This is an optimization exercise on Yosys and OpenROAD, whose aim is small area and a short achievable clock period, not a production implementation. RTL that was checked went through simulation tests only; none was proved equivalent to the original. Not every run is shown, and edits may drop behaviour that the tests do not exercise. No functional check of the RTL was part of runs 7 and 8. No activity file was given, so power comes from the tool's default toggle rates.

$ cat flow/run.sh
#!/bin/bash
# synth_recipe.tcl (not shown) runs the flow's synth.tcl, then flattens the netlist and writes it again
# the make line also repeats each setting of config.mk as NAME=value (left out here)
make -C /OpenROAD-flow-scripts/flow DESIGN_CONFIG=/design/flow/config.mk WORK_HOME=/design/flow/orfs CLKGATE_MAP_FILE= SYNTH_SCRIPT=/design/flow/synth_recipe.tcl finish
$ cat flow/config.mk
export PLATFORM = sky130hd
export DESIGN_NAME = systolic_top
export DESIGN_NICKNAME = systolic_top
export VERILOG_FILES = /design/flow/design.v
export SDC_FILE = /design/flow/constraint.sdc
export NUM_CORES = 4
export LEC_CHECK = 0
export CAP_MARGIN = 20
export CORE_MARGIN = 2
export CORE_UTILIZATION = 40
export CTS_BUF_LIST = sky130_fd_sc_hd__clkbuf_8
export CTS_CLUSTER_DIAMETER = 60
export CTS_CLUSTER_SIZE = 16
export SETUP_SLACK_MARGIN = 5
export SLEW_MARGIN = 20
$ cat flow/constraint.sdc
create_clock -name core_clock -period 10.0 [get_ports {i_clk}]
set_input_delay 2.0000 -clock core_clock [delete_from_list [all_inputs] [get_ports {i_clk}]]
set_output_delay 2.0000 -clock core_clock [all_outputs]
set_load 0.01 [all_outputs]
$ cat flow/design.v
module fa (
    input  logic a, b, c,
    output logic s, co
);
    assign s  = a ^ b ^ c;
    assign co = (a & b) | (a & c) | (b & c);
endmodule
module ha (
    input  logic a, b,
    output logic s, co
);
    assign s  = a ^ b;
    assign co = a & b;
endmodule
module mFU (
    input  logic [7:0]  a, b,
    input  logic        s_2, s_4, s_8, s_24, s_48, s_248,
    input  logic [15:0] acc,
    output logic [15:0] sum
);
    wire p0_0 = ((s_48&(a[0]&b[0])))|(s_2&((~a[1]&a[0]&~b[1]&b[0])|(~a[1]&a[0]&b[1]&b[0])|(a[1]&a[0]&~b[1]&b[0])|(a[1]&a[0]&b[1]&b[0])));
    wire p0_1 = ((s_4&(a[4]&b[4])))|(s_2&((~a[3]&a[2]&~b[3]&b[2])|(~a[3]&a[2]&b[3]&b[2])|(a[3]&a[2]&~b[3]&b[2])|(a[3]&a[2]&b[3]&b[2])));
    wire p0_2 = (s_2&((~a[5]&a[4]&~b[5]&b[4])|(~a[5]&a[4]&b[5]&b[4])|(a[5]&a[4]&~b[5]&b[4])|(a[5]&a[4]&b[5]&b[4])));
    wire p0_3 = (s_2&((~a[7]&a[6]&~b[7]&b[6])|(~a[7]&a[6]&b[7]&b[6])|(a[7]&a[6]&~b[7]&b[6])|(a[7]&a[6]&b[7]&b[6])));
    wire p0_4 = acc[0];
    wire p1_0 = ((s_48&(a[0]&b[1])))|(s_2&((~a[1]&~a[0]&~b[1]&~b[0])|(~a[1]&~a[0]&~b[1]&b[0])|(~a[1]&~a[0]&b[1]&~b[0])|(~a[1]&~a[0]&b[1]&b[0])|(~a[1]&a[0]&~b[1]&~b[0])|(~a[1]&a[0]&~b[1]&b[0])|(a[1]&~a[0]&~b[1]&~b[0])|(a[1]&~a[0]&b[1]&~b[0])|(a[1]&a[0]&~b[1]&~b[0])|(a[1]&a[0]&b[1]&b[0])));
    wire p1_1 = ((s_48&(a[1]&b[0])))|(s_2&((~a[3]&~a[2]&~b[3]&~b[2])|(~a[3]&~a[2]&~b[3]&b[2])|(~a[3]&~a[2]&b[3]&~b[2])|(~a[3]&~a[2]&b[3]&b[2])|(~a[3]&a[2]&~b[3]&~b[2])|(~a[3]&a[2]&~b[3]&b[2])|(a[3]&~a[2]&~b[3]&~b[2])|(a[3]&~a[2]&b[3]&~b[2])|(a[3]&a[2]&~b[3]&~b[2])|(a[3]&a[2]&b[3]&b[2])));
    wire p1_2 = ((s_4&(a[4]&b[5])))|(s_2&((~a[5]&~a[4]&~b[5]&~b[4])|(~a[5]&~a[4]&~b[5]&b[4])|(~a[5]&~a[4]&b[5]&~b[4])|(~a[5]&~a[4]&b[5]&b[4])|(~a[5]&a[4]&~b[5]&~b[4])|(~a[5]&a[4]&~b[5]&b[4])|(a[5]&~a[4]&~b[5]&~b[4])|(a[5]&~a[4]&b[5]&~b[4])|(a[5]&a[4]&~b[5]&~b[4])|(a[5]&a[4]&b[5]&b[4])));
    wire p1_3 = ((s_4&(a[5]&b[4])))|(s_2&((~a[7]&~a[6]&~b[7]&~b[6])|(~a[7]&~a[6]&~b[7]&b[6])|(~a[7]&~a[6]&b[7]&~b[6])|(~a[7]&~a[6]&b[7]&b[6])|(~a[7]&a[6]&~b[7]&~b[6])|(~a[7]&a[6]&~b[7]&b[6])|(a[7]&~a[6]&~b[7]&~b[6])|(a[7]&~a[6]&b[7]&~b[6])|(a[7]&a[6]&~b[7]&~b[6])|(a[7]&a[6]&b[7]&b[6])));
    wire p1_4 = acc[1];
    wire p2_0 = ((s_48&(a[0]&b[2])))|(s_2&((a[1]&~a[0]&b[1]&~b[0])|(a[1]&~a[0]&b[1]&b[0])|(a[1]&a[0]&b[1]&~b[0])));
    wire p2_1 = ((s_48&(a[1]&b[1])))|(s_2&((a[3]&~a[2]&b[3]&~b[2])|(a[3]&~a[2]&b[3]&b[2])|(a[3]&a[2]&b[3]&~b[2])));
    wire p2_2 = ((s_48&(a[2]&b[0])))|(s_2&((a[5]&~a[4]&b[5]&~b[4])|(a[5]&~a[4]&b[5]&b[4])|(a[5]&a[4]&b[5]&~b[4])));
    wire p2_3 = ((s_4&(a[4]&b[6])))|(s_2&((a[7]&~a[6]&b[7]&~b[6])|(a[7]&~a[6]&b[7]&b[6])|(a[7]&a[6]&b[7]&~b[6])));
    wire p2_4 = ((s_4&(a[5]&b[5])));
    wire p2_5 = ((s_4&(a[6]&b[4])));
    wire p2_6 = acc[2];
    wire p3_0 = ((s_8&(a[0]&b[3]))|(s_4&~(a[0]&b[3])))|(s_2);
    wire p3_1 = ((s_48&(a[1]&b[2])));
    wire p3_2 = ((s_48&(a[2]&b[1])));
    wire p3_3 = ((s_8&(a[3]&b[0]))|(s_4&~(a[3]&b[0])));
    wire p3_4 = ((s_4&~(a[4]&b[7])));
    wire p3_5 = ((s_4&(a[5]&b[6])));
    wire p3_6 = ((s_4&(a[6]&b[5])));
    wire p3_7 = ((s_4&~(a[7]&b[4])));
    wire p3_8 = acc[3];
    wire p4_0 = ((s_8&(a[1]&b[3]))|(s_4&~(a[1]&b[3])))|(s_2);
    wire p4_1 = ((s_48&(a[2]&b[2])));
    wire p4_2 = ((s_8&(a[3]&b[1]))|(s_4&~(a[3]&b[1])));
    wire p4_3 = ((s_8&(a[0]&b[4])))|((s_4&~(a[5]&b[7])));
    wire p4_4 = ((s_8&(a[4]&b[0])))|((s_4&(a[6]&b[6])));
    wire p4_5 = ((s_4&~(a[7]&b[5])));
    wire p4_6 = acc[4];
    wire p5_0 = ((s_8&(a[2]&b[3]))|(s_4&~(a[2]&b[3])));
    wire p5_1 = ((s_8&(a[3]&b[2]))|(s_4&~(a[3]&b[2])));
    wire p5_2 = (s_24)|((s_8&(a[0]&b[5])));
    wire p5_3 = ((s_8&(a[1]&b[4])))|((s_4&~(a[6]&b[7])));
    wire p5_4 = ((s_8&(a[4]&b[1])))|((s_4&~(a[7]&b[6])));
    wire p5_5 = ((s_8&(a[5]&b[0])));
    wire p5_6 = acc[5];
    wire p6_0 = ((s_48&(a[3]&b[3])))|(s_2);
    wire p6_1 = ((s_8&(a[0]&b[6])))|((s_4&(a[7]&b[7])));
    wire p6_2 = ((s_8&(a[1]&b[5])));
    wire p6_3 = ((s_8&(a[2]&b[4])));
    wire p6_4 = ((s_8&(a[4]&b[2])));
    wire p6_5 = ((s_8&(a[5]&b[1])));
    wire p6_6 = ((s_8&(a[6]&b[0])));
    wire p6_7 = acc[6];
    wire p7_0 = ((s_8&~(a[0]&b[7])))|(s_2);
    wire p7_1 = ((s_8&(a[1]&b[6])));
    wire p7_2 = ((s_8&(a[2]&b[5])));
    wire p7_3 = ((s_8&(a[3]&b[4])));
    wire p7_4 = ((s_8&(a[4]&b[3])));
    wire p7_5 = ((s_8&(a[5]&b[2])));
    wire p7_6 = ((s_8&(a[6]&b[1])));
    wire p7_7 = ((s_8&~(a[7]&b[0])));
    wire p7_8 = acc[7];
    wire p8_0 = (s_248);
    wire p8_1 = ((s_8&~(a[1]&b[7])));
    wire p8_2 = ((s_8&(a[2]&b[6])));
    wire p8_3 = ((s_8&(a[3]&b[5])));
    wire p8_4 = ((s_8&(a[4]&b[4])));
    wire p8_5 = ((s_8&(a[5]&b[3])));
    wire p8_6 = ((s_8&(a[6]&b[2])));
    wire p8_7 = ((s_8&~(a[7]&b[1])));
    wire p8_8 = acc[8];
    wire p9_0 = (s_24)|((s_8&~(a[2]&b[7])));
    wire p9_1 = ((s_8&(a[3]&b[6])));
    wire p9_2 = ((s_8&(a[4]&b[5])));
    wire p9_3 = ((s_8&(a[5]&b[4])));
    wire p9_4 = ((s_8&(a[6]&b[3])));
    wire p9_5 = ((s_8&~(a[7]&b[2])));
    wire p9_6 = acc[9];
    wire p10_0 = (s_24)|((s_8&~(a[3]&b[7])));
    wire p10_1 = ((s_8&(a[4]&b[6])));
    wire p10_2 = ((s_8&(a[5]&b[5])));
    wire p10_3 = ((s_8&(a[6]&b[4])));
    wire p10_4 = ((s_8&~(a[7]&b[3])));
    wire p10_5 = acc[10];
    wire p11_0 = (s_24)|((s_8&~(a[4]&b[7])));
    wire p11_1 = ((s_8&(a[5]&b[6])));
    wire p11_2 = ((s_8&(a[6]&b[5])));
    wire p11_3 = ((s_8&~(a[7]&b[4])));
    wire p11_4 = acc[11];
    wire p12_0 = (s_24)|((s_8&~(a[5]&b[7])));
    wire p12_1 = ((s_8&(a[6]&b[6])));
    wire p12_2 = ((s_8&~(a[7]&b[5])));
    wire p12_3 = acc[12];
    wire p13_0 = (s_24)|((s_8&~(a[6]&b[7])));
    wire p13_1 = ((s_8&~(a[7]&b[6])));
    wire p13_2 = acc[13];
    wire p14_0 = (s_24)|((s_8&(a[7]&b[7])));
    wire p14_1 = acc[14];
    wire p15_0 = (s_248);
    wire p15_1 = acc[15];
    wire s0, c0;
    ha us0 (.a(p2_6), .b(p2_4), .s(s0), .co(c0));
    wire s1, c1;
    fa us1 (.a(p3_8), .b(p3_1), .c(p3_2), .s(s1), .co(c1));
    wire s2, c2;
    fa us2 (.a(p3_3), .b(p3_4), .c(p3_5), .s(s2), .co(c2));
    wire s3, c3;
    fa us3 (.a(p4_6), .b(p4_1), .c(p4_2), .s(s3), .co(c3));
    wire s4, c4;
    ha us4 (.a(p4_5), .b(p4_0), .s(s4), .co(c4));
    wire s5, c5;
    fa us5 (.a(p5_6), .b(p5_0), .c(p5_1), .s(s5), .co(c5));
    wire s6, c6;
    ha us6 (.a(p5_5), .b(p5_2), .s(s6), .co(c6));
    wire s7, c7;
    fa us7 (.a(p6_7), .b(p6_2), .c(p6_3), .s(s7), .co(c7));
    wire s8, c8;
    fa us8 (.a(p6_4), .b(p6_5), .c(p6_6), .s(s8), .co(c8));
    wire s9, c9;
    fa us9 (.a(p7_8), .b(p7_1), .c(p7_2), .s(s9), .co(c9));
    wire s10, c10;
    fa us10 (.a(p7_3), .b(p7_4), .c(p7_5), .s(s10), .co(c10));
    wire s11, c11;
    ha us11 (.a(p7_6), .b(p7_7), .s(s11), .co(c11));
    wire s12, c12;
    fa us12 (.a(p8_8), .b(p8_0), .c(p8_1), .s(s12), .co(c12));
    wire s13, c13;
    fa us13 (.a(p8_2), .b(p8_3), .c(p8_4), .s(s13), .co(c13));
    wire s14, c14;
    fa us14 (.a(p8_5), .b(p8_6), .c(p8_7), .s(s14), .co(c14));
    wire s15, c15;
    fa us15 (.a(p9_6), .b(p9_1), .c(p9_2), .s(s15), .co(c15));
    wire s16, c16;
    fa us16 (.a(p9_3), .b(p9_4), .c(p9_5), .s(s16), .co(c16));
    wire s17, c17;
    fa us17 (.a(p10_5), .b(p10_1), .c(p10_2), .s(s17), .co(c17));
    wire s18, c18;
    ha us18 (.a(p0_4), .b(p0_2), .s(s18), .co(c18));
    wire s19, c19;
    fa us19 (.a(p1_4), .b(p1_0), .c(p1_1), .s(s19), .co(c19));
    wire s20, c20;
    fa us20 (.a(p2_5), .b(p2_0), .c(p2_1), .s(s20), .co(c20));
    wire s21, c21;
    ha us21 (.a(p2_2), .b(p2_3), .s(s21), .co(c21));
    wire s22, c22;
    fa us22 (.a(p3_6), .b(p3_7), .c(p3_0), .s(s22), .co(c22));
    wire s23, c23;
    fa us23 (.a(c0), .b(s1), .c(s2), .s(s23), .co(c23));
    wire s24, c24;
    fa us24 (.a(p4_3), .b(p4_4), .c(c1), .s(s24), .co(c24));
    wire s25, c25;
    fa us25 (.a(c2), .b(s3), .c(s4), .s(s25), .co(c25));
    wire s26, c26;
    fa us26 (.a(p5_3), .b(p5_4), .c(c3), .s(s26), .co(c26));
    wire s27, c27;
    fa us27 (.a(c4), .b(s5), .c(s6), .s(s27), .co(c27));
    wire s28, c28;
    fa us28 (.a(p6_0), .b(p6_1), .c(c5), .s(s28), .co(c28));
    wire s29, c29;
    fa us29 (.a(c6), .b(s7), .c(s8), .s(s29), .co(c29));
    wire s30, c30;
    fa us30 (.a(p7_0), .b(s11), .c(c7), .s(s30), .co(c30));
    wire s31, c31;
    fa us31 (.a(c8), .b(s10), .c(s9), .s(s31), .co(c31));
    wire s32, c32;
    fa us32 (.a(c11), .b(c10), .c(c9), .s(s32), .co(c32));
    wire s33, c33;
    fa us33 (.a(s12), .b(s13), .c(s14), .s(s33), .co(c33));
    wire s34, c34;
    fa us34 (.a(p9_0), .b(c12), .c(c13), .s(s34), .co(c34));
    wire s35, c35;
    fa us35 (.a(c14), .b(s15), .c(s16), .s(s35), .co(c35));
    wire s36, c36;
    fa us36 (.a(p10_3), .b(p10_4), .c(p10_0), .s(s36), .co(c36));
    wire s37, c37;
    fa us37 (.a(c15), .b(c16), .c(s17), .s(s37), .co(c37));
    wire s38, c38;
    fa us38 (.a(p11_4), .b(p11_1), .c(p11_2), .s(s38), .co(c38));
    wire s39, c39;
    fa us39 (.a(p11_3), .b(p11_0), .c(c17), .s(s39), .co(c39));
    wire s40, c40;
    fa us40 (.a(p12_3), .b(p12_1), .c(p12_2), .s(s40), .co(c40));
    wire s41, c41;
    ha us41 (.a(p0_3), .b(p0_0), .s(s41), .co(c41));
    wire s42, c42;
    fa us42 (.a(p1_2), .b(p1_3), .c(c18), .s(s42), .co(c42));
    wire s43, c43;
    fa us43 (.a(s0), .b(s21), .c(c19), .s(s43), .co(c43));
    wire s44, c44;
    fa us44 (.a(c21), .b(c20), .c(s22), .s(s44), .co(c44));
    wire s45, c45;
    fa us45 (.a(c22), .b(c23), .c(s24), .s(s45), .co(c45));
    wire s46, c46;
    fa us46 (.a(c24), .b(c25), .c(s26), .s(s46), .co(c46));
    wire s47, c47;
    fa us47 (.a(c26), .b(c27), .c(s28), .s(s47), .co(c47));
    wire s48, c48;
    fa us48 (.a(c28), .b(c29), .c(s30), .s(s48), .co(c48));
    wire s49, c49;
    fa us49 (.a(c30), .b(c31), .c(s32), .s(s49), .co(c49));
    wire s50, c50;
    fa us50 (.a(c32), .b(c33), .c(s34), .s(s50), .co(c50));
    wire s51, c51;
    fa us51 (.a(s36), .b(c34), .c(c35), .s(s51), .co(c51));
    wire s52, c52;
    fa us52 (.a(s38), .b(c36), .c(c37), .s(s52), .co(c52));
    wire s53, c53;
    fa us53 (.a(p12_0), .b(c38), .c(s40), .s(s53), .co(c53));
    wire s54, c54;
    fa us54 (.a(p13_2), .b(p13_1), .c(p13_0), .s(s54), .co(c54));
    wire s55, c55;
    ha us55 (.a(p0_1), .b(s18), .s(s55), .co(c55));
    wire s56, c56;
    fa us56 (.a(c41), .b(s19), .c(s42), .s(s56), .co(c56));
    wire s57, c57;
    fa us57 (.a(s20), .b(c42), .c(s43), .s(s57), .co(c57));
    wire s58, c58;
    fa us58 (.a(s23), .b(c43), .c(s44), .s(s58), .co(c58));
    wire s59, c59;
    fa us59 (.a(s25), .b(c44), .c(s45), .s(s59), .co(c59));
    wire s60, c60;
    fa us60 (.a(s27), .b(c45), .c(s46), .s(s60), .co(c60));
    wire s61, c61;
    fa us61 (.a(s29), .b(c46), .c(s47), .s(s61), .co(c61));
    wire s62, c62;
    fa us62 (.a(s31), .b(c47), .c(s48), .s(s62), .co(c62));
    wire s63, c63;
    fa us63 (.a(s33), .b(c48), .c(s49), .s(s63), .co(c63));
    wire s64, c64;
    fa us64 (.a(s35), .b(c49), .c(s50), .s(s64), .co(c64));
    wire s65, c65;
    fa us65 (.a(s37), .b(c50), .c(s51), .s(s65), .co(c65));
    wire s66, c66;
    fa us66 (.a(s39), .b(c51), .c(s52), .s(s66), .co(c66));
    wire s67, c67;
    fa us67 (.a(c39), .b(s53), .c(c52), .s(s67), .co(c67));
    wire s68, c68;
    fa us68 (.a(c40), .b(s54), .c(c53), .s(s68), .co(c68));
    wire s69, c69;
    fa us69 (.a(p14_1), .b(p14_0), .c(c54), .s(s69), .co(c69));
    wire s70, c70;
    ha us70 (.a(p15_1), .b(p15_0), .s(s70), .co(c70));
    wire [15:0] x = {s70, s69, s68, c66, c65, c64, c63, c62, c61, c60, c59, c58, c57, c56, c55, s41};
    wire [15:0] y = {c69, c68, c67, s67, s66, s65, s64, s63, s62, s61, s60, s59, s58, s57, s56, s55};
    assign sum = x + y;
endmodule
module pe (
    input  logic        i_clk, i_nrst,
    input  logic        i_reg_clear, i_pe_en, i_psum_out_en,
    input  logic [1:0]  i_mode,
    input  logic [7:0]  i_ifmap, i_weight,
    output logic [7:0]  o_weight,
    output logic [15:0] o_ofmap
);
    logic [7:0]  w_q, a_q;
    logic [15:0] acc_q, out_q, sum;
    logic        s_2, s_4, s_8, s_24, s_48, s_248;
    wire go = i_pe_en & ~i_reg_clear & ~i_psum_out_en & (|i_ifmap);
    wire d8 = go & (i_mode == 2'b00);
    wire d4 = go & (i_mode == 2'b01);
    wire d2 = go & (i_mode == 2'b10);
    wire clr_acc = i_reg_clear & ~i_psum_out_en;
    always_ff @(posedge i_clk or negedge i_nrst) begin
        if (~i_nrst) begin
            w_q   <= 8'd0;
            acc_q <= 16'd0;
            out_q <= 16'd0;
            s_2 <= 1'b0;
            s_4 <= 1'b0;
            s_8 <= 1'b0;
            s_24 <= 1'b0;
            s_48 <= 1'b0;
            s_248 <= 1'b0;
        end else begin
            if (i_reg_clear)      w_q <= 8'd0;
            else if (i_pe_en)     w_q <= i_weight;
            s_2 <= d2;
            s_4 <= d4;
            s_8 <= d8;
            s_24 <= d2 | d4;
            s_48 <= d4 | d8;
            s_248 <= d2 | d4 | d8;
            acc_q <= clr_acc ? 16'd0 : sum;
            if (i_psum_out_en) begin
                out_q <= sum;
            end else if (i_reg_clear) begin
                out_q <= 16'd0;
            end
        end
    end
    always_ff @(posedge i_clk) a_q <= i_ifmap;
    mFU mfu (.a(a_q), .b(w_q), .s_2(s_2), .s_4(s_4), .s_8(s_8), .s_24(s_24), .s_48(s_48), .s_248(s_248), .acc(acc_q), .sum(sum));
    assign o_weight = w_q;
    assign o_ofmap  = out_q;
endmodule
module systolic_array #(
    parameter int HEIGHT = 8
) (
    input  logic                         i_clk, i_nrst, i_reg_clear, i_pe_en, i_psum_out_en,
    input  logic [1:0]                   i_mode,
    input  logic [0:HEIGHT-1][7:0]       i_ifmap,
    input  logic [7:0]                   i_weight,
    output logic [0:HEIGHT-1][15:0]      o_ofmap
);
    logic [0:HEIGHT][7:0] wchain;
    assign wchain[0] = i_weight;
    genvar r;
    generate
        for (r = 0; r < HEIGHT; r++) begin : y_axis
            pe pe_inst (
                .i_clk(i_clk), .i_nrst(i_nrst),
                .i_reg_clear(i_reg_clear), .i_pe_en(i_pe_en), .i_psum_out_en(i_psum_out_en),
                .i_mode(i_mode),
                .i_ifmap(i_ifmap[r]), .i_weight(wchain[r]),
                .o_weight(wchain[r+1]), .o_ofmap(o_ofmap[r])
            );
        end
    endgenerate
endmodule
module systolic_top (
    input  logic         i_clk,
    input  logic         i_nrst,
    input  logic         i_reg_clear,
    input  logic         i_pe_en,
    input  logic         i_psum_out_en,
    input  logic [1:0]   i_mode,
    input  logic [63:0]  i_ifmap,    
    input  logic [7:0]   i_weight,
    output logic [127:0] o_ofmap     
);
    systolic_array #(.HEIGHT(8)) systolic_array_inst (
        .i_clk(i_clk), .i_nrst(i_nrst), .i_mode(i_mode),
        .i_reg_clear(i_reg_clear), .i_pe_en(i_pe_en), .i_psum_out_en(i_psum_out_en),
        .i_ifmap(i_ifmap), .i_weight(i_weight), .o_ofmap(o_ofmap)
    );
endmodule
Figure 1. Port wiring (run 1).
Bar = 100 um.
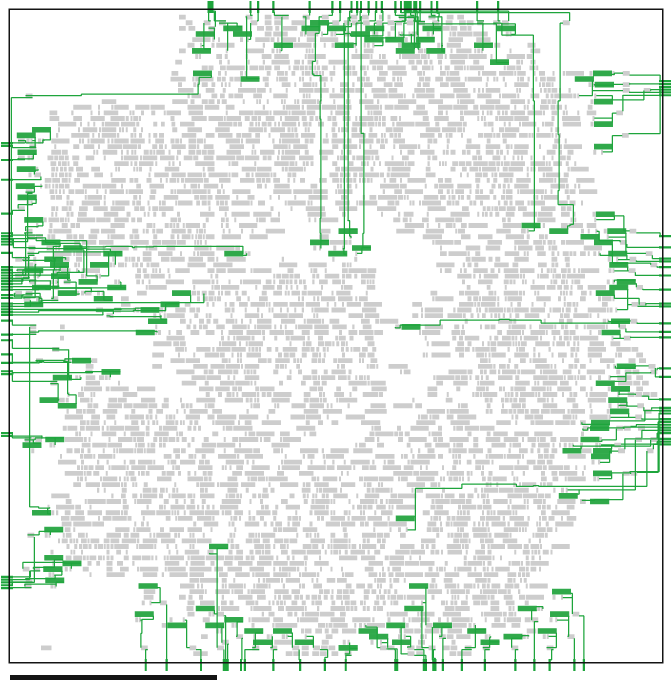
port	colour	direction	end cells	buffers	wire
o_ofmap	green	output	128	128	5810 um

Figure 2. Layout detail (run 1).
Region (137, 200) to (177, 240) um. Cells in grey, sequential cells in the stronger grey; small squares are vias.
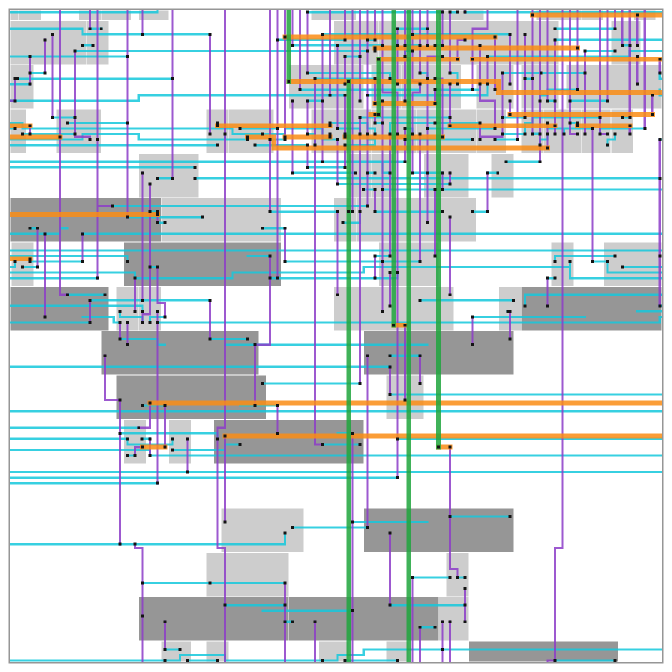
layer	colour
M2	purple
M4	green
M1	cyan
M3	orange
most frequent	nand2_1 (8), dfrtp_1 (8), nor2_1 (6)
cells with their middle in the window	61
netlist names of flops here include	systolic_array_inst.y_axis.pe_inst.acc_q (2), systolic_array_inst.y_axis.pe_inst.out_q (2), systolic_array_inst.y_axis.pe_inst.w_q (2)
sequential cells in the window	11

==> reports/summary.txt, run 1 <==
Clk buf depth = 3
Global route overflow = 0
Initial DRC Count = 2239
CP most frequent cell = fa_1
Logic pwr share = 39.7%
I/O pins = 207
Cell variety after synth = 78
Unrepaired setup endpoints after global routing = false
Critical path buffer and inverter count = 3
Critical path type = flip-flop to flip-flop
Clock Sink Count = 432
H-Tree Depth = 2
DPL Wire Length = 78.6 mm
Worst Setup Start Kind = flip-flop
Max Freq = 0.208 GHz
Cell area after synthesis = 0.0387 mm2
Synth top area share = 26.1%
R2r setup slk = 5200 ps
Max Cap Viol = 0
Via/cell ratio = 5.33
Syn avg cell area = 9.31 um2
Maximum vdd drop = 0.104 mV
PostCTS Resize Cnt = 1
Worst Hold Depth = 2
Synthesis-to-layout area growth = 11.5%
Largest net degree at the start of global routing = 125
Pins Over Slew Limit = 0
Ys flop type = dfrtp_1
Seq/Total Area, Yosys = 27.1%
Placement Setup Slack = 5000 ps
Switching Share = 40.1%
Yosys warning count = 1
Critical hold path startpoint = systolic_array_inst.y_axis[4].pe_inst.out_q[6]$_DFFE_PN0P_
Slew headroom = 33.2%
Largest regs = systolic_array_inst.y_axis.pe_inst.acc_q x128, systolic_array_inst.y_axis.pe_inst.out_q x128
Setup violations, final = 0
Leading area contributor after synthesis = fa_1
Cell class contributing the biggest share of worst-path delay = adder cells
Routed WL per cell = 19.7 um
Synth top area cells = fa_1, dfrtp_1, inv_1, ha_1, nand2_1
Synth Area in Compound Gates = 12.1%
Hold violation total from the final report = 0
Flop pwr share = 37.1%
Total Power = 0.00657 W
DRC Markers = 0
Worst r2r dst = systolic_array_inst.y_axis[5].pe_inst.acc_q[14]$_DFF_PN0_
Outcome = complete, no violations
Die height = 315 um
# nets final = 4939
P_sw = 0.00263 W
Power per cell area = 152 mW/mm2
Number of global-route vias before repair = 30.4k
Pleak = 21.5 nW
Gpl congestion = 0.891
Critical path capture point = systolic_array_inst.y_axis[5].pe_inst.acc_q[14]$_DFF_PN0_
Placed cell count = 5369
Cell row count = 114
Number of synthesized flops with an enable pin = 0
1st-pass router iterations = 5
Clock power frac = 23.2%
Tcrit/Tclk final = 48.0%
Tmin final = 4800 ps
Final TNS setup = 0 ps
Post-layout util = 44.8%
Initial antenna violation count = 3
Worst EP required = 10630 ps
Worst path max stage delay = 710 ps
Simple-gate share of the synthesized area = 14.0%
Worst-path clk slew = 100 ps
Buffers on Ports = 206
Hold WC Path Type = flip-flop to flip-flop
Figure 3. Selected gate families (run 1).
Bar = 100 um.
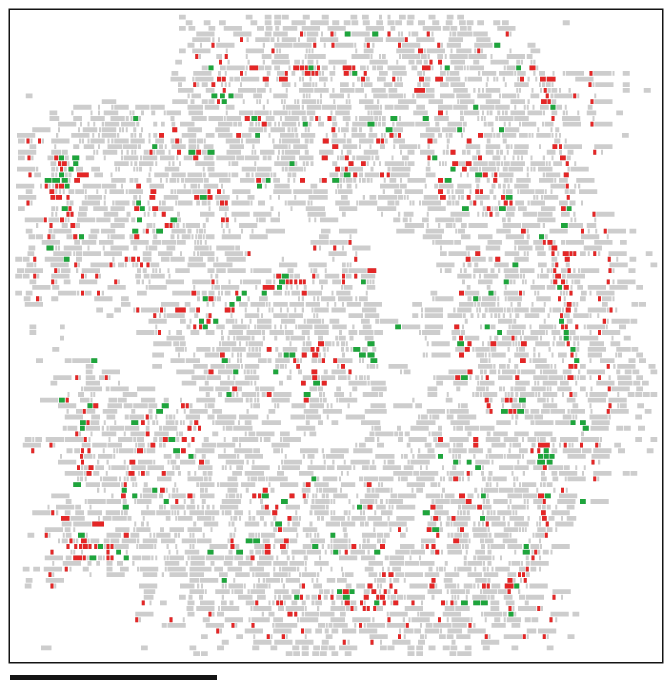
family	colour	cells	most used	where
non-inverting ao/oa cells	green	172	a21o_1	widely spread
aoi and oai cells	red	510	o21ai_0	widely spread
multi-input gate share of the layout cell area: 57.3%
commonest non-fill, non-tap cell in the layout: inv_1
Layout Cells excl Fill: 5494

Figure 4. Metal 3 (run 1).
Bar = 100 um.
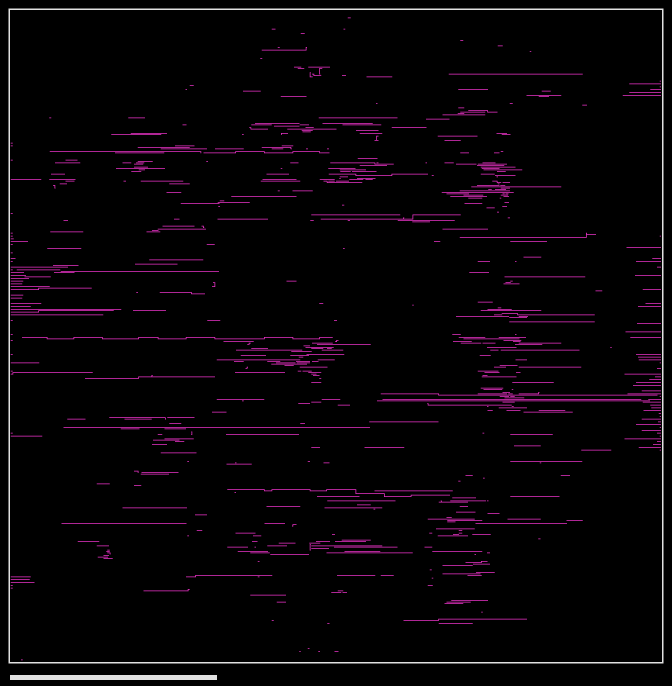
share of all routed wire	6.0%
main direction	horizontal
nets with wire on the layer	390
final WL: 108 mm
met3 Use GR: 3.56%
vias post-DR: 29.3k

[run 1: final cells by class]
cell class              instances  area, um2
fillers                      9357      53200
multi-input cells            2780      24700
flip-flops and latches        432      10600
repair buffers                252       2520
inverters                     653       2450
well taps                    1276       1600
clock buffers                  57        785
clock inverters                43        484
diodes                          1       2.50
[run 1: metal layers]
| metal | GRT usage (%) | part of all wire [%] | vias up |
|---|---|---|---|
| li1 | - | - | 13468 |
| met2 | 35.5 | 46 | 947 |
| met3 | 3.56 | 6.0 | 173 |
| met4 | 5.97 | 2.5 | 2 |
| met5 | 0 | 0.011 | - |
| met1 | 31.7 | 45 | 14685 |
[run 1: power groups by stage]
stage / Sequential (W) / Combinational, W / Clock (W)
2_1_floorplan: 0.00240 / 0.00164 / 0
3_3_place_gp: 0.00247 / 0.00260 / 0
3_5_place_dp: 0.00247 / 0.00262 / 0
4_1_cts: 0.00244 / 0.00264 / 0.00159
5_1_grt: 0.00248 / 0.00299 / 0.00165
6_report: 0.00243 / 0.00261 / 0.00153
[run 1: stage by stage]
stage	hold WS, ps	area (um2)
3_5_place_dp	472	41400
5_1_grt	507	43100
6_report	485	43100
2_1_floorplan	516	38700
4_1_cts	493	42700
3_3_place_gp	461	41400
## Run 2: what changed since run 1
--- a/flow/config.mk
+++ b/flow/config.mk
@@ -8,8 +8,4 @@
 export CAP_MARGIN = 20
 export CORE_MARGIN = 2
 export CORE_UTILIZATION = 40
-export CTS_BUF_LIST = sky130_fd_sc_hd__clkbuf_8
-export CTS_CLUSTER_DIAMETER = 60
-export CTS_CLUSTER_SIZE = 16
-export SETUP_SLACK_MARGIN = 5
 export SLEW_MARGIN = 20
Figure 5. Layout detail (run 2).
Region (137, 200) to (177, 240) um. Cells in grey, sequential cells in the stronger grey; small squares are vias.
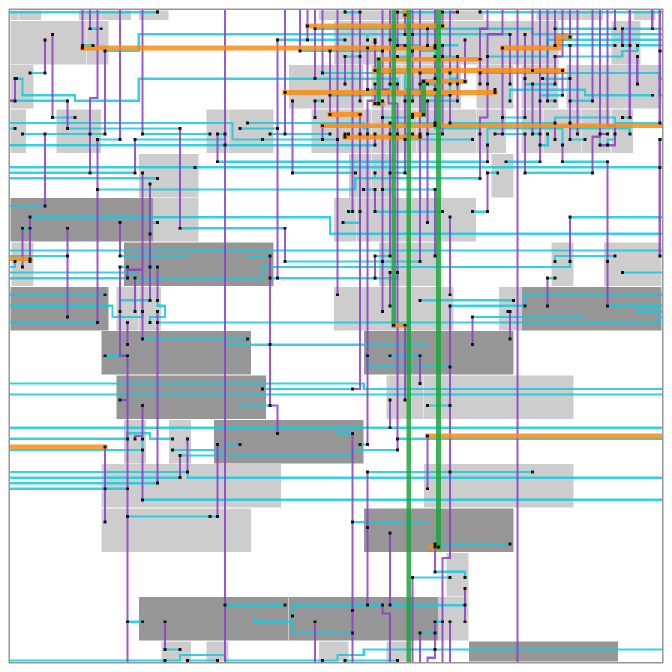
layer	colour
M4	green
M3	orange
M1	cyan
M2	purple
netlist names of flops here include	systolic_array_inst.y_axis.pe_inst.acc_q (2), systolic_array_inst.y_axis.pe_inst.out_q (2), systolic_array_inst.y_axis.pe_inst.w_q (2)
most frequent	dfrtp_1 (11), nand2_1 (8), nor2_1 (6)
cells with their middle in the window	62
sequential cells in the window	11

Figure 6. Selected gate families (run 2).
Bar = 100 um.
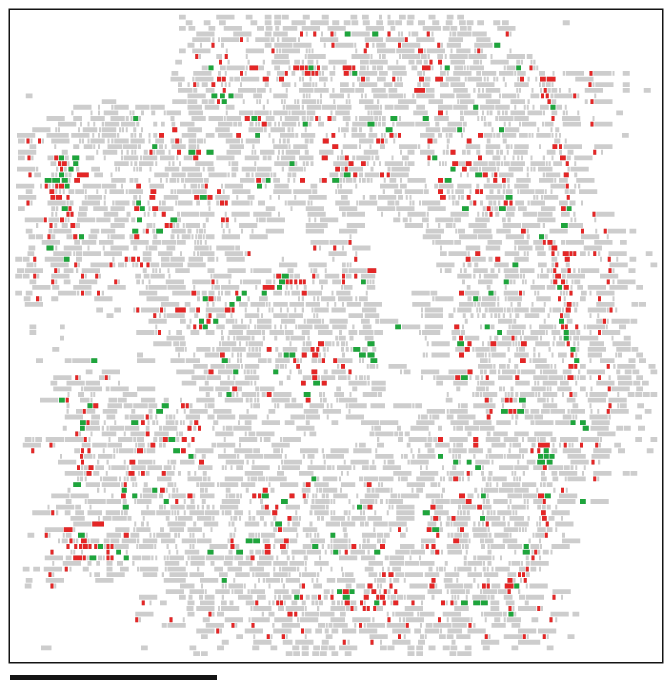
family	colour	cells	most used	where
aoi and oai cells	red	510	o21ai_0	widely spread
non-inverting ao/oa cells	green	172	a21o_1	widely spread

==> reports/summary.txt, run 2 <==
Outcome = complete, no violations
Worst-path clk slew = 60 ps
Most frequent cell after synthesis = inv_1
Clock Sink Count = 432
Cell area after synthesis = 0.0387 mm2
Final TNS setup = 0 ps
Slew headroom = 33.4%
Vias post-DR = 29.1k
Yosys warning count = 1
Synth Area in Compound Gates = 12.1%
Worst Reg2Reg Path Length in Cells = 18
Crit path from = systolic_array_inst.y_axis[7].pe_inst.s_8$_DFF_PN0_
Max Cap Viol = 0
Layout Cells excl Fill = 5468
Largest family of logic cells by synthesized area = adder cells
Worst r2r dst = systolic_array_inst.y_axis[7].pe_inst.out_q[14]$_DFFE_PN0P_
Worst EP required = 10530 ps
Placement Setup Slack = 5000 ps
Initial antenna violation count = 2
CTS hold repair buffers = 0
Leading cell types in the layout, fill and taps excluded = inv_1, fa_1, nand2_1, dfrtp_1, nor2_1
Number of global-route vias before repair = 30.4k
N_diodes = 0
Filler cells = 9309
Tmin final = 5060 ps
Max Freq = 0.198 GHz
Cells after Synth = 4150
# nets final = 4915
Final WL = 108 mm
DPL Wire Length = 78.6 mm
Worst Setup Slack, final = 4940 ps
Non-CTS buffers = 228
Synth top area share = 26.1%
Cell row count = 114
Multi-input gate share of the layout cell area = 56.8%
Sequential share of cell area = 24.2%
Commonest non-fill, non-tap cell in the layout = inv_1
Critical path arrival = 5590 ps
Yosys reg bits = 432
Post-synthesis mux area share = 2.56%
Buffers on Ports = 206
CTS tree = built
Final clock-cell share = 4.47%
I/O pins = 207
Die height = 315 um
Gpl congestion = 0.891
Pleak = 21.7 nW
Inverters = 653
Worst clock skew = 26.4 ps
Clk Latency, worst-skew pair = 650 ps
Multi-input gate area = 0.0246 mm2
First-pass GRT wire length = 175 mm
Area-dominant class = multi-input gates
Simple-gate share of the synthesized area = 14.0%
Syn_nets = 4917
Clk buf depth = 3
Placed cell count = 5369
Post-layout util = 45.0%
Num CTS Buffers = 53
Leading area contributor after synthesis = fa_1
Largest net degree at the start of global routing = 125
Hold violation total from the final report = 0
GRT Resource Usage Total = 22.4%
PostCTS Resize Cnt = 0
Type of element capturing the critical path = flip-flop
Critical path capture point = systolic_array_inst.y_axis[7].pe_inst.out_q[14]$_DFFE_PN0P_
Adder-Cell Fraction of Synth Area = 32.1%
Post-synthesis xor/xnor area fraction = 3.06%
Slew @ Worst Pin = 998 ps
Critical path type = flip-flop to flip-flop
Worst-path maximum fanout = 50
Hold WC Path Type = flip-flop to flip-flop
Cell variety after synth = 78
Tcrit/Tclk final = 50.6%
Async SR Flop Fraction = 85.2%
Seq_cells = 432
DRT antenna net count = 0
Routed WL per cell = 19.8 um
Synthesis-to-layout area growth = 12.2%
Power per cell area = 166 mW/mm2
DRC Markers = 0
Initial DRC Count = 2123
DIE AREA = 0.0991 mm2
Critical hold path startpoint = systolic_array_inst.y_axis[1].pe_inst.out_q[7]$_DFFE_PN0P_
H-Tree Depth = 2
Initial Util = 40.1%
Layout cell share with drive strength beyond 1 = 4.10%
Tapcells inserted = 1276
Ys flop type = dfrtp_1
CLK BUF = 75
Reg area = 0.0105 mm2
Post-CTS setup buffer count = 0
R2r setup slk = 4940 ps
R2R Path Start = systolic_array_inst.y_axis[7].pe_inst.s_8$_DFF_PN0_
Worst Setup Start Kind = flip-flop
WHS = 476 ps
Die Wd = 315 um
Maximum vdd drop = 0.112 mV
Synth cell count leaders = inv_1, fa_1, nand2_1
Data buffer area share = 5.15%
Via/cell ratio = 5.33
Synth top area cells = fa_1, dfrtp_1, inv_1, ha_1, nand2_1
Worst Hold End = systolic_array_inst.y_axis[1].pe_inst.out_q[7]$_DFFE_PN0P_
Largest regs = systolic_array_inst.y_axis.pe_inst.acc_q x128, systolic_array_inst.y_axis.pe_inst.out_q x128
Root Driver = clkbuf_16
Number of synthesized flops with an enable pin = 0
Global route overflow = 0
Pins Over Slew Limit = 0
Worst Hold Depth = 2
Core footprint = 0.0963 mm2
Multi-In Gates = 2780
Syn avg cell area = 9.31 um2
1st-pass router iterations = 6
Unrepaired setup endpoints after global routing = false
Setup violations, final = 0
Seq/Total Area, Yosys = 27.1%
==> run 2: report_power, final <==
part	switching (W)	leakage [nW]	internal, W
logic	0.00147	15.3	0.00113
registers	0.000304	5.46	0.00213
clock network	0.000835	0.946	0.00131
total	0.00261	21.7	0.00457
==> run 2: worst max-delay path, stage by stage, from the launching register on <==
cell	delay (ps)
dfrtp_1	320
buf_4	360
and2_1	300
nand2_1	100
fa_1	510
inv_1	50
fa_1	390
fa_1	520
inv_1	50
fa_1	480
inv_1	40
ha_1	410
a21oi_4	220
a21oi_1	120
o21ai_2	150
nor4b_2	210
a21oi_1	100
or3_1	340
a32o_1	260
==> run 2: metal layers <==
metal	up-vias	part of all wire, %	track usage (%)	wire [um]
met5	-	0.011	0	12
met4	2	2.8	6.60	3000
met3	173	6.0	3.29	6460
met2	914	46	35.7	49900
met1	14610	45	31.7	48700
li1	13422	-	-	-
==> run 2: through the flow <==
stage                     total power [W]  instance area (um2)
final                             0.00718                43400
after global routing              0.00772                43400
after CTS                         0.00729                43400
after detailed placement          0.00509                41400
after global placement            0.00506                41400
after floorplan                   0.00404                38700
## Run 3: what changed since run 2
--- a/flow/config.mk
+++ b/flow/config.mk
@@ -5,6 +5,7 @@
 export SDC_FILE = /design/flow/constraint.sdc
 export NUM_CORES = 4
 export LEC_CHECK = 0
+export ABC_CLOCK_PERIOD_IN_PS = 4000
 export CAP_MARGIN = 20
 export CORE_MARGIN = 2
 export CORE_UTILIZATION = 40
Figure 7. Metal 3 (run 3).
Bar = 100 um.
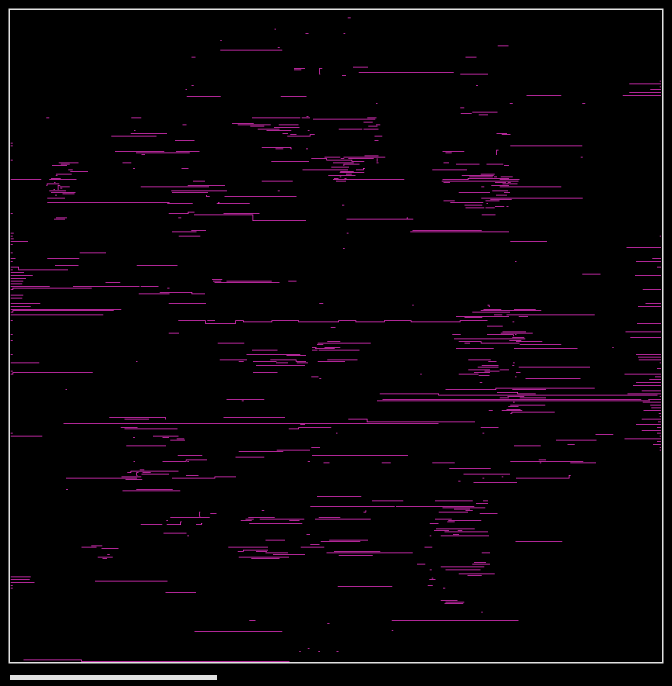
main direction	horizontal
wire length on this layer	6460 um
nets with wire on the layer	373
met3 Use GR: 3.29%
vias post-DR: 29.1k

Figure 8. Port wiring (run 3).
Bar = 100 um.
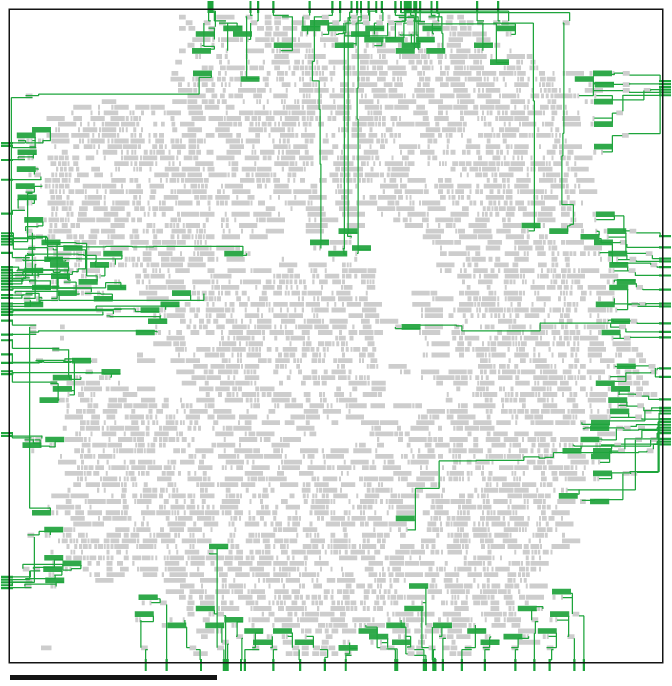
port	colour	direction	end cells	buffers	wire
o_ofmap	green	output	128	128	5810 um

==> reports/summary.txt, run 3 <==
First-pass GRT wire length = 175 mm
Most frequent cell after synthesis = inv_1
Levels on crit path = 18
Initial DRC Count = 2123
Unrepaired setup endpoints after global routing = false
Critical path capture point = systolic_array_inst.y_axis[7].pe_inst.out_q[14]$_DFFE_PN0P_
Highest metal used = met5
Synth top area cells = fa_1, dfrtp_1, inv_1, ha_1, nand2_1
Cell area after synthesis = 0.0387 mm2
Post-CTS setup buffer count = 0
Power per cell area = 166 mW/mm2
Yosys reg bits = 432
Pins Over Slew Limit = 0
Routed WL per cell = 19.8 um
GRT Resource Usage Total = 22.4%
Worst-path maximum fanout = 50
Syn_nets = 4917
Worst Hold End = systolic_array_inst.y_axis[1].pe_inst.out_q[7]$_DFFE_PN0P_
Placement Setup Slack = 5000 ps
Post-route cell area = 0.0434 mm2
Clk buf depth = 3
Initial antenna violation count = 2
Syn avg cell area = 9.31 um2
Met2 wire length = 49.9 mm
Worst Reg2Reg Path Length in Cells = 18
Metal3 WL = 6.46 mm
Critical path type = flip-flop to flip-flop
Cells after Synth = 4150
Buffers on Ports = 206
Final WL = 108 mm
Synth top area share = 26.1%
Worst Hold Depth = 2
Post-synthesis mux area share = 2.56%
DRT antenna net count = 0
Pleak = 21.7 nW
Crit path from = systolic_array_inst.y_axis[7].pe_inst.s_8$_DFF_PN0_
Met1 WL = 48.7 mm
R2r setup slk = 4940 ps
Global route overflow = 0
PostCTS Resize Cnt = 0
Leading area contributor after synthesis = fa_1
Cell row count = 114
Yosys warning count = 1
Clock Sink Count = 432
Die height = 315 um
Critical path buffer and inverter count = 4
DIE AREA = 0.0991 mm2
Seq/Total Area, Yosys = 27.1%
Hold violation total from the final report = 0
Num CTS Buffers = 53
Maximum vdd drop = 0.112 mV
Post-DP Area = 0.0414 mm2
Adder-Cell Fraction of Synth Area = 32.1%
Cell class contributing the biggest share of worst-path delay = adder cells
Outcome = complete, no violations
Synth Area in Compound Gates = 12.1%
DRC Markers = 0
N_diodes = 0
Worst EP required = 10530 ps
CTS hold repair buffers = 0
Root Driver = clkbuf_16
Worst Setup Start Kind = flip-flop
Leading cell types in the layout, fill and taps excluded = inv_1, fa_1, nand2_1, dfrtp_1, nor2_1
Worst-path clk slew = 60 ps
Simple-gate share of the synthesized area = 14.0%
Post-synthesis xor/xnor area fraction = 3.06%
Max Cap Viol = 0
Core footprint = 0.0963 mm2
Tmin final = 5060 ps
Clk Latency, worst-skew pair = 650 ps
Cell variety after synth = 78
Worst r2r dst = systolic_array_inst.y_axis[7].pe_inst.out_q[14]$_DFFE_PN0P_
Largest family of logic cells by synthesized area = adder cells
Final TNS setup = 0 ps
Post-layout util = 45.0%
Critical hold path startpoint = systolic_array_inst.y_axis[1].pe_inst.out_q[7]$_DFFE_PN0P_
Largest net degree at the start of global routing = 125
Async SR Flop Fraction = 85.2%
CP most frequent cell = fa_1
Initial Util = 40.1%
I/O pins = 207
# nets final = 4915
R2R Path Start = systolic_array_inst.y_axis[7].pe_inst.s_8$_DFF_PN0_
Synth cell count leaders = inv_1, fa_1, nand2_1
Worst clock skew = 26.4 ps
Tcrit/Tclk final = 50.6%
Hold WC Path Type = flip-flop to flip-flop
Via/cell ratio = 5.33
Max Freq = 0.198 GHz
Number of global-route vias before repair = 30.4k
[run 3: report_power, final]
part / switching (W) / leakage, nW / internal [W]
registers: 0.000304 / 5.46 / 0.00213
logic: 0.00147 / 15.3 / 0.00113
clock network: 0.000835 / 0.946 / 0.00131
[run 3: logic make-up after synthesis]
family,count (synthesis)
compound gates,682
fa+ha+maj,688
simple gates,1178
mux,97
flops,432
buf+inv,938
xor+xnor,135
[run 3: cell type report]
| type | instances | area, um2 |
|---|---|---|
| clock buffer | 75 | 1620 |
| multi-input combinational | 2780 | 24600 |
| sequential | 432 | 10500 |
| fill | 9309 | 52900 |
| clock inverter | 24 | 320 |
| tap | 1276 | 1600 |
| timing repair buffer | 228 | 2230 |
| inverter | 653 | 2450 |
[run 3: layer usage]
metal	vias to the layer above	track usage, %
met5	-	0
met1	14610	31.7
met3	173	3.29
met2	914	35.7
li1	13422	-
met4	2	6.60
[run 3: through the flow]
stage | hold WS [ps] | std cells | power (W)
6_report | 476 | 5468 | 0.00718
5_1_grt | 499 | 5468 | 0.00772
4_1_cts | 485 | 5468 | 0.00729
3_5_place_dp | 472 | 5369 | 0.00509
3_3_place_gp | 461 | 5369 | 0.00506
2_1_floorplan | 516 | 4150 | 0.00404
## Run 4: what changed since run 3
--- a/flow/config.mk
+++ b/flow/config.mk
@@ -5,8 +5,8 @@
 export SDC_FILE = /design/flow/constraint.sdc
 export NUM_CORES = 4
 export LEC_CHECK = 0
-export ABC_CLOCK_PERIOD_IN_PS = 4000
 export CAP_MARGIN = 20
 export CORE_MARGIN = 2
 export CORE_UTILIZATION = 40
+export SETUP_SLACK_MARGIN = 5
 export SLEW_MARGIN = 20
Figure 9. Port wiring (run 4).
Bar = 100 um.
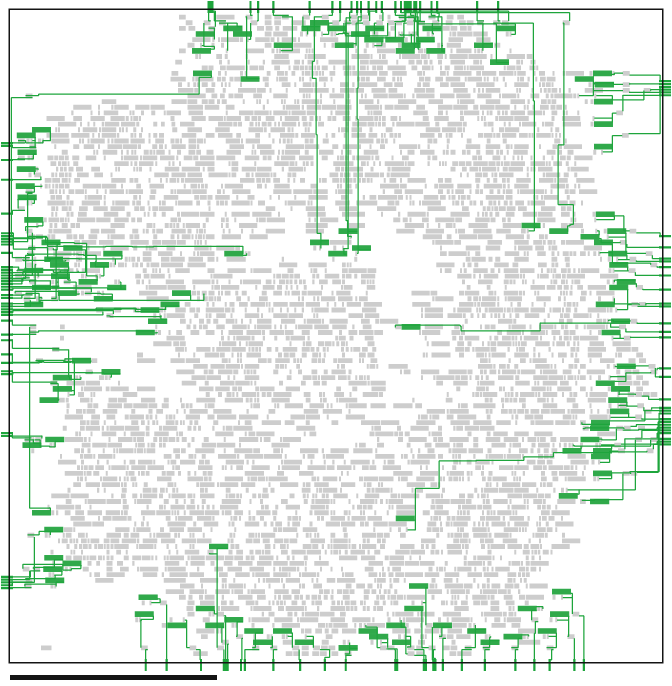
port	colour	direction	end cells	buffers	wire
o_ofmap	green	output	128	128	5830 um
Buffers on Ports: 206
I/O pins: 207

Figure 10. Layout detail (run 4).
Region (137, 200) to (177, 240) um. Cells in grey, sequential cells in the stronger grey; small squares are vias.
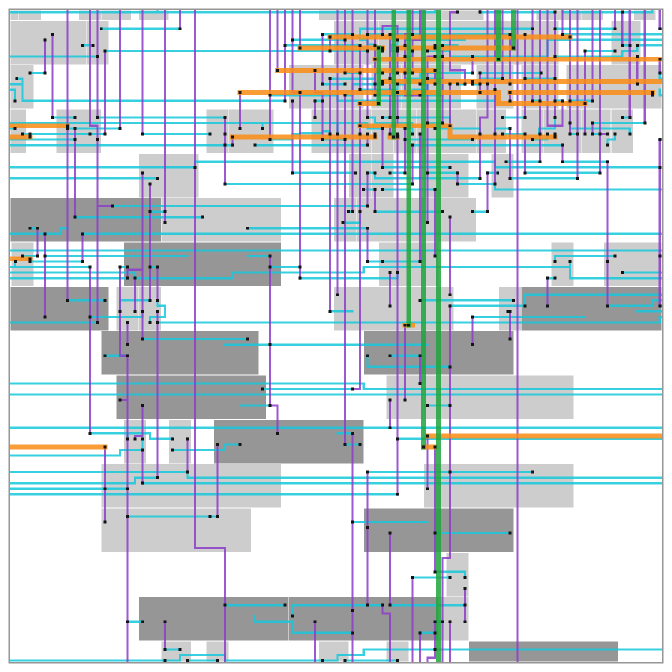
layer	colour
M4	green
M1	cyan
M3	orange
M2	purple
sequential cells in the window	11
most frequent	nand2_1 (8), dfrtp_1 (8), nor2_1 (6)
netlist names of flops here include	systolic_array_inst.y_axis.pe_inst.acc_q (2), systolic_array_inst.y_axis.pe_inst.out_q (2), systolic_array_inst.y_axis.pe_inst.w_q (2)
cells with their middle in the window	63

==> reports/summary.txt, run 4 <==
Outcome = complete, no violations
CP most frequent cell = fa_1
Placed cell count = 5369
Initial Util = 40.1%
Int Power = 0.00458 W
Layout Cells excl Fill = 5482
Synth cell count leaders = inv_1, fa_1, nand2_1
CLK BUF = 75
Worst-path maximum fanout = 50
Critical path arrival = 5290 ps
Logic pwr share = 36.3%
N_diodes = 0
Max Freq = 0.209 GHz
Clk Latency, worst-skew pair = 650 ps
Syn_nets = 4917
Slew @ Worst Pin = 989 ps
Via/cell ratio = 5.32
Vias post-DR = 29.1k
Global route overflow = 0
Number of global-route vias before repair = 30.4k
CTS hold repair buffers = 0
Worst Setup Slack, final = 5210 ps
Switching Share = 36.3%
Cell row count = 114
Ys flop type = dfrtp_1
Placement Setup Slack = 5000 ps
Tapcells inserted = 1276
Largest net degree at the start of global routing = 125
Worst path max stage delay = 520 ps
Type of element capturing the critical path = flip-flop
Die Wd = 315 um
GRT met2 Usage = 35.7%
Final clock-cell share = 4.43%
DRC Markers = 0
Critical path type = flip-flop to flip-flop
GRT Resource Usage Total = 22.4%
Power per cell area = 165 mW/mm2
Reg area = 0.0106 mm2
Biggest consumer = combinational cells
Commonest non-fill, non-tap cell in the layout = inv_1
Initial DRC Count = 2098
Clk pwr = 0.00214 W
P_sw = 0.00261 W
Synth top area share = 26.1%
Async SR Flop Fraction = 85.2%
Setup violations, final = 0
Die height = 315 um
Combinational gate power = 0.00261 W
Hold WC Path Type = flip-flop to flip-flop
Worst clock skew = 25.2 ps
Cells after Synth = 4150
Non-CTS buffers = 242
P_seq = 0.00244 W
Critical path buffer and inverter count = 4
Worst Setup Start Kind = flip-flop
Num CTS Buffers = 53
Total Power = 0.00719 W
Sequential share of cell area = 24.2%
Yosys warning count = 1
Synthesis-to-layout area growth = 13.1%
Metal3 WL = 6.21 mm
Root Driver = clkbuf_16
WHS = 477 ps
Clk buf depth = 3
Pins Over Slew Limit = 0
Final TNS setup = 0 ps
Area-dominant class = multi-input gates
Slew headroom = 34.1%
Most frequent cell after synthesis = inv_1
Cell class contributing the biggest share of worst-path delay = adder cells
Max Cap Viol = 0
Largest regs = systolic_array_inst.y_axis.pe_inst.acc_q x128, systolic_array_inst.y_axis.pe_inst.out_q x128
Post-route cell area = 0.0437 mm2
Clock Sink Count = 432
Worst EP required = 10500 ps
Unrepaired setup endpoints after global routing = true
Synth top area cells = fa_1, dfrtp_1, inv_1, ha_1, nand2_1
Core footprint = 0.0963 mm2
DPL Wire Length = 78.6 mm
Layer with the highest usage = met2
CP Cell Sequence = buf_8 -> and2_1 -> nand2_1 -> fa_1 -> inv_1 -> fa_1 -> fa_1 -> inv_1 -> fa_1 -> inv_1 -> ha_1 -> a21oi_1 -> nor2b_1 -> o21ai_0 -> o31ai_2 -> o41ai_2 -> xor2_1 -> o21ai_1
First-pass GRT wire length = 175 mm
CTS tree = built
Met1 WL = 49.1 mm
Filler cells = 9277
Leading area contributor after synthesis = fa_1
Post-DP Area = 0.0414 mm2
Leading cell types in the layout, fill and taps excluded = inv_1, fa_1, nand2_1, dfrtp_1, nor2_1
Layout cell share with drive strength beyond 1 = 6.37%
Tmin final = 4790 ps
Multi-In Gates = 2780
Post-layout util = 45.4%
Seq/Total Area, Yosys = 27.1%
DIE AREA = 0.0991 mm2
DRT antenna net count = 0
Data buffer area share = 5.58%
Met2 wire length = 50.2 mm
Multi-input gate share of the layout cell area = 56.5%
Met3 Use GR = 3.29%
H-Tree Depth = 2
Number of synthesized flops with an enable pin = 0
Clock power frac = 29.8%
CP max-delay cell = fa_1
Yosys reg bits = 432
Seq_cells = 432
Crit path from = systolic_array_inst.y_axis[3].pe_inst.s_8$_DFF_PN0_
Hold violation total from the final report = 0
Maximum vdd drop = 0.112 mV
Syn avg cell area = 9.31 um2
R2R Path Start = systolic_array_inst.y_axis[3].pe_inst.s_8$_DFF_PN0_
Pleak = 21.7 nW
Cell variety after synth = 78
Tcrit/Tclk final = 47.9%
Flop pwr share = 33.9%
Routed WL per cell = 19.8 um
Critical hold path startpoint = systolic_array_inst.y_axis[1].pe_inst.out_q[7]$_DFFE_PN0P_
Met1 usage in global routing = 31.7%
Cell area after synthesis = 0.0387 mm2
Gpl congestion = 0.891
1st-pass router iterations = 6
Final WL = 109 mm
Multi-input gate area = 0.0247 mm2
# nets final = 4929
Initial antenna violation count = 2
Inverters = 653
Worst-path clk slew = 60 ps
Highest metal used = met5
[run 4: worst paths after layout]
check | slack (ps) | endpoint | cells after the start
min reg2reg | 480 | systolic_array_inst.y_axis[1].pe_inst.out_q[7]$_DFFE_PN0P_ | 2
max reg2reg | 5210 | systolic_array_inst.y_axis[3].pe_inst.out_q[13]$_DFFE_PN0P_ | 18
max in group asynchronous | 6760 | systolic_array_inst.y_axis[5].pe_inst.s_4$_DFF_PN0_ | 3
min | 480 | systolic_array_inst.y_axis[1].pe_inst.out_q[7]$_DFFE_PN0P_ | 2
max | 5210 | systolic_array_inst.y_axis[3].pe_inst.out_q[13]$_DFFE_PN0P_ | 18
min in group asynchronous | 1340 | systolic_array_inst.y_axis[1].pe_inst.out_q[10]$_DFFE_PN0P_ | 1
[run 4: repair_timing]
action / CTS / global route
pin swaps: 0 / 6
endpoints found under the setup margin: 1 / 78
gates cloned: 0 / 1
resized for setup: 1 / 107
buffers inserted: 0 / 13
[run 4: cell families after synthesis]
family	count (synthesis)	synth area share, %
and+or+nand+nor	1178	14.0
buffers and inverters	938	9.14
adders and majority gates	688	32.1
AOI/OAI and AO/OA	682	12.1
DFF	432	27.1
xor gates and xnor gates	135	3.06
muxes	97	2.56
## Run 5: what changed since run 4
--- a/flow/config.mk
+++ b/flow/config.mk
@@ -10,3 +10,5 @@
 export CORE_UTILIZATION = 40
 export SETUP_SLACK_MARGIN = 5
 export SLEW_MARGIN = 20
+export SYNTH_HIERARCHICAL = 1
+export SYNTH_MINIMUM_KEEP_SIZE = 0
Figure 11. Layout detail (run 5).
Region (137, 200) to (177, 240) um. Cells in grey, sequential cells in the stronger grey; small squares are vias.
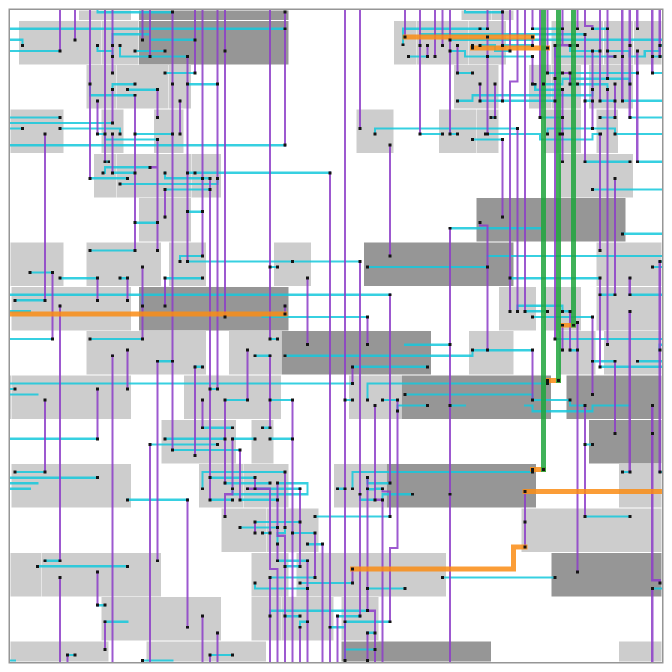
layer	colour
M2	purple
M4	green
M3	orange
M1	cyan
netlist names of flops here include	systolic_array_inst.y_axis.pe_inst.acc_q (7), systolic_array_inst.y_axis.pe_inst.out_q (2)
cells with their middle in the window	70
sequential cells in the window	9
most frequent	and2_1 (9), dfrtp_1 (9), fa_1 (7)

Figure 12. Port wiring (run 5).
Bar = 100 um.
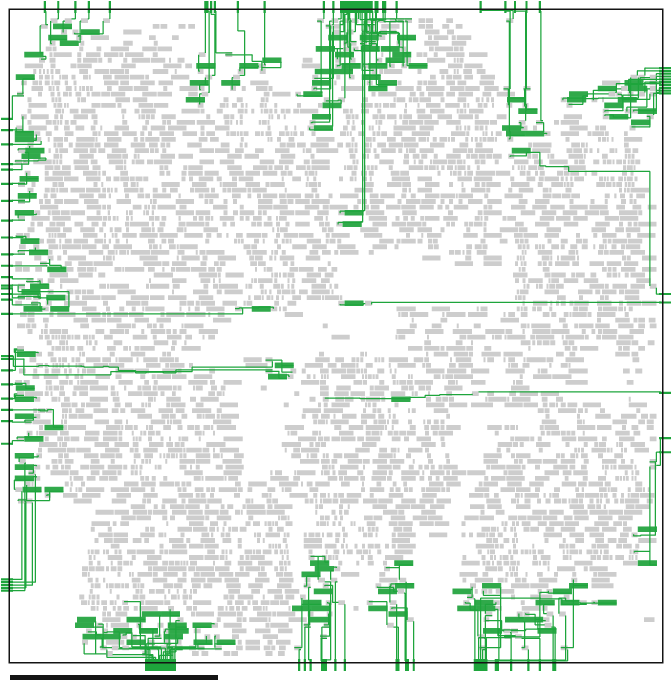
port	colour	direction	end cells	buffers	wire
o_ofmap	green	output	128	128	6140 um

==> reports/summary.txt, run 5 <==
CTS tree = built
Hold WC Path Type = flip-flop to flip-flop
DPL Wire Length = 78.9 mm
Worst r2r dst = systolic_array_inst.y_axis[1].pe_inst.out_q[13]$_DFFE_PN0P_
Unrepaired setup endpoints after global routing = true
Number of global-route vias before repair = 29.8k
Clock Sink Count = 432
Post-synthesis xor/xnor area fraction = 3.10%
Maximum vdd drop = 0.134 mV
Cell class contributing the biggest share of worst-path delay = adder cells
Tmin final = 4860 ps
Simple-gate share of the synthesized area = 15.9%
Most frequent cell after synthesis = fa_1
First-pass GRT wire length = 176 mm
Cells after Synth = 3592
Setup violations, final = 0
Worst-path clk slew = 60 ps
Number of synthesized flops with an enable pin = 0
Met3 Use GR = 3.01%
Slew headroom = 22.0%
Via/cell ratio = 5.71
Worst path max stage delay = 640 ps
Gpl congestion = 0.888
Clk buf depth = 3
Synth Area in Compound Gates = 14.8%
Layer with the highest usage = met2
Max Cap Viol = 0
Seq/Total Area, Yosys = 27.3%
Type of element capturing the critical path = flip-flop
Worst Setup Slack, final = 5140 ps
DRT antenna net count = 0
GRT met2 Usage = 37.1%
1st-pass router iterations = 5
Post-synthesis mux area share = 2.61%
Worst clock skew = 18.4 ps
Die Wd = 314 um
Critical path buffer and inverter count = 0
GRT Resource Usage Total = 22.5%
I/O pins = 207
PostCTS Resize Cnt = 0
Die height = 314 um
Yosys reg bits = 432
Pins Over Slew Limit = 0
Met2 wire length = 53.1 mm
Leading area contributor after synthesis = fa_1
Worst Hold End = systolic_array_inst.y_axis[1].pe_inst.out_q[4]$_DFFE_PN0P_
Power per cell area = 174 mW/mm2
Root Driver = clkbuf_16
# nets final = 4390
Max Freq = 0.206 GHz
Initial Util = 40.4%
Synth cell count leaders = fa_1, dfrtp_1, and3_1
DIE AREA = 0.0985 mm2
Global route overflow = 0
Syn_nets = 4367
Cell row count = 113
Met1 usage in global routing = 31.2%
Outcome = complete, no violations
Largest regs = systolic_array_inst.y_axis.pe_inst.acc_q x128, systolic_array_inst.y_axis.pe_inst.out_q x128
Num CTS Buffers = 53
Metal3 WL = 5.18 mm
Worst EP required = 10540 ps
Yosys warning count = 7
Placement Setup Slack = 5050 ps
Adder-Cell Fraction of Synth Area = 32.5%
==> run 5: per-stage QoR <==
step                      hold WS (ps)  total power (W)  cell area, um2  utilization (%)  std cells
after global routing               507          0.00804           43200             45.5       4925
final                              493          0.00753           43200             45.5       4925
after CTS                          498          0.00763           43100             45.3       4925
after floorplan                    484          0.00431           38400                -       3592
after global placement             480          0.00544           41200             43.3       4824
after detailed placement           479          0.00543           41200             43.3       4825
==> run 5: modules after synthesis, one instance, submodules excluded, excerpt <==
module,area (um2),flops+latches,cells,times used
pe,1820,54,125,8
mFU,1630,0,253,8
fa,20.0,0,1,496
ha,12.5,0,1,72
==> run 5: power by group <==
part	internal, W	leakage (nW)	switching [W]
clock	0.00128	0.917	0.000844
combinational	0.00137	15.2	0.00153
sequential	0.00215	5.36	0.000359
total	0.00479	21.4	0.00273
==> run 5: layout make-up <==
type | instances | area, um2
Fill cell | 8993 | 51800
Multi-Input combinational cell | 2792 | 26500
Sequential cell | 432 | 10600
Timing Repair Buffer | 232 | 2270
Tap cell | 1265 | 1580
Clock buffer | 75 | 1540
Inverter | 104 | 390
Clock inverter | 25 | 349
## Run 6: what changed since run 5
--- a/flow/config.mk
+++ b/flow/config.mk
@@ -8,7 +8,6 @@
 export CAP_MARGIN = 20
 export CORE_MARGIN = 2
 export CORE_UTILIZATION = 40
+export CTS_BUF_LIST = sky130_fd_sc_hd__clkbuf_8
 export SETUP_SLACK_MARGIN = 5
 export SLEW_MARGIN = 20
-export SYNTH_HIERARCHICAL = 1
-export SYNTH_MINIMUM_KEEP_SIZE = 0
Figure 13. Layout detail (run 6).
Region (137, 200) to (177, 240) um. Cells in grey, sequential cells in the stronger grey; small squares are vias.
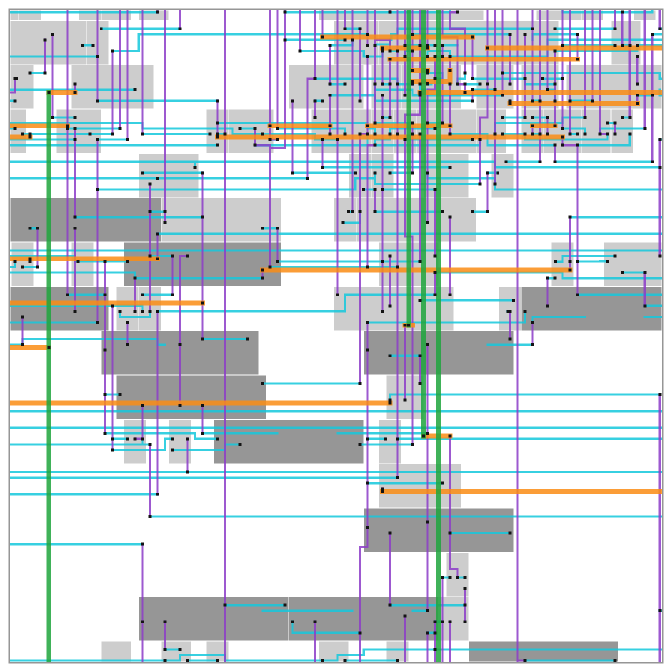
layer	colour
M4	green
M2	purple
M3	orange
M1	cyan
netlist names of flops here include	systolic_array_inst.y_axis.pe_inst.acc_q (2), systolic_array_inst.y_axis.pe_inst.out_q (2), systolic_array_inst.y_axis.pe_inst.w_q (2)
cells with their middle in the window	63
sequential cells in the window	11
most frequent	nand2_1 (8), dfrtp_1 (8), inv_1 (7)

Figure 14. Port wiring (run 6).
Bar = 100 um.
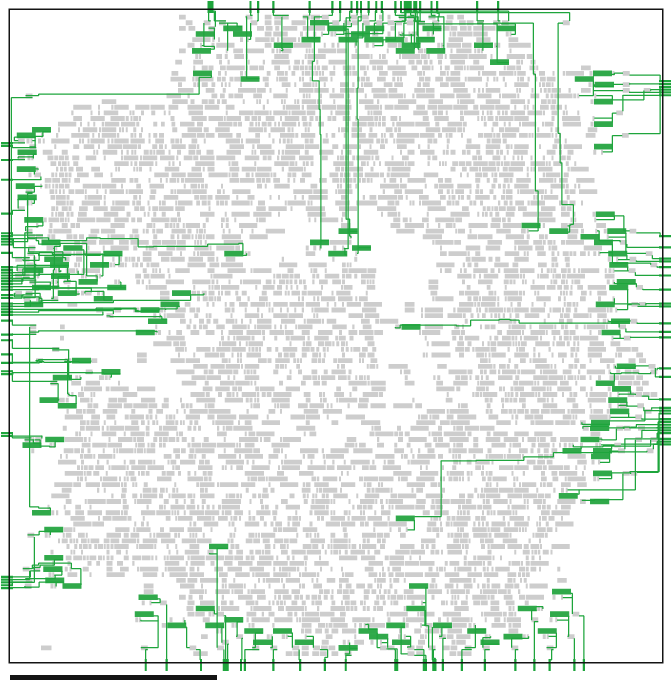
port	colour	direction	end cells	buffers	wire
o_ofmap	green	output	128	128	5840 um

==> reports/summary.txt, run 6 <==
Outcome = complete, no violations
Unrepaired setup endpoints after global routing = true
Worst EP required = 10590 ps
Final WL = 109 mm
Synth cell count leaders = inv_1, fa_1, nand2_1
Slew @ Worst Pin = 984 ps
H-Tree Depth = 3
Via/cell ratio = 5.31
Setup violations, final = 0
WHS = 477 ps
Worst Setup Slack, final = 5180 ps
Largest regs = systolic_array_inst.y_axis.pe_inst.acc_q x128, systolic_array_inst.y_axis.pe_inst.out_q x128
Pleak = 21.8 nW
Placement Setup Slack = 5000 ps
CP max-delay cell = dfxtp_1
CP most frequent cell = fa_1
Critical path buffer and inverter count = 3
Worst Reg2Reg Path Length in Cells = 16
Synthesis-to-layout area growth = 13.0%
CP Cell Sequence = nand3_1 -> fa_1 -> inv_1 -> fa_1 -> fa_1 -> inv_1 -> fa_1 -> inv_1 -> ha_1 -> a21oi_2 -> nand3_1 -> nand3b_1 -> a31oi_1 -> o21bai_2 -> mux2i_1 -> a2111oi_2
Levels on crit path = 16
Synth top area cells = fa_1, dfrtp_1, inv_1, ha_1, nand2_1
Synth top area share = 26.1%
Worst r2r dst = systolic_array_inst.y_axis[5].pe_inst.acc_q[14]$_DFF_PN0_
Critical path type = flip-flop to flip-flop
Pins Over Slew Limit = 0
Initial antenna violation count = 2
Yosys warning count = 1
CTS tree = built
First-pass GRT wire length = 176 mm
Layout Cells excl Fill = 5540
R2r setup slk = 5180 ps
Worst-path clk slew = 60 ps
R2R Path Start = systolic_array_inst.y_axis[5].pe_inst.a_q[5]$_DFF_P_
Post-layout util = 45.4%
Cell row count = 114
Die Wd = 315 um
Syn avg cell area = 9.31 um2
Max Cap Viol = 0
Commonest non-fill, non-tap cell in the layout = inv_1
Worst Hold End = systolic_array_inst.y_axis[4].pe_inst.out_q[10]$_DFFE_PN0P_
Initial Util = 40.1%
# nets final = 4961
Root Driver = clkbuf_8
Most frequent cell after synthesis = inv_1
Filler cells = 9316
Clk buf depth = 3
Syn_nets = 4917
Ys flop type = dfrtp_1
Worst Hold Depth = 2
Vias post-DR = 29.4k
I/O pins = 207
Yosys reg bits = 432
Final TNS setup = 0 ps
Power per cell area = 162 mW/mm2
Cell variety after synth = 78
Cell class contributing the biggest share of worst-path delay = adder cells
Cells after Synth = 4150
Num CTS Buffers = 83
Layout cell share with drive strength beyond 1 = 7.22%
Tcrit/Tclk final = 48.2%
Global route overflow = 0
Post-DP Area = 0.0414 mm2
GRT Resource Usage Total = 22.5%
Cell area after synthesis = 0.0387 mm2
Total Power = 0.00706 W
Worst Setup Start Kind = flip-flop
DRC Markers = 0
Hold violation total from the final report = 0
Core footprint = 0.0963 mm2
Maximum vdd drop = 0.104 mV
Worst clock skew = 30.1 ps
DPL Wire Length = 78.6 mm
## run 6: kinds of logic (layout without fill, tap and decap cells)
kind of cell    after synthesis  count (layout)  synth area share, %
mux                          97              97                 2.56
other cells                   0               1                    0
flops                       432             432                 27.1
buf+inv                     938            1051                 9.14
simple gates               1178            1178                 14.0
compound gates              682             682                 12.1
fa+ha+maj                   688             688                 32.1
xor+xnor                    135             135                 3.06
## run 6: timing repair
action / in CTS / in global routing
buffers inserted: 0 / 14
pin swaps: 0 / 6
resized for setup: 1 / 106
hold endpoints to repair: 0 / 0
gates cloned: 0 / 2
endpoints found under the setup margin: 1 / 77
## run 6: layout make-up
type                    count  share of cell area (%)
clock buffers             105                    3.31
flip-flops and latches    432                    24.2
well taps                1276                    3.65
multi-input cells        2780                    56.6
clock inverters            49                    1.00
inverters                 653                    5.62
repair buffers            244                    5.66
diodes                      1                 0.00573
## run 6: routing by layer
layer  track usage (%)  share of wire, %
met3              3.63               6.5
met4              6.98               2.6
met1              31.7                45
met5                 0                 0
met2              35.7                46
## run 6: power breakdown
part / switching [W] / internal (W)
Sequential: 0.000306 / 0.00214
Clock: 0.000847 / 0.00116
Combinational: 0.00147 / 0.00114
## Run 7: what changed since run 6
--- a/flow/design.v
+++ b/flow/design.v
@@ -14,10 +14,12 @@
 endmodule
 module mFU (
     input  logic [7:0]  a, b,
-    input  logic        s_2, s_4, s_8, s_24, s_48, s_248,
+    input  logic        s_2, s_4, s_8, s_48,
     input  logic [15:0] acc,
     output logic [15:0] sum
 );
+    wire s_24 = s_2 | s_4;
+    wire s_248 = s_2 | s_4 | s_8;
     wire p0_0 = ((s_48&(a[0]&b[0])))|(s_2&((~a[1]&a[0]&~b[1]&b[0])|(~a[1]&a[0]&b[1]&b[0])|(a[1]&a[0]&~b[1]&b[0])|(a[1]&a[0]&b[1]&b[0])));
     wire p0_1 = ((s_4&(a[4]&b[4])))|(s_2&((~a[3]&a[2]&~b[3]&b[2])|(~a[3]&a[2]&b[3]&b[2])|(a[3]&a[2]&~b[3]&b[2])|(a[3]&a[2]&b[3]&b[2])));
     wire p0_2 = (s_2&((~a[5]&a[4]&~b[5]&b[4])|(~a[5]&a[4]&b[5]&b[4])|(a[5]&a[4]&~b[5]&b[4])|(a[5]&a[4]&b[5]&b[4])));
@@ -269,7 +271,7 @@
 );
     logic [7:0]  w_q, a_q;
     logic [15:0] acc_q, out_q, sum;
-    logic        s_2, s_4, s_8, s_24, s_48, s_248;
+    logic        s_2, s_4, s_8, s_48;
     wire go = i_pe_en & ~i_reg_clear & ~i_psum_out_en & (|i_ifmap);
     wire d8 = go & (i_mode == 2'b00);
     wire d4 = go & (i_mode == 2'b01);
@@ -283,18 +285,14 @@
             s_2 <= 1'b0;
             s_4 <= 1'b0;
             s_8 <= 1'b0;
-            s_24 <= 1'b0;
             s_48 <= 1'b0;
-            s_248 <= 1'b0;
         end else begin
             if (i_reg_clear)      w_q <= 8'd0;
             else if (i_pe_en)     w_q <= i_weight;
             s_2 <= d2;
             s_4 <= d4;
             s_8 <= d8;
-            s_24 <= d2 | d4;
             s_48 <= d4 | d8;
-            s_248 <= d2 | d4 | d8;
             acc_q <= clr_acc ? 16'd0 : sum;
             if (i_psum_out_en) begin
                 out_q <= sum;
@@ -304,7 +302,7 @@
         end
     end
     always_ff @(posedge i_clk) a_q <= i_ifmap;
-    mFU mfu (.a(a_q), .b(w_q), .s_2(s_2), .s_4(s_4), .s_8(s_8), .s_24(s_24), .s_48(s_48), .s_248(s_248), .acc(acc_q), .sum(sum));
+    mFU mfu (.a(a_q), .b(w_q), .s_2(s_2), .s_4(s_4), .s_8(s_8), .s_48(s_48), .acc(acc_q), .sum(sum));
     assign o_weight = w_q;
     assign o_ofmap  = out_q;
 endmodule
==> flow/flow/run.sh (new file) <==
#!/bin/bash
# Standard layout, with one netlist step between synthesis and floorplan:
# fixpol.py removes polarity inverters around full-adder cells (a full adder
# inverted on all three inputs gives both outputs inverted), choosing which
# adders to take in inverted polarity so that the fewest inverters remain.
# Registers and all other cells are left as the standard synthesis made them.
set -euo pipefail
R=orfs/results/${FLOW_PLATFORM}/systolic_top/base
bash standard.sh synth > synth.log 2>&1
cp $R/1_2_yosys.v 1_2_yosys.orig.v
python3 flow/fixpol.py 1_2_yosys.orig.v $R/1_2_yosys.v > fixpol.log 2>&1
rm -f $R/1_synth.odb $R/1_synth.sdc
bash standard.sh finish > layout.log 2>&1
==> flow/flow/fixpol.py (new file) <==
#!/usr/bin/env python3
"""Remove polarity inverters around full-adder cells in a flat Yosys netlist.

A full adder is self-dual: inverting its three inputs inverts both outputs.
Each sky130 fa cell may therefore be "flipped" (inputs and outputs taken in the
other polarity) without changing the function. This picks flips by local search
to minimise the inverters needed, then rewrites the netlist: all inv_1 cells
that are not driving module ports are removed and one inverter per signal that
some pin needs in inverted polarity is recreated.

usage: fixpol.py IN.v OUT.v
"""
import re, sys, random
from collections import defaultdict

FA = "sky130_fd_sc_hd__fa_1"
INV = "sky130_fd_sc_hd__inv_1"
OUTPINS = {"X", "Y", "Q", "Q_N", "SUM", "COUT", "HI", "LO"}

src = open(sys.argv[1]).read()
mstart = src.index("module ")
# split into header (module line + decls), cells, footer
cell_re = re.compile(r"^\s*(sky130_fd_sc_hd__\w+)\s+(\S+)\s*\((.*?)\);\s*$", re.S | re.M)
pin_re = re.compile(r"\.(\w+)\((.*?)\)\s*(?:,|$)", re.S)

cells = []
spans = []
for m in cell_re.finditer(src):
    typ, name, body = m.group(1), m.group(2), m.group(3)
    pins = {}
    for pm in pin_re.finditer(body):
        pins[pm.group(1)] = pm.group(2).strip()
    cells.append([typ, name, pins])
    spans.append((m.start(), m.end()))
assert spans, "no cells"
head = src[:spans[0][0]]
tail = src[spans[-1][1]:]
between = [src[spans[i][1]:spans[i + 1][0]] for i in range(len(spans) - 1)]
assert all(b.strip() == "" for b in between), "unexpected text between cells"
assert "assign" not in tail and "assign" not in head.split(");", 1)[1] if ");" in head else True

ports = set()
hdr = head[head.index("module "):]
for d in re.finditer(r"^\s*(input|output|inout)\s+(\[[^\]]*\]\s*)?(.+?);", hdr, re.M):
    for nm in d.group(3).split(","):
        ports.add(nm.strip())
def is_port(net):
    base = re.sub(r"\s*\[\d+\]$", "", net)
    return base in ports or net in ports

driver = {}
for i, (t, n, p) in enumerate(cells):
    for pin, net in p.items():
        if pin in OUTPINS:
            driver[net] = (i, pin)

def is_inv(i):
    return cells[i][0] == INV

# removable inverters: output not a port
removable = set()
for i, (t, n, p) in enumerate(cells):
    if t == INV and not is_port(p["Y"]):
        removable.add(i)

def root(net):
    """(signal net, polarity) after stripping removable inverters."""
    pol = 0
    seen = 0
    while net in driver and driver[net][0] in removable and seen < 50:
        net = cells[driver[net][0]][2]["A"]
        pol ^= 1
        seen += 1
    return net, pol

# consumer pins (cell index, pin) of non-removable cells, needing (signal, polarity)
uses = []
for i, (t, n, p) in enumerate(cells):
    if i in removable:
        continue
    for pin, net in p.items():
        if pin in OUTPINS:
            continue
        if net.startswith("1'b") or net == "":
            continue
        s, pol = root(net)
        uses.append([i, pin, s, pol])
# module output ports driven through removable inverters: treat port net as consumer
portuses = []
for i in removable:
    pass  # removable excludes port-driving inverters by construction

fa_ids = [i for i, c in enumerate(cells) if c[0] == FA]
fa_out = {}  # signal net -> fa index
for i in fa_ids:
    for pin in ("SUM", "COUT"):
        fa_out[cells[i][2][pin]] = i
flip = {i: 0 for i in fa_ids}
uses_of_fa_in = defaultdict(list)   # fa -> use indices (its inputs)
uses_of_sig = defaultdict(list)     # signal -> use indices
for k, (i, pin, s, pol) in enumerate(uses):
    uses_of_sig[s].append(k)
    if i in flip:
        uses_of_fa_in[i].append(k)

def eff(k):
    i, pin, s, pol = uses[k]
    e = pol
    if i in flip and flip[i]:
        e ^= 1
    if s in fa_out and flip[fa_out[s]]:
        e ^= 1
    return e

def sig_cost(s):
    return 1 if any(eff(k) for k in uses_of_sig[s]) else 0

def touched(i):
    sigs = set(uses[k][2] for k in uses_of_fa_in[i])
    sigs.add(cells[i][2]["SUM"]); sigs.add(cells[i][2]["COUT"])
    return sigs

def total():
    return sum(sig_cost(s) for s in uses_of_sig)

before = len(removable)
cost0 = total()
import math
random.seed(1)
cur = cost0
best = cur
bestflip = dict(flip)
T = 1.0
N = 200000
for step in range(N):
    T = 1.0 * (1 - step / N) + 0.02
    i = random.choice(fa_ids)
    sigs = touched(i)
    c0 = sum(sig_cost(s) for s in sigs)
    flip[i] ^= 1
    c1 = sum(sig_cost(s) for s in sigs)
    d = c1 - c0
    if d <= 0 or random.random() < math.exp(-d / T):
        cur += d
        if cur < best:
            best = cur
            bestflip = dict(flip)
    else:
        flip[i] ^= 1
flip.update(bestflip)
cost1 = total()

# rewrite
out_cells = []
invnet = {}
newinv = []
cnt = 0
def inv_of(s):
    global cnt
    if s.startswith("1'b"):
        return "1'b1" if s == "1'b0" else "1'b0"
    if s not in invnet:
        nm = f"\\polinv_{cnt}_n "
        invnet[s] = nm
        newinv.append((f"polinv_{cnt}", s, nm))
        cnt += 1
    return invnet[s]

OUTNAME = {"and2_1": "X", "and3_1": "X", "and4_1": "X", "or2_1": "X", "or3_1": "X", "or4_1": "X",
           "a21o_1": "X", "a31o_1": "X", "a32o_1": "X", "a22o_1": "X", "a211o_1": "X", "o21a_1": "X",
           "o22a_1": "X", "o211a_1": "X", "o31a_1": "X", "mux2_1": "X", "xor2_1": "X", "xnor2_1": "Y",
           "nand2_1": "Y", "nand3_1": "Y", "nor2_1": "Y", "a21oi_1": "Y"}
SWAP = {"nand2_1": "and2_1", "nand3_1": "and3_1", "nand4_1": "and4_1", "nor2_1": "or2_1",
        "nor3_1": "or3_1", "nor4_1": "or4_1", "a21oi_1": "a21o_1", "a31oi_1": "a31o_1",
        "a32oi_1": "a32o_1", "a22oi_1": "a22o_1", "a211oi_1": "a211o_1", "o21ai_0": "o21a_1",
        "o21ai_1": "o21a_1", "o22ai_1": "o22a_1", "o211ai_1": "o211a_1", "o31ai_1": "o31a_1",
        "mux2i_1": "mux2_1", "xnor2_1": "xor2_1", "xor2_1": "xnor2_1", "and2_1": "nand2_1",
        "and3_1": "nand3_1", "or2_1": "nor2_1", "a21o_1": "a21oi_1"}
swapped = set()
for sg, ks in uses_of_sig.items():
    if sg not in driver or is_port(sg):
        continue
    di, dp = driver[sg]
    t = cells[di][0].replace("sky130_fd_sc_hd__", "")
    if t in SWAP and dp in ("X", "Y") and ks and all(eff(k) for k in ks):
        swapped.add(sg)
        nt = SWAP[t]
        cells[di][0] = "sky130_fd_sc_hd__" + nt
        oldpins = cells[di][2]
        net = oldpins.pop(dp)
        oldpins[OUTNAME[nt]] = net
newpins = {}
for k, (i, pin, s, pol) in enumerate(uses):
    e = eff(k)
    if s in swapped:
        e = 0
    newpins[(i, pin)] = inv_of(s) if e else s
# constants on fa inputs of flipped cells
for i in fa_ids:
    if flip[i]:
        for pin in ("A", "B", "CIN"):
            net = cells[i][2][pin]
            if net.startswith("1'b"):
                newpins[(i, pin)] = "1'b1" if net == "1'b0" else "1'b0"

def esc(net):
    return net.rstrip() + " " if net.startswith("\\") else net

lines = []
for i, (t, n, p) in enumerate(cells):
    if i in removable:
        continue
    pl = []
    for pin, net in p.items():
        pl.append(f"    .{pin}({esc(newpins.get((i, pin), net))})")
    lines.append(f"  {t} {n} (\n" + ",\n".join(pl) + "\n  );")
for nm, a, y in newinv:
    lines.append(f"  {INV} {nm} (\n    .A({esc(a)}),\n    .Y({esc(y)})\n  );")
wires = "".join(f"  wire {y};\n" for _, _, y in newinv)
# insert wire decls before first cell
out = head + wires + "\n".join(lines) + "\n" + tail
open(sys.argv[2], "w").write(out)
print(f"inverters: {before} removable, cost before {cost0}, after {cost1}, flipped {sum(flip.values())}/{len(fa_ids)}", file=sys.stderr)
==> flow/standard.sh (new file) <==
#!/bin/bash
# synth_recipe.tcl (not shown) runs the flow's synth.tcl, then flattens the netlist and writes it again
# the make line also repeats each setting of config.mk as NAME=value (left out here)
make -C /OpenROAD-flow-scripts/flow DESIGN_CONFIG=/design/flow/config.mk WORK_HOME=/design/flow/orfs CLKGATE_MAP_FILE= SYNTH_SCRIPT=/design/flow/synth_recipe.tcl "${@:-finish}"
--- a/flow/config.mk
+++ b/flow/config.mk
@@ -9,5 +9,7 @@
 export CORE_MARGIN = 2
 export CORE_UTILIZATION = 40
 export CTS_BUF_LIST = sky130_fd_sc_hd__clkbuf_8
+export CTS_CLUSTER_DIAMETER = 60
+export CTS_CLUSTER_SIZE = 16
 export SETUP_SLACK_MARGIN = 5
 export SLEW_MARGIN = 20
removed: flow/run.sh
Figure 15. Selected gate families (run 7).
Bar = 100 um.
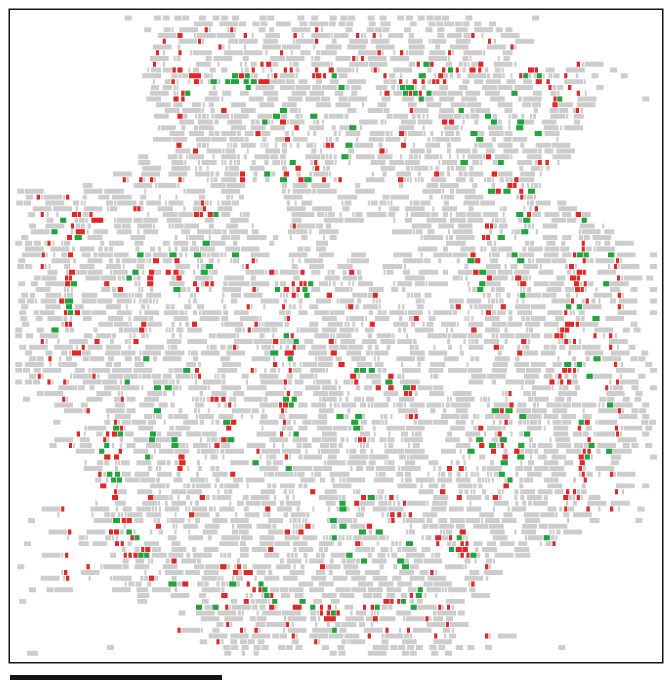
family	colour	cells	most used	where
non-inverting ao/oa cells	green	191	a21o_1	widely spread
aoi and oai cells	red	461	o21ai_0	widely spread

Figure 16. Metal 3 (run 7).
Bar = 100 um.
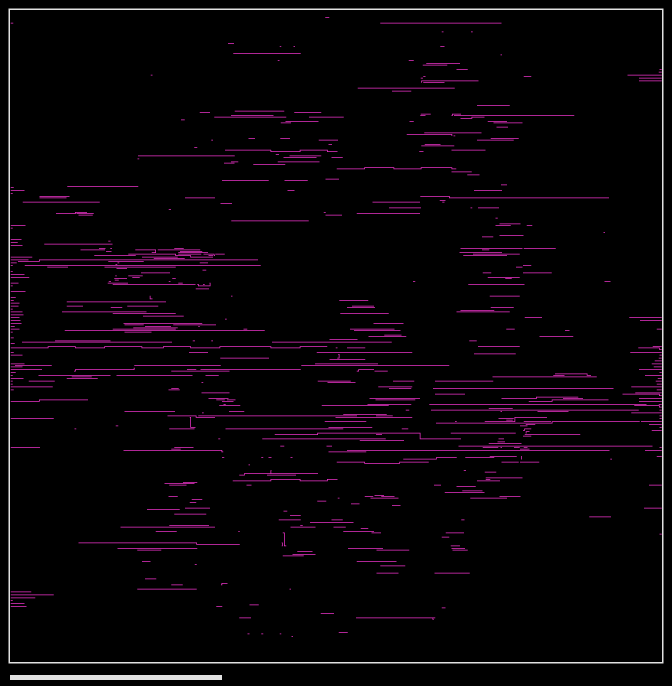
wire length on this layer	6930 um
longest straight run	123 um

==> reports/summary.txt, run 7 <==
DRC Markers = 0
Max Freq = 0.209 GHz
Hold violation total from the final report = 0
Pleak = 20.8 nW
Num CTS Buffers = 50
DPL Wire Length = 75.9 mm
GRT met2 Usage = 35.6%
First-pass GRT wire length = 167 mm
Routed WL per cell = 21.2 um
Worst Hold Depth = 2
Highest metal used = met5
Final WL = 105 mm
Worst r2r dst = systolic_array_inst.y_axis[4].pe_inst.out_q[15]$_DFFE_PN0P_
Initial antenna violation count = 7
Worst-path clk slew = 90 ps
CTS hold repair buffers = 0
Worst Setup Slack, final = 5210 ps
Global route overflow = 0
Met1 WL = 46.3 mm
Total Power = 0.00644 W
CP Cell Sequence = nand2_1 -> mux2_2 -> fa_1 -> fa_1 -> fa_1 -> fa_1 -> ha_1 -> and3_1 -> and3_1 -> a21oi_2 -> a31oi_1 -> a221o_1 -> xnor2_2 -> o21ai_1
Number of global-route vias before repair = 28.4k
H-Tree Depth = 2
DIE AREA = 0.0943 mm2
Layout Cells excl Fill = 4938
Critical path buffer and inverter count = 0
Worst Reg2Reg Path Length in Cells = 14
Crit path from = systolic_array_inst.y_axis[4].pe_inst.w_q[3]$_DFFE_PN0P_
Setup violations, final = 0
Worst EP required = 10570 ps
Outcome = complete, no violations
CP most frequent cell = fa_1
# nets final = 4474
Clk Latency, worst-skew pair = 720 ps
Largest regs = systolic_array_inst.y_axis.pe_inst.acc_q x128, systolic_array_inst.y_axis.pe_inst.out_q x128
1st-pass router iterations = 6
Max Cap Viol = 0
R2r setup slk = 5210 ps
Placed cell count = 4817
Post-layout util = 45.0%
Post-DP Area = 0.0394 mm2
Clock Sink Count = 416
Yosys warning count = 1
Critical path type = flip-flop to flip-flop
Critical hold path startpoint = systolic_array_inst.y_axis[2].pe_inst.out_q[2]$_DFFE_PN0P_
Maximum vdd drop = 0.109 mV
Cell area after synthesis = 0.0367 mm2
GRT Resource Usage Total = 22.6%
Buffers on Ports = 206
Vias post-DR = 27.7k
Worst Hold End = systolic_array_inst.y_axis[2].pe_inst.out_q[2]$_DFFE_PN0P_
Type of element capturing the critical path = flip-flop
Post-route cell area = 0.0412 mm2
Die height = 307 um
Gpl congestion = 0.908
Levels on crit path = 14
I/O pins = 207
Root Driver = clkbuf_8
Cells after Synth = 3687
Slew headroom = 25.9%
Leading cell types in the layout, fill and taps excluded = fa_1, nand2_1, dfrtp_1, nor2_1, and3_1
Via/cell ratio = 5.62
Initial DRC Count = 2166
Critical path capture point = systolic_array_inst.y_axis[4].pe_inst.out_q[15]$_DFFE_PN0P_
Power per cell area = 156 mW/mm2
WHS = 484 ps
Die Wd = 307 um
CP max-delay cell = fa_1
Commonest non-fill, non-tap cell in the layout = fa_1
Slew @ Worst Pin = 1110 ps
Clk buf depth = 3
==> run 7: cell types whose count changed in the layout (fill, tap and decap cells not counted), moves of 17 or more <==
cell and delta:
a21o_1 -31, a31o_1 +19, a31oi_1 -27, a32o_1 +19
and2_1 +36, and3_1 +50, clkbuf_8 -49, dfrtp_1 -20
inv_1 -512, nand2_1 +27, nand3_1 -33, nor2_1 -31
nor3_1 +23, or4_1 +17
==> run 7: repair_timing <==
action	4_1_cts	5_1_grt
pin swaps	1	7
setup endpoints to repair	17	82
buffers inserted	0	24
resized for setup	19	110
==> run 7: where the power goes <==
part / internal (W) / total [W] / switching (W) / leakage (nW)
sequential: 0.00207 / 0.00243 / 0.000357 / 5.15
clock: 0.000625 / 0.00143 / 0.000810 / 0.622
combinational: 0.00118 / 0.00258 / 0.00140 / 15.0
total: 0.00387 / 0.00644 / 0.00256 / 20.8
==> run 7: final cells by class <==
type                       instances  area (um2)  share of cell area, %
multi-input combinational       2827       25200                   61.2
clock buffer                      55         757                   1.84
clock inverter                    39         457                   1.11
timing repair buffer             252        2480                   6.03
inverter                         160         603                   1.47
tap                             1186        1480                   3.61
antenna                            3        7.51                 0.0182
sequential                       416       10200                   24.7
## Run 8: what changed since run 7
--- a/flow/design.v
+++ b/flow/design.v
@@ -271,6 +271,7 @@
 );
     logic [7:0]  w_q, a_q;
     logic [15:0] acc_q, out_q, sum;
+    logic        zero_q;    
     logic        s_2, s_4, s_8, s_48;
     wire go = i_pe_en & ~i_reg_clear & ~i_psum_out_en & (|i_ifmap);
     wire d8 = go & (i_mode == 2'b00);
@@ -280,7 +281,7 @@
     always_ff @(posedge i_clk or negedge i_nrst) begin
         if (~i_nrst) begin
             w_q   <= 8'd0;
-            acc_q <= 16'd0;
+            zero_q <= 1'b1;
             out_q <= 16'd0;
             s_2 <= 1'b0;
             s_4 <= 1'b0;
@@ -293,7 +294,7 @@
             s_4 <= d4;
             s_8 <= d8;
             s_48 <= d4 | d8;
-            acc_q <= clr_acc ? 16'd0 : sum;
+            zero_q <= clr_acc;
             if (i_psum_out_en) begin
                 out_q <= sum;
             end else if (i_reg_clear) begin
@@ -301,8 +302,11 @@
             end
         end
     end
-    always_ff @(posedge i_clk) a_q <= i_ifmap;
-    mFU mfu (.a(a_q), .b(w_q), .s_2(s_2), .s_4(s_4), .s_8(s_8), .s_48(s_48), .acc(acc_q), .sum(sum));
+    always_ff @(posedge i_clk) begin
+        a_q   <= i_ifmap;
+        acc_q <= sum;
+    end
+    mFU mfu (.a(a_q), .b(w_q), .s_2(s_2), .s_4(s_4), .s_8(s_8), .s_48(s_48), .acc(acc_q & {16{~zero_q}}), .sum(sum));
     assign o_weight = w_q;
     assign o_ofmap  = out_q;
 endmodule
Figure 17. Layout detail (run 8).
Region (134, 196) to (174, 236) um. Cells in grey, sequential cells in the stronger grey; small squares are vias.
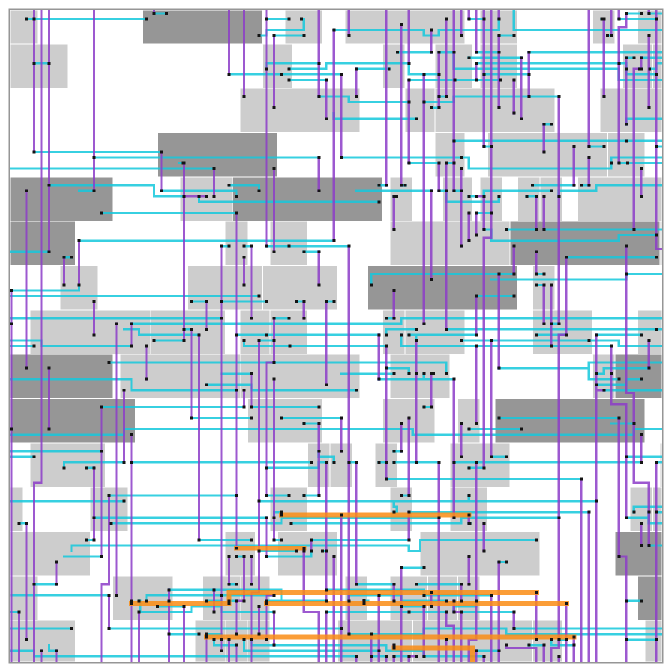
layer	colour
M1	cyan
M2	purple
M3	orange
sequential cells in the window	10
most frequent	fa_1 (14), nand3_1 (11), nand2_1 (9)
cells with their middle in the window	85
netlist names of flops here include	systolic_array_inst.y_axis.pe_inst.acc_q (3), systolic_array_inst.y_axis.pe_inst.w_q (3)

Figure 18. Metal 3 (run 8).
Bar = 100 um.
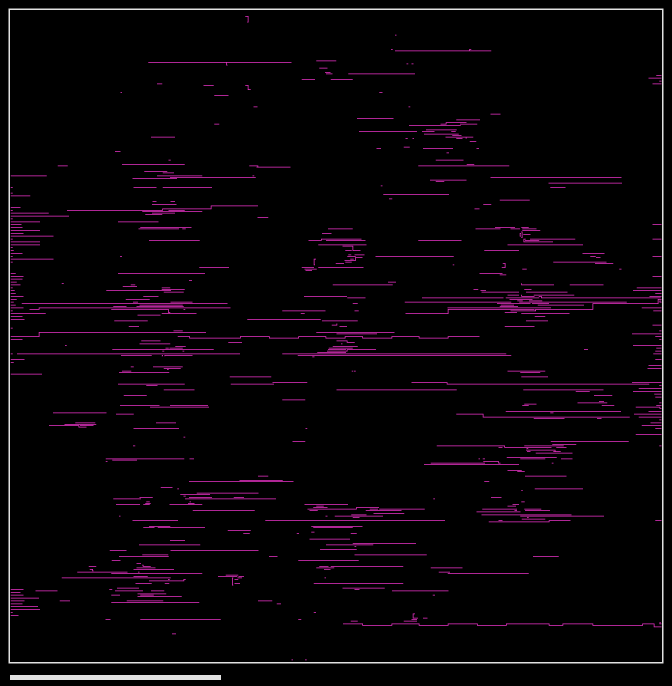
main direction	horizontal
nets with wire on the layer	373
met3 Use GR: 3.77%
final WL: 107 mm
vias post-DR: 28.1k

==> reports/summary.txt, run 8 <==
CP max-delay cell = dfrtp_1
Cell row count = 111
Biggest consumer = combinational cells
Critical hold path startpoint = systolic_array_inst.y_axis[2].pe_inst.out_q[1]$_DFFE_PN0P_
Worst clock skew = 34.2 ps
Critical path type = flip-flop to flip-flop
Critical path buffer and inverter count = 0
CTS hold repair buffers = 0
Layout cell share with drive strength beyond 1 = 5.94%
Cells after Synth = 3752
I/O pins = 207
Initial Util = 40.5%
Die height = 309 um
Via/cell ratio = 5.58
Final TNS setup = 0 ps
Power per cell area = 150 mW/mm2
Crit path from = systolic_array_inst.y_axis[2].pe_inst.s_2$_DFF_PN0_
Initial DRC Count = 2376
First-pass GRT wire length = 170 mm
Maximum vdd drop = 0.0935 mV
CTS tree = built
Num CTS Buffers = 50
DRC Markers = 0
DRT antenna net count = 0
Setup violations, final = 0
Slew @ Worst Pin = 954 ps
1st-pass router iterations = 6
Critical path capture point = systolic_array_inst.y_axis[2].pe_inst.out_q[11]$_DFFE_PN0P_
Syn_nets = 4519
R2r setup slk = 5030 ps
# nets final = 4510
Synthesis-to-layout area growth = 11.3%
P_seq = 0.00234 W
Hold violation total from the final report = 0
Worst path max stage delay = 630 ps
Worst Reg2Reg Path Length in Cells = 11
Outcome = complete, no violations
GRT Resource Usage Total = 22.9%
Post-route cell area = 0.0413 mm2
Syn avg cell area = 9.90 um2
Commonest non-fill, non-tap cell in the layout = fa_1
Slew headroom = 36.3%
Hold WC Path Type = flip-flop to flip-flop
Clk Latency, worst-skew pair = 740 ps
Largest net degree at the start of global routing = 99
Cell class contributing the biggest share of worst-path delay = adder cells
Critical path arrival = 5600 ps
Levels on crit path = 11
Number of global-route vias before repair = 28.7k
Unrepaired setup endpoints after global routing = true
P_sw = 0.00243 W
Cell area after synthesis = 0.0371 mm2
Root Driver = clkbuf_8
Flop pwr share = 37.8%
Max Freq = 0.201 GHz
R2R Path Start = systolic_array_inst.y_axis[2].pe_inst.s_2$_DFF_PN0_
Global route overflow = 0
Worst Setup Start Kind = flip-flop
Clk buf depth = 3
H-Tree Depth = 2
Buffers on Ports = 206
Leading cell types in the layout, fill and taps excluded = fa_1, nand2_1, inv_1, nand3_1, clkdlybuf4s50_1
Clock power frac = 22.4%
Worst EP required = 10630 ps
Worst r2r dst = systolic_array_inst.y_axis[2].pe_inst.out_q[11]$_DFFE_PN0P_
Worst Hold Depth = 2
Routed WL per cell = 21.3 um
Worst-path clk slew = 90 ps
Int Power = 0.00376 W
Largest regs = systolic_array_inst.y_axis.pe_inst.acc_q x128, systolic_array_inst.y_axis.pe_inst.out_q x128
Switching Share = 39.3%
Logic pwr share = 39.7%
Type of element capturing the critical path = flip-flop
Max Cap Viol = 0
Die Wd = 309 um
Tmin final = 4970 ps
CP Cell Sequence = or3_1 -> fa_1 -> fa_1 -> fa_1 -> fa_1 -> ha_1 -> a21o_1 -> or4_4 -> and2_1 -> xor2_1 -> a22o_1
Combinational gate power = 0.00246 W
Post-DP Area = 0.0398 mm2
Yosys warning count = 1
Clk pwr = 0.00139 W
Worst Hold End = systolic_array_inst.y_axis[2].pe_inst.out_q[1]$_DFFE_PN0P_
CP most frequent cell = fa_1
Core footprint = 0.0918 mm2
Pleak = 20.3 nW
Tcrit/Tclk final = 49.7%
WHS = 486 ps
Worst-path maximum fanout = 19
DPL Wire Length = 76.4 mm
Pins Over Slew Limit = 0
Initial antenna violation count = 2
DIE AREA = 0.0953 mm2
Gpl congestion = 0.890
Clock Sink Count = 417
-- run 8: stage by stage --
step                      power (W)  setup WS [ps]  std cells  util (%)
after floorplan             0.00388           5040       3752         -
after global placement      0.00480           4500       4924      43.4
after detailed placement    0.00481           4480       4924      43.4
after CTS                   0.00626           5000       5024      44.7
after global routing        0.00666           4900       5029      45.0
final                       0.00620           5030       5033      45.0
-- run 8: area by class of cell --
| type | count | area, um2 |
|---|---|---|
| Clock buffer | 52 | 716 |
| Tap cell | 1243 | 1560 |
| Clock inverter | 42 | 429 |
| Inverter | 231 | 867 |
| Fill cell | 8827 | 50500 |
| Antenna cell | 5 | 12.5 |
| Multi-Input combinational cell | 2807 | 25800 |
| Sequential cell | 417 | 9530 |
| Timing Repair Buffer | 236 | 2400 |
-- run 8: per-layer routing --
layer | vias up | routed length [um] | global-route usage, %
met5 | - | 0 | 0
met4 | 0 | 2730 | 6.69
met3 | 151 | 7300 | 3.77
met2 | 973 | 48700 | 35.3
met1 | 14097 | 48700 | 33.0
li1 | 12878 | - | -
-- run 8: repair_timing --
action,in CTS,in global routing
gates resized for setup,9,74
endpoints found under the setup margin,81,65
gates cloned,2,0
pin swaps,0,2
buffers inserted,4,3
## Run 9: what changed since run 8
--- a/flow/design.v
+++ b/flow/design.v
@@ -14,12 +14,10 @@
 endmodule
 module mFU (
     input  logic [7:0]  a, b,
-    input  logic        s_2, s_4, s_8, s_48,
+    input  logic        s_2, s_4, s_8, s_24, s_48, s_248,
     input  logic [15:0] acc,
     output logic [15:0] sum
 );
-    wire s_24 = s_2 | s_4;
-    wire s_248 = s_2 | s_4 | s_8;
     wire p0_0 = ((s_48&(a[0]&b[0])))|(s_2&((~a[1]&a[0]&~b[1]&b[0])|(~a[1]&a[0]&b[1]&b[0])|(a[1]&a[0]&~b[1]&b[0])|(a[1]&a[0]&b[1]&b[0])));
     wire p0_1 = ((s_4&(a[4]&b[4])))|(s_2&((~a[3]&a[2]&~b[3]&b[2])|(~a[3]&a[2]&b[3]&b[2])|(a[3]&a[2]&~b[3]&b[2])|(a[3]&a[2]&b[3]&b[2])));
     wire p0_2 = (s_2&((~a[5]&a[4]&~b[5]&b[4])|(~a[5]&a[4]&b[5]&b[4])|(a[5]&a[4]&~b[5]&b[4])|(a[5]&a[4]&b[5]&b[4])));
@@ -271,8 +269,7 @@
 );
     logic [7:0]  w_q, a_q;
     logic [15:0] acc_q, out_q, sum;
-    logic        zero_q;    
-    logic        s_2, s_4, s_8, s_48;
+    logic        s_2, s_4, s_8, s_24, s_48, s_248;
     wire go = i_pe_en & ~i_reg_clear & ~i_psum_out_en & (|i_ifmap);
     wire d8 = go & (i_mode == 2'b00);
     wire d4 = go & (i_mode == 2'b01);
@@ -281,20 +278,24 @@
     always_ff @(posedge i_clk or negedge i_nrst) begin
         if (~i_nrst) begin
             w_q   <= 8'd0;
-            zero_q <= 1'b1;
+            acc_q <= 16'd0;
             out_q <= 16'd0;
             s_2 <= 1'b0;
             s_4 <= 1'b0;
             s_8 <= 1'b0;
+            s_24 <= 1'b0;
             s_48 <= 1'b0;
+            s_248 <= 1'b0;
         end else begin
             if (i_reg_clear)      w_q <= 8'd0;
             else if (i_pe_en)     w_q <= i_weight;
             s_2 <= d2;
             s_4 <= d4;
             s_8 <= d8;
+            s_24 <= d2 | d4;
             s_48 <= d4 | d8;
-            zero_q <= clr_acc;
+            s_248 <= d2 | d4 | d8;
+            acc_q <= clr_acc ? 16'd0 : sum;
             if (i_psum_out_en) begin
                 out_q <= sum;
             end else if (i_reg_clear) begin
@@ -302,11 +303,8 @@
             end
         end
     end
-    always_ff @(posedge i_clk) begin
-        a_q   <= i_ifmap;
-        acc_q <= sum;
-    end
-    mFU mfu (.a(a_q), .b(w_q), .s_2(s_2), .s_4(s_4), .s_8(s_8), .s_48(s_48), .acc(acc_q & {16{~zero_q}}), .sum(sum));
+    always_ff @(posedge i_clk) a_q <= i_ifmap;
+    mFU mfu (.a(a_q), .b(w_q), .s_2(s_2), .s_4(s_4), .s_8(s_8), .s_24(s_24), .s_48(s_48), .s_248(s_248), .acc(acc_q), .sum(sum));
     assign o_weight = w_q;
     assign o_ofmap  = out_q;
 endmodule
Figure 19. Selected gate families (run 9).
Bar = 100 um.
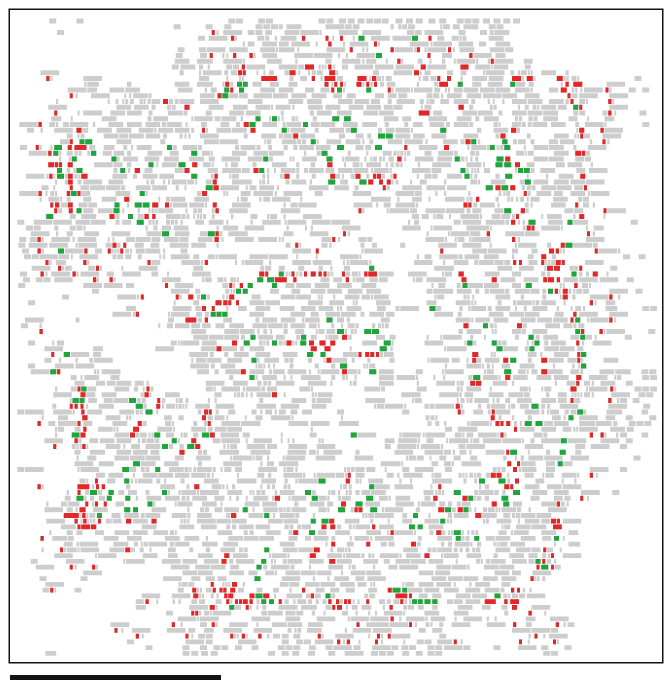
family	colour	cells	most used	where
aoi and oai cells	red	464	o21ai_0	widely spread
non-inverting ao/oa cells	green	218	a21o_1	widely spread
commonest non-fill, non-tap cell in the layout: fa_1
Layout Cells excl Fill: 4951
multi-input gate share of the layout cell area: 60.6%

Figure 20. Metal 3 (run 9).
Bar = 100 um.
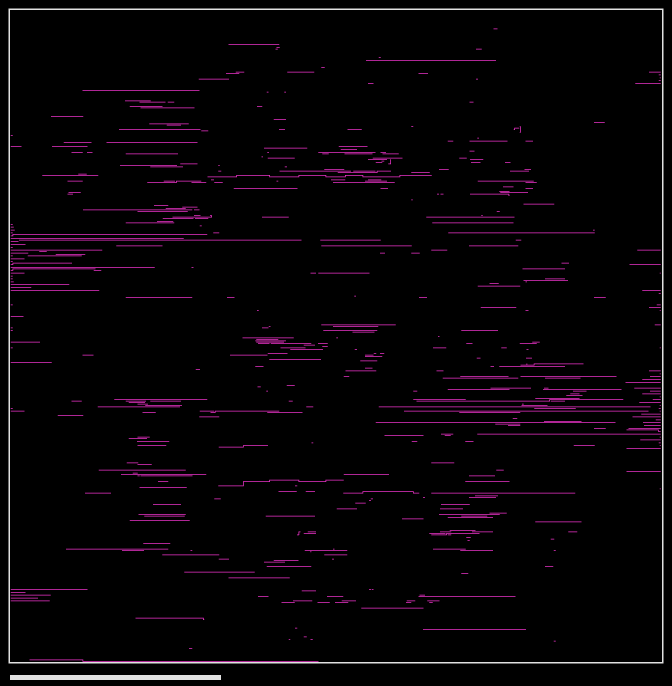
wire length on this layer	5950 um
share of all routed wire	5.7%
nets with wire on the layer	322
longest straight run	133 um
met3 Use GR: 3.82%
vias post-DR: 27.5k
final WL: 105 mm

==> reports/summary.txt, run 9 <==
# nets final = 4432
Logic pwr share = 38.9%
Flop pwr share = 38.7%
Cell area after synthesis = 0.0371 mm2
Worst Hold End = systolic_array_inst.y_axis[3].pe_inst.out_q[3]$_DFFE_PN0P_
Power per cell area = 154 mW/mm2
Critical path arrival = 5360 ps
Outcome = complete, no violations
Buffers on Ports = 206
Num CTS Buffers = 49
Worst EP required = 10580 ps
Critical path type = flip-flop to flip-flop
Slew @ Worst Pin = 949 ps
Max Cap Viol = 0
1st-pass router iterations = 5
H-Tree Depth = 2
P_sw = 0.00251 W
Biggest consumer = combinational cells
Worst Hold Depth = 2
Clk Latency, worst-skew pair = 720 ps
Tcrit/Tclk final = 47.8%
Die height = 308 um
CTS hold repair buffers = 0
Root Driver = clkbuf_8
Worst Setup Start Kind = flip-flop
DPL Wire Length = 75.5 mm
Initial DRC Count = 2050
R2R Path Start = systolic_array_inst.y_axis[2].pe_inst.w_q[3]$_DFFE_PN0P_
Int Power = 0.00385 W
Pins Over Slew Limit = 0
Total Power = 0.00636 W
Gpl congestion = 0.861
Critical hold path startpoint = systolic_array_inst.y_axis[3].pe_inst.out_q[3]$_DFFE_PN0P_
DIE AREA = 0.0952 mm2
Clock power frac = 22.3%
Number of global-route vias before repair = 28.7k
Clk pwr = 0.00142 W
Worst-path maximum fanout = 13
Die Wd = 308 um
GRT Resource Usage Total = 22.7%
Syn_nets = 4433
Critical path capture point = systolic_array_inst.y_axis[2].pe_inst.out_q[14]$_DFFE_PN0P_
DRT antenna net count = 0
Layout cell share with drive strength beyond 1 = 6.48%
Core footprint = 0.0918 mm2
CTS tree = built
Maximum vdd drop = 0.0920 mV
Combinational gate power = 0.00248 W
Post-DP Area = 0.0398 mm2
Worst Setup Slack, final = 5220 ps
Worst clock skew = 30.8 ps
Crit path from = systolic_array_inst.y_axis[2].pe_inst.w_q[3]$_DFFE_PN0P_
Pleak = 20.8 nW
Cell row count = 111
Hold WC Path Type = flip-flop to flip-flop
Largest regs = systolic_array_inst.y_axis.pe_inst.acc_q x128, systolic_array_inst.y_axis.pe_inst.out_q x128
Initial Util = 40.4%
Setup violations, final = 0
Clock Sink Count = 432
Cells after Synth = 3666
First-pass GRT wire length = 169 mm
Placement Setup Slack = 4940 ps
DRC Markers = 0
Leading cell types in the layout, fill and taps excluded = fa_1, nand2_1, dfrtp_1, nor2_1, clkdlybuf4s50_1
Final TNS setup = 0 ps
Global route overflow = 0
Switching Share = 39.4%
I/O pins = 207
Syn avg cell area = 10.1 um2
Hold violation total from the final report = 0
Max Freq = 0.209 GHz
Post-route cell area = 0.0412 mm2
Slew headroom = 36.7%
Type of element capturing the critical path = flip-flop
P_seq = 0.00246 W
Worst-path clk slew = 100 ps
Worst r2r dst = systolic_array_inst.y_axis[2].pe_inst.out_q[14]$_DFFE_PN0P_
Initial antenna violation count = 4
Via/cell ratio = 5.55
Yosys warning count = 1
Unrepaired setup endpoints after global routing = true
Largest net degree at the start of global routing = 153
Tmin final = 4780 ps
Synthesis-to-layout area growth = 11.1%
Clk buf depth = 3
R2r setup slk = 5220 ps
Routed WL per cell = 21.2 um
Worst Reg2Reg Path Length in Cells = 13
Placed cell count = 4851
run 9: final cells by class:
cell class	count	area [um2]
Clock buffer	51	702
Antenna cell	2	5.00
Sequential cell	432	10600
Timing Repair Buffer	233	2340
Fill cell	8806	50600
Tap cell	1243	1560
Clock inverter	41	438
Multi-Input combinational cell	2780	25000
Inverter	169	637
run 9: per-stage QoR:
stage                     util (%)  hold slack (ps)
after detailed placement      43.4              470
after global routing          44.9              516
final                         44.9              484
after global placement        43.4              464
after floorplan                  -              516
after CTS                     44.6              492
run 9: critical path, stage by stage, from the launching register on:
cell	delay, ps
dfrtp_2	530
nand2_1	140
mux2_2	360
fa_1	520
fa_1	440
fa_1	530
fa_1	410
ha_1	250
or3_1	350
nor3_1	390
o21ai_0	190
a21boi_1	220
xor2_1	210
o21ai_0	100
run 9: timing repair:
action                     4_1_cts  5_1_grt
buffers inserted                 0        6
pin swaps                        0        3
gates resized for setup          2       86
setup endpoints to repair        2       70
run 9: routing by layer:
metal	global-route usage [%]	vias up	share of wire [%]
li1	-	12447	-
met1	32.1	14154	45
met2	36.0	753	47
met3	3.82	142	5.7
met4	6.30	2	2.6
met5	0	-	0.011
## Run 10: what changed since run 9
--- a/flow/flow/run.sh
+++ b/flow/flow/run.sh
@@ -5,6 +5,8 @@
 # adders to take in inverted polarity so that the fewest inverters remain.
 # Registers and all other cells are left as the standard synthesis made them.
 set -euo pipefail
+# every port still gets its own buffer, as the smallest buffer cell (the resizer upsizes as needed)
+export BUFFER_PORTS_ARGS="-buffer_cell sky130_fd_sc_hd__buf_1"
 R=orfs/results/${FLOW_PLATFORM}/systolic_top/base
 bash standard.sh synth > synth.log 2>&1
 cp $R/1_2_yosys.v 1_2_yosys.orig.v
Figure 21. Layout detail (run 10).
Region (134, 196) to (174, 236) um. Cells in grey, sequential cells in the stronger grey; small squares are vias.
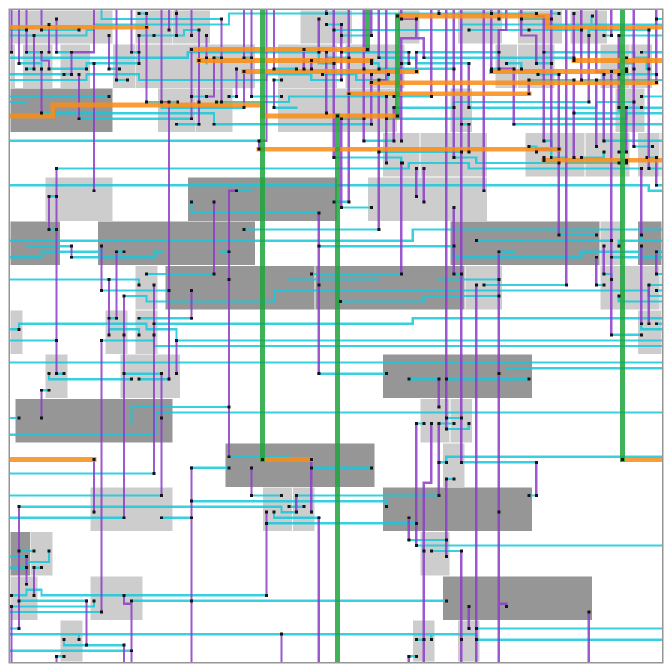
layer	colour
M3	orange
M4	green
M2	purple
M1	cyan
sequential cells in the window	11
cells with their middle in the window	62
netlist names of flops here include	systolic_array_inst.y_axis.pe_inst.out_q (3), systolic_array_inst.y_axis.pe_inst.acc_q (2), systolic_array_inst.y_axis.pe_inst.w_q (2)
most frequent	dfrtp_1 (9), nor2_1 (8), nand2_1 (8)

Figure 22. Selected gate families (run 10).
Bar = 100 um.
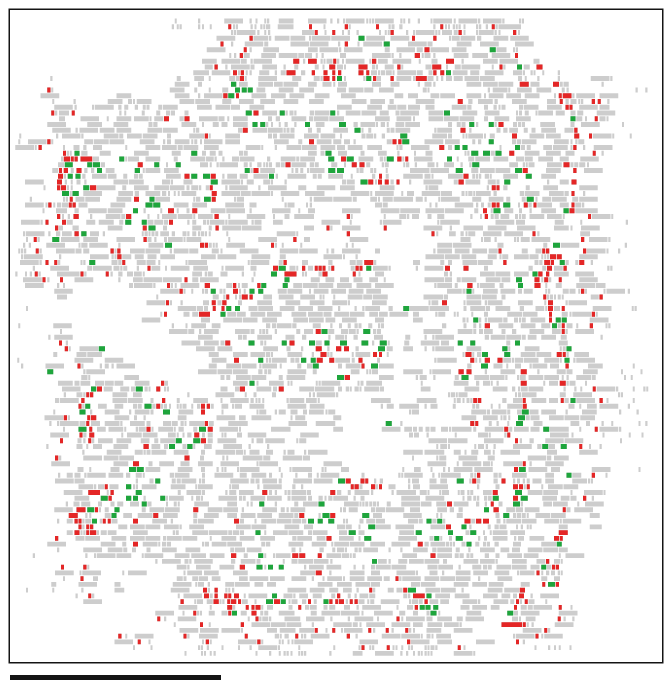
family	colour	cells	most used	where
non-inverting ao/oa cells	green	218	a21o_1	widely spread
aoi and oai cells	red	464	o21ai_0	widely spread

==> reports/summary.txt, run 10 <==
DRC Markers = 0
Multi-In Gates = 2780
Maximum vdd drop = 0.105 mV
Multi-input gate area = 0.0249 mm2
Initial Util = 40.4%
Cells after Synth = 3666
Yosys warning count = 1
Multi-input gate share of the layout cell area = 62.6%
Die height = 308 um
Slew headroom = 39.5%
Routed WL per cell = 20.8 um
R2r setup slk = 5190 ps
Post-DP Area = 0.0386 mm2
Initial antenna violation count = 4
# nets final = 4430
Total Power = 0.00606 W
N_diodes = 1
Core footprint = 0.0918 mm2
Type of element capturing the critical path = flip-flop
Sequential share of cell area = 26.5%
Post-layout util = 43.4%
Cell class contributing the biggest share of worst-path delay = adder cells
Worst-path clk slew = 110 ps
Levels on crit path = 14
Syn avg cell area = 10.1 um2
Highest metal used = met5
Slew @ Worst Pin = 908 ps
CP Cell Sequence = nand2_1 -> mux2_2 -> fa_1 -> fa_1 -> fa_1 -> fa_1 -> ha_2 -> nand3_1 -> a21oi_1 -> o21ai_2 -> nor4b_2 -> a21oi_1 -> or3_1 -> a32o_1
First-pass GRT wire length = 165 mm
Critical path capture point = systolic_array_inst.y_axis[7].pe_inst.out_q[14]$_DFFE_PN0P_
Filler cells = 8956
Cell row count = 111
Number of global-route vias before repair = 28.5k
Initial DRC Count = 2031
CP most frequent cell = fa_1
DIE AREA = 0.0952 mm2
Post-route cell area = 0.0398 mm2
Largest net degree at the start of global routing = 149
Non-CTS buffers = 233
Clk buf depth = 3
Vias post-DR = 27.3k
Tcrit/Tclk final = 48.1%
Setup violations, final = 0
Syn_nets = 4433
Worst path max stage delay = 650 ps
Pins Over Slew Limit = 0
Outcome = complete, no violations
Met2 wire length = 48.0 mm
Gpl congestion = 0.877
Worst Setup Slack, final = 5190 ps
Crit path from = systolic_array_inst.y_axis[7].pe_inst.w_q[2]$_DFFE_PN0P_
Seq_cells = 432
Clock Sink Count = 432
Buffers on Ports = 206
Layer with the highest usage = met2
Tapcells inserted = 1243
Global route overflow = 0
CTS hold repair buffers = 0
DPL Wire Length = 75.4 mm
Largest regs = systolic_array_inst.y_axis.pe_inst.acc_q x128, systolic_array_inst.y_axis.pe_inst.out_q x128
Hold violation total from the final report = 0
Unrepaired setup endpoints after global routing = true
Commonest non-fill, non-tap cell in the layout = fa_1
Max Cap Viol = 0
Root Driver = clkbuf_8
Final clock-cell share = 2.71%
Cell area after synthesis = 0.0371 mm2
Hold WC Path Type = flip-flop to flip-flop
Critical path buffer and inverter count = 0
Layout cell share with drive strength beyond 1 = 6.16%
Final WL = 103 mm
Die Wd = 308 um
Worst Setup Start Kind = flip-flop
Power per cell area = 152 mW/mm2
CLK BUF = 50
Worst Reg2Reg Path Length in Cells = 14
Worst r2r dst = systolic_array_inst.y_axis[7].pe_inst.out_q[14]$_DFFE_PN0P_
Worst EP required = 10590 ps
Pleak = 20.2 nW
GRT Resource Usage Total = 22.3%
I/O pins = 207
GRT met2 Usage = 35.5%
Inverters = 169
1st-pass router iterations = 5
Via/cell ratio = 5.52
Data buffer area share = 2.70%
Worst Hold End = systolic_array_inst.y_axis[4].pe_inst.out_q[6]$_DFFE_PN0P_
Tmin final = 4810 ps
H-Tree Depth = 2
Area-dominant class = multi-input gates
Final TNS setup = 0 ps
CTS tree = built
Met1 WL = 45.5 mm
Met3 Use GR = 3.82%
Clk Latency, worst-skew pair = 710 ps
R2R Path Start = systolic_array_inst.y_axis[7].pe_inst.w_q[2]$_DFFE_PN0P_
Critical path arrival = 5400 ps
Synthesis-to-layout area growth = 7.45%
Worst clock skew = 35.9 ps
Met1 usage in global routing = 30.9%
Reg area = 0.0106 mm2
Leading cell types in the layout, fill and taps excluded = fa_1, nand2_1, dfrtp_1, nor2_1, buf_1
Max Freq = 0.208 GHz
Num CTS Buffers = 47
DRT antenna net count = 0
Critical hold path startpoint = systolic_array_inst.y_axis[4].pe_inst.out_q[6]$_DFFE_PN0P_
Metal3 WL = 6.30 mm
Worst-path maximum fanout = 11
CP max-delay cell = dfrtp_1
Critical path type = flip-flop to flip-flop
Worst Hold Depth = 2
Placement Setup Slack = 4910 ps
[run 10: timing repair]
action | CTS | global route
setup buffers | 0 | 5
pin swaps | 0 | 1
setup endpoints to repair | 3 | 65
resized for setup | 2 | 74
[run 10: worst reg2reg max path: stages, from the launching register on]
cell	delay, ps
dfrtp_1	650
nand2_1	170
mux2_2	310
fa_1	480
fa_1	430
fa_1	430
fa_1	530
ha_2	320
nand3_1	180
a21oi_1	100
o21ai_2	180
nor4b_2	220
a21oi_1	100
or3_1	340
a32o_1	260
[run 10: stage by stage]
stage | hold WS [ps] | instances
3_3_place_gp | 461 | 4851
3_5_place_dp | 468 | 4852
2_1_floorplan | 516 | 3666
6_report | 481 | 4945
5_1_grt | 497 | 4945
4_1_cts | 488 | 4939
[run 10: power breakdown]
part / total (W) / switching (W) / internal [W]
clock: 0.00137 / 0.000784 / 0.000590
combinational: 0.00223 / 0.00134 / 0.000887
sequential: 0.00246 / 0.000327 / 0.00213
## Run 11: what changed since run 10
--- a/flow/flow/run.sh
+++ b/flow/flow/run.sh
@@ -5,6 +5,8 @@
 # adders to take in inverted polarity so that the fewest inverters remain.
 # Registers and all other cells are left as the standard synthesis made them.
 set -euo pipefail
+# repair setup timing towards a slack of 6 ns (the standard flow's setting stops at 5)
+export SETUP_SLACK_MARGIN=6
 # every port still gets its own buffer, as the smallest buffer cell (the resizer upsizes as needed)
 export BUFFER_PORTS_ARGS="-buffer_cell sky130_fd_sc_hd__buf_1"
 R=orfs/results/${FLOW_PLATFORM}/systolic_top/base
--- a/flow/config.mk
+++ b/flow/config.mk
@@ -11,5 +11,4 @@
 export CTS_BUF_LIST = sky130_fd_sc_hd__clkbuf_8
 export CTS_CLUSTER_DIAMETER = 60
 export CTS_CLUSTER_SIZE = 16
-export SETUP_SLACK_MARGIN = 5
 export SLEW_MARGIN = 20
Figure 23. Selected gate families (run 11).
Bar = 100 um.
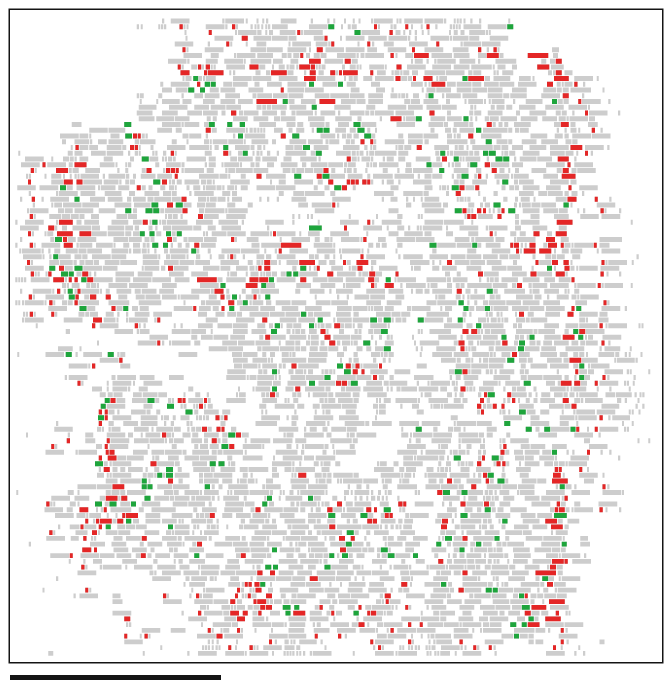
family	colour	cells	most used	where
non-inverting ao/oa cells	green	218	a21o_1	widely spread
aoi and oai cells	red	464	o21ai_0	widely spread
Layout Cells excl Fill: 5289
multi-input gate share of the layout cell area: 60.1%

Figure 24. Metal 3 (run 11).
Bar = 100 um.
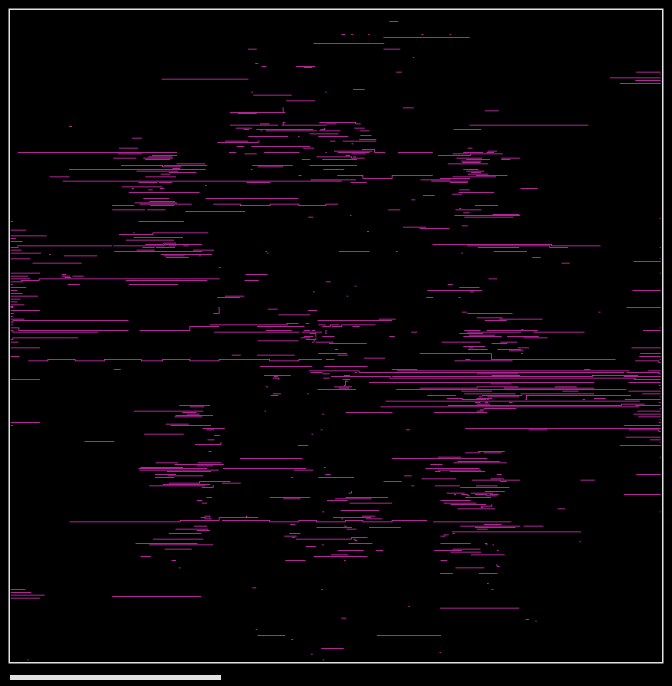
share of all routed wire	7.4%
wire length on this layer	8600 um
met3 Use GR: 4.39%
vias post-DR: 29.3k
final WL: 116 mm

==> reports/summary.txt, run 11 <==
Outcome = complete, no violations
I/O pins = 207
Critical path type = flip-flop to flip-flop
Cell row count = 111
Buffers on Ports = 206
P_seq = 0.00248 W
Yosys warning count = 1
Layout cell share with drive strength beyond 1 = 29.4%
Type of element capturing the critical path = flip-flop
Worst Setup Start Kind = flip-flop
DIE AREA = 0.0952 mm2
Initial antenna violation count = 4
Commonest non-fill, non-tap cell in the layout = fa_1
Core footprint = 0.0918 mm2
First-pass GRT wire length = 180 mm
CTS tree = built
Maximum vdd drop = 0.122 mV
Worst clock skew = 28.7 ps
# nets final = 4772
Initial Util = 40.4%
Pins Over Slew Limit = 0
Clk pwr = 0.00141 W
Final TNS setup = 0 ps
R2R Path Start = systolic_array_inst.y_axis[6].pe_inst.a_q[2]$_DFF_P_
Worst Hold End = systolic_array_inst.y_axis[3].pe_inst.out_q[3]$_DFFE_PN0P_
Crit path from = systolic_array_inst.y_axis[6].pe_inst.a_q[2]$_DFF_P_
Levels on crit path = 14
Tmin final = 4440 ps
Slew @ Worst Pin = 990 ps
Unrepaired setup endpoints after global routing = true
Synthesis-to-layout area growth = 26.7%
Total Power = 0.00704 W
Hold violation total from the final report = 0
Setup violations, final = 0
DRT antenna net count = 0
Die Wd = 308 um
Worst-path clk slew = 100 ps
Worst r2r dst = systolic_array_inst.y_axis[6].pe_inst.out_q[14]$_DFFE_PN0P_
Max Cap Viol = 0
Switching Share = 40.2%
Worst path max stage delay = 560 ps
Die height = 308 um
Biggest consumer = combinational cells
Power per cell area = 150 mW/mm2
Worst-path maximum fanout = 10
Worst Hold Depth = 2
H-Tree Depth = 2
CP Cell Sequence = nand2_2 -> mux2_4 -> fa_2 -> fa_1 -> fa_2 -> fa_1 -> ha_4 -> o21a_1 -> o21ai_2 -> a311oi_2 -> o31ai_2 -> o21a_1 -> xor2_2 -> o21ai_1
Clk buf depth = 3
Tcrit/Tclk final = 44.4%
Largest net degree at the start of global routing = 148
Worst EP required = 10550 ps
Root Driver = clkbuf_8
Combinational gate power = 0.00316 W
Gpl congestion = 0.861
Routed WL per cell = 22.0 um
Logic pwr share = 44.9%
Hold WC Path Type = flip-flop to flip-flop
Flop pwr share = 35.1%
R2r setup slk = 5560 ps
Critical path arrival = 4990 ps
Cell class contributing the biggest share of worst-path delay = adder cells
Critical path buffer and inverter count = 0
Initial DRC Count = 2313
Cell area after synthesis = 0.0371 mm2
Syn_nets = 4433
Slew headroom = 34.0%
Clk Latency, worst-skew pair = 720 ps
Via/cell ratio = 5.54
Clock power frac = 20.0%
DPL Wire Length = 76.0 mm
P_sw = 0.00283 W
Pleak = 22.3 nW
CP max-delay cell = fa_2
DRC Markers = 0
GRT Resource Usage Total = 24.4%
Worst Reg2Reg Path Length in Cells = 14
Int Power = 0.00421 W
==> run 11: per-stage QoR <==
step	setup slack [ps]	utilization, %	cell area, um2	cells	hold slack [ps]
detailed placement	5230	43.0	39500	4850	468
floorplan	5630	-	38500	3666	516
global placement	5220	43.0	39500	4850	464
finish	5560	51.2	47000	5289	481
global route	5420	51.2	47000	5289	506
CTS	5550	49.1	45100	5205	490
==> run 11: area by class of cell <==
class,count,area [um2]
flip-flops and latches,432,10800
fillers,8202,44800
repair buffers,576,4690
clock inverters,34,392
clock buffers,52,716
diodes,3,7.51
multi-input cells,2780,28200
inverters,169,637
well taps,1243,1560
==> run 11: repair_timing <==
action	4_1_cts	5_1_grt
setup endpoints to repair	170	196
resized for setup	552	266
hold buffers	0	0
pin swaps	234	218
gates cloned	24	9
buffers inserted	245	72
==> run 11: metal layers <==
metal	GRT usage [%]	routed length, um
met5	0	0
met4	7.50	3430
met3	4.39	8600
met2	39.0	55100
met1	33.8	49300

[static timing again, ports no longer ideal]
No port has a modelled driver above. Below, the same layouts with a new extraction and two added sets of constraints.
Step 1 assumes that a clkbuf_16 drives the clock port and a buf_2 every other input.
Step 2 also shifts input and output timing later by t, the mid clock arrival at the registers, as if the neighbouring blocks saw the same clock.
a / b / c = ideal / step 1 / step 2; a / b = the first two.
| run | t (ns) | slack for setup (ns) | worst setup path after step 2 |
|---|---|---|---|
| run 1 | 0.784 | 5.200 / 5.200 / 5.200 | register to register |
| run 2 | 0.705 | 4.942 / 4.942 / 4.942 | register to register |
| run 3 | 0.705 | 4.942 / 4.942 / 4.942 | register to register |
| run 4 | 0.703 | 5.211 / 5.211 / 5.211 | register to register |
| run 5 | 0.710 | 5.143 / 5.143 / 5.143 | register to register |
| run 6 | 0.766 | 5.181 / 5.181 / 5.181 | register to register |
| run 7 | 0.760 | 5.211 / 5.211 / 4.952 | input to register |
| run 8 | 0.788 | 5.033 / 5.033 / 4.586 | input to register |
| run 9 | 0.768 | 5.216 / 5.216 / 5.216 | register to register |
| run 10 | 0.752 | 5.188 / 5.188 / 5.188 | register to register |
| run 11 | 0.762 | 5.560 / 5.560 / 5.282 | input to register |
After both steps setup and hold are still met in every run listed. For run 8, which loses most, drivers alone change the setup slack by 0.000 ns; drivers and shift together by -0.447 ns.
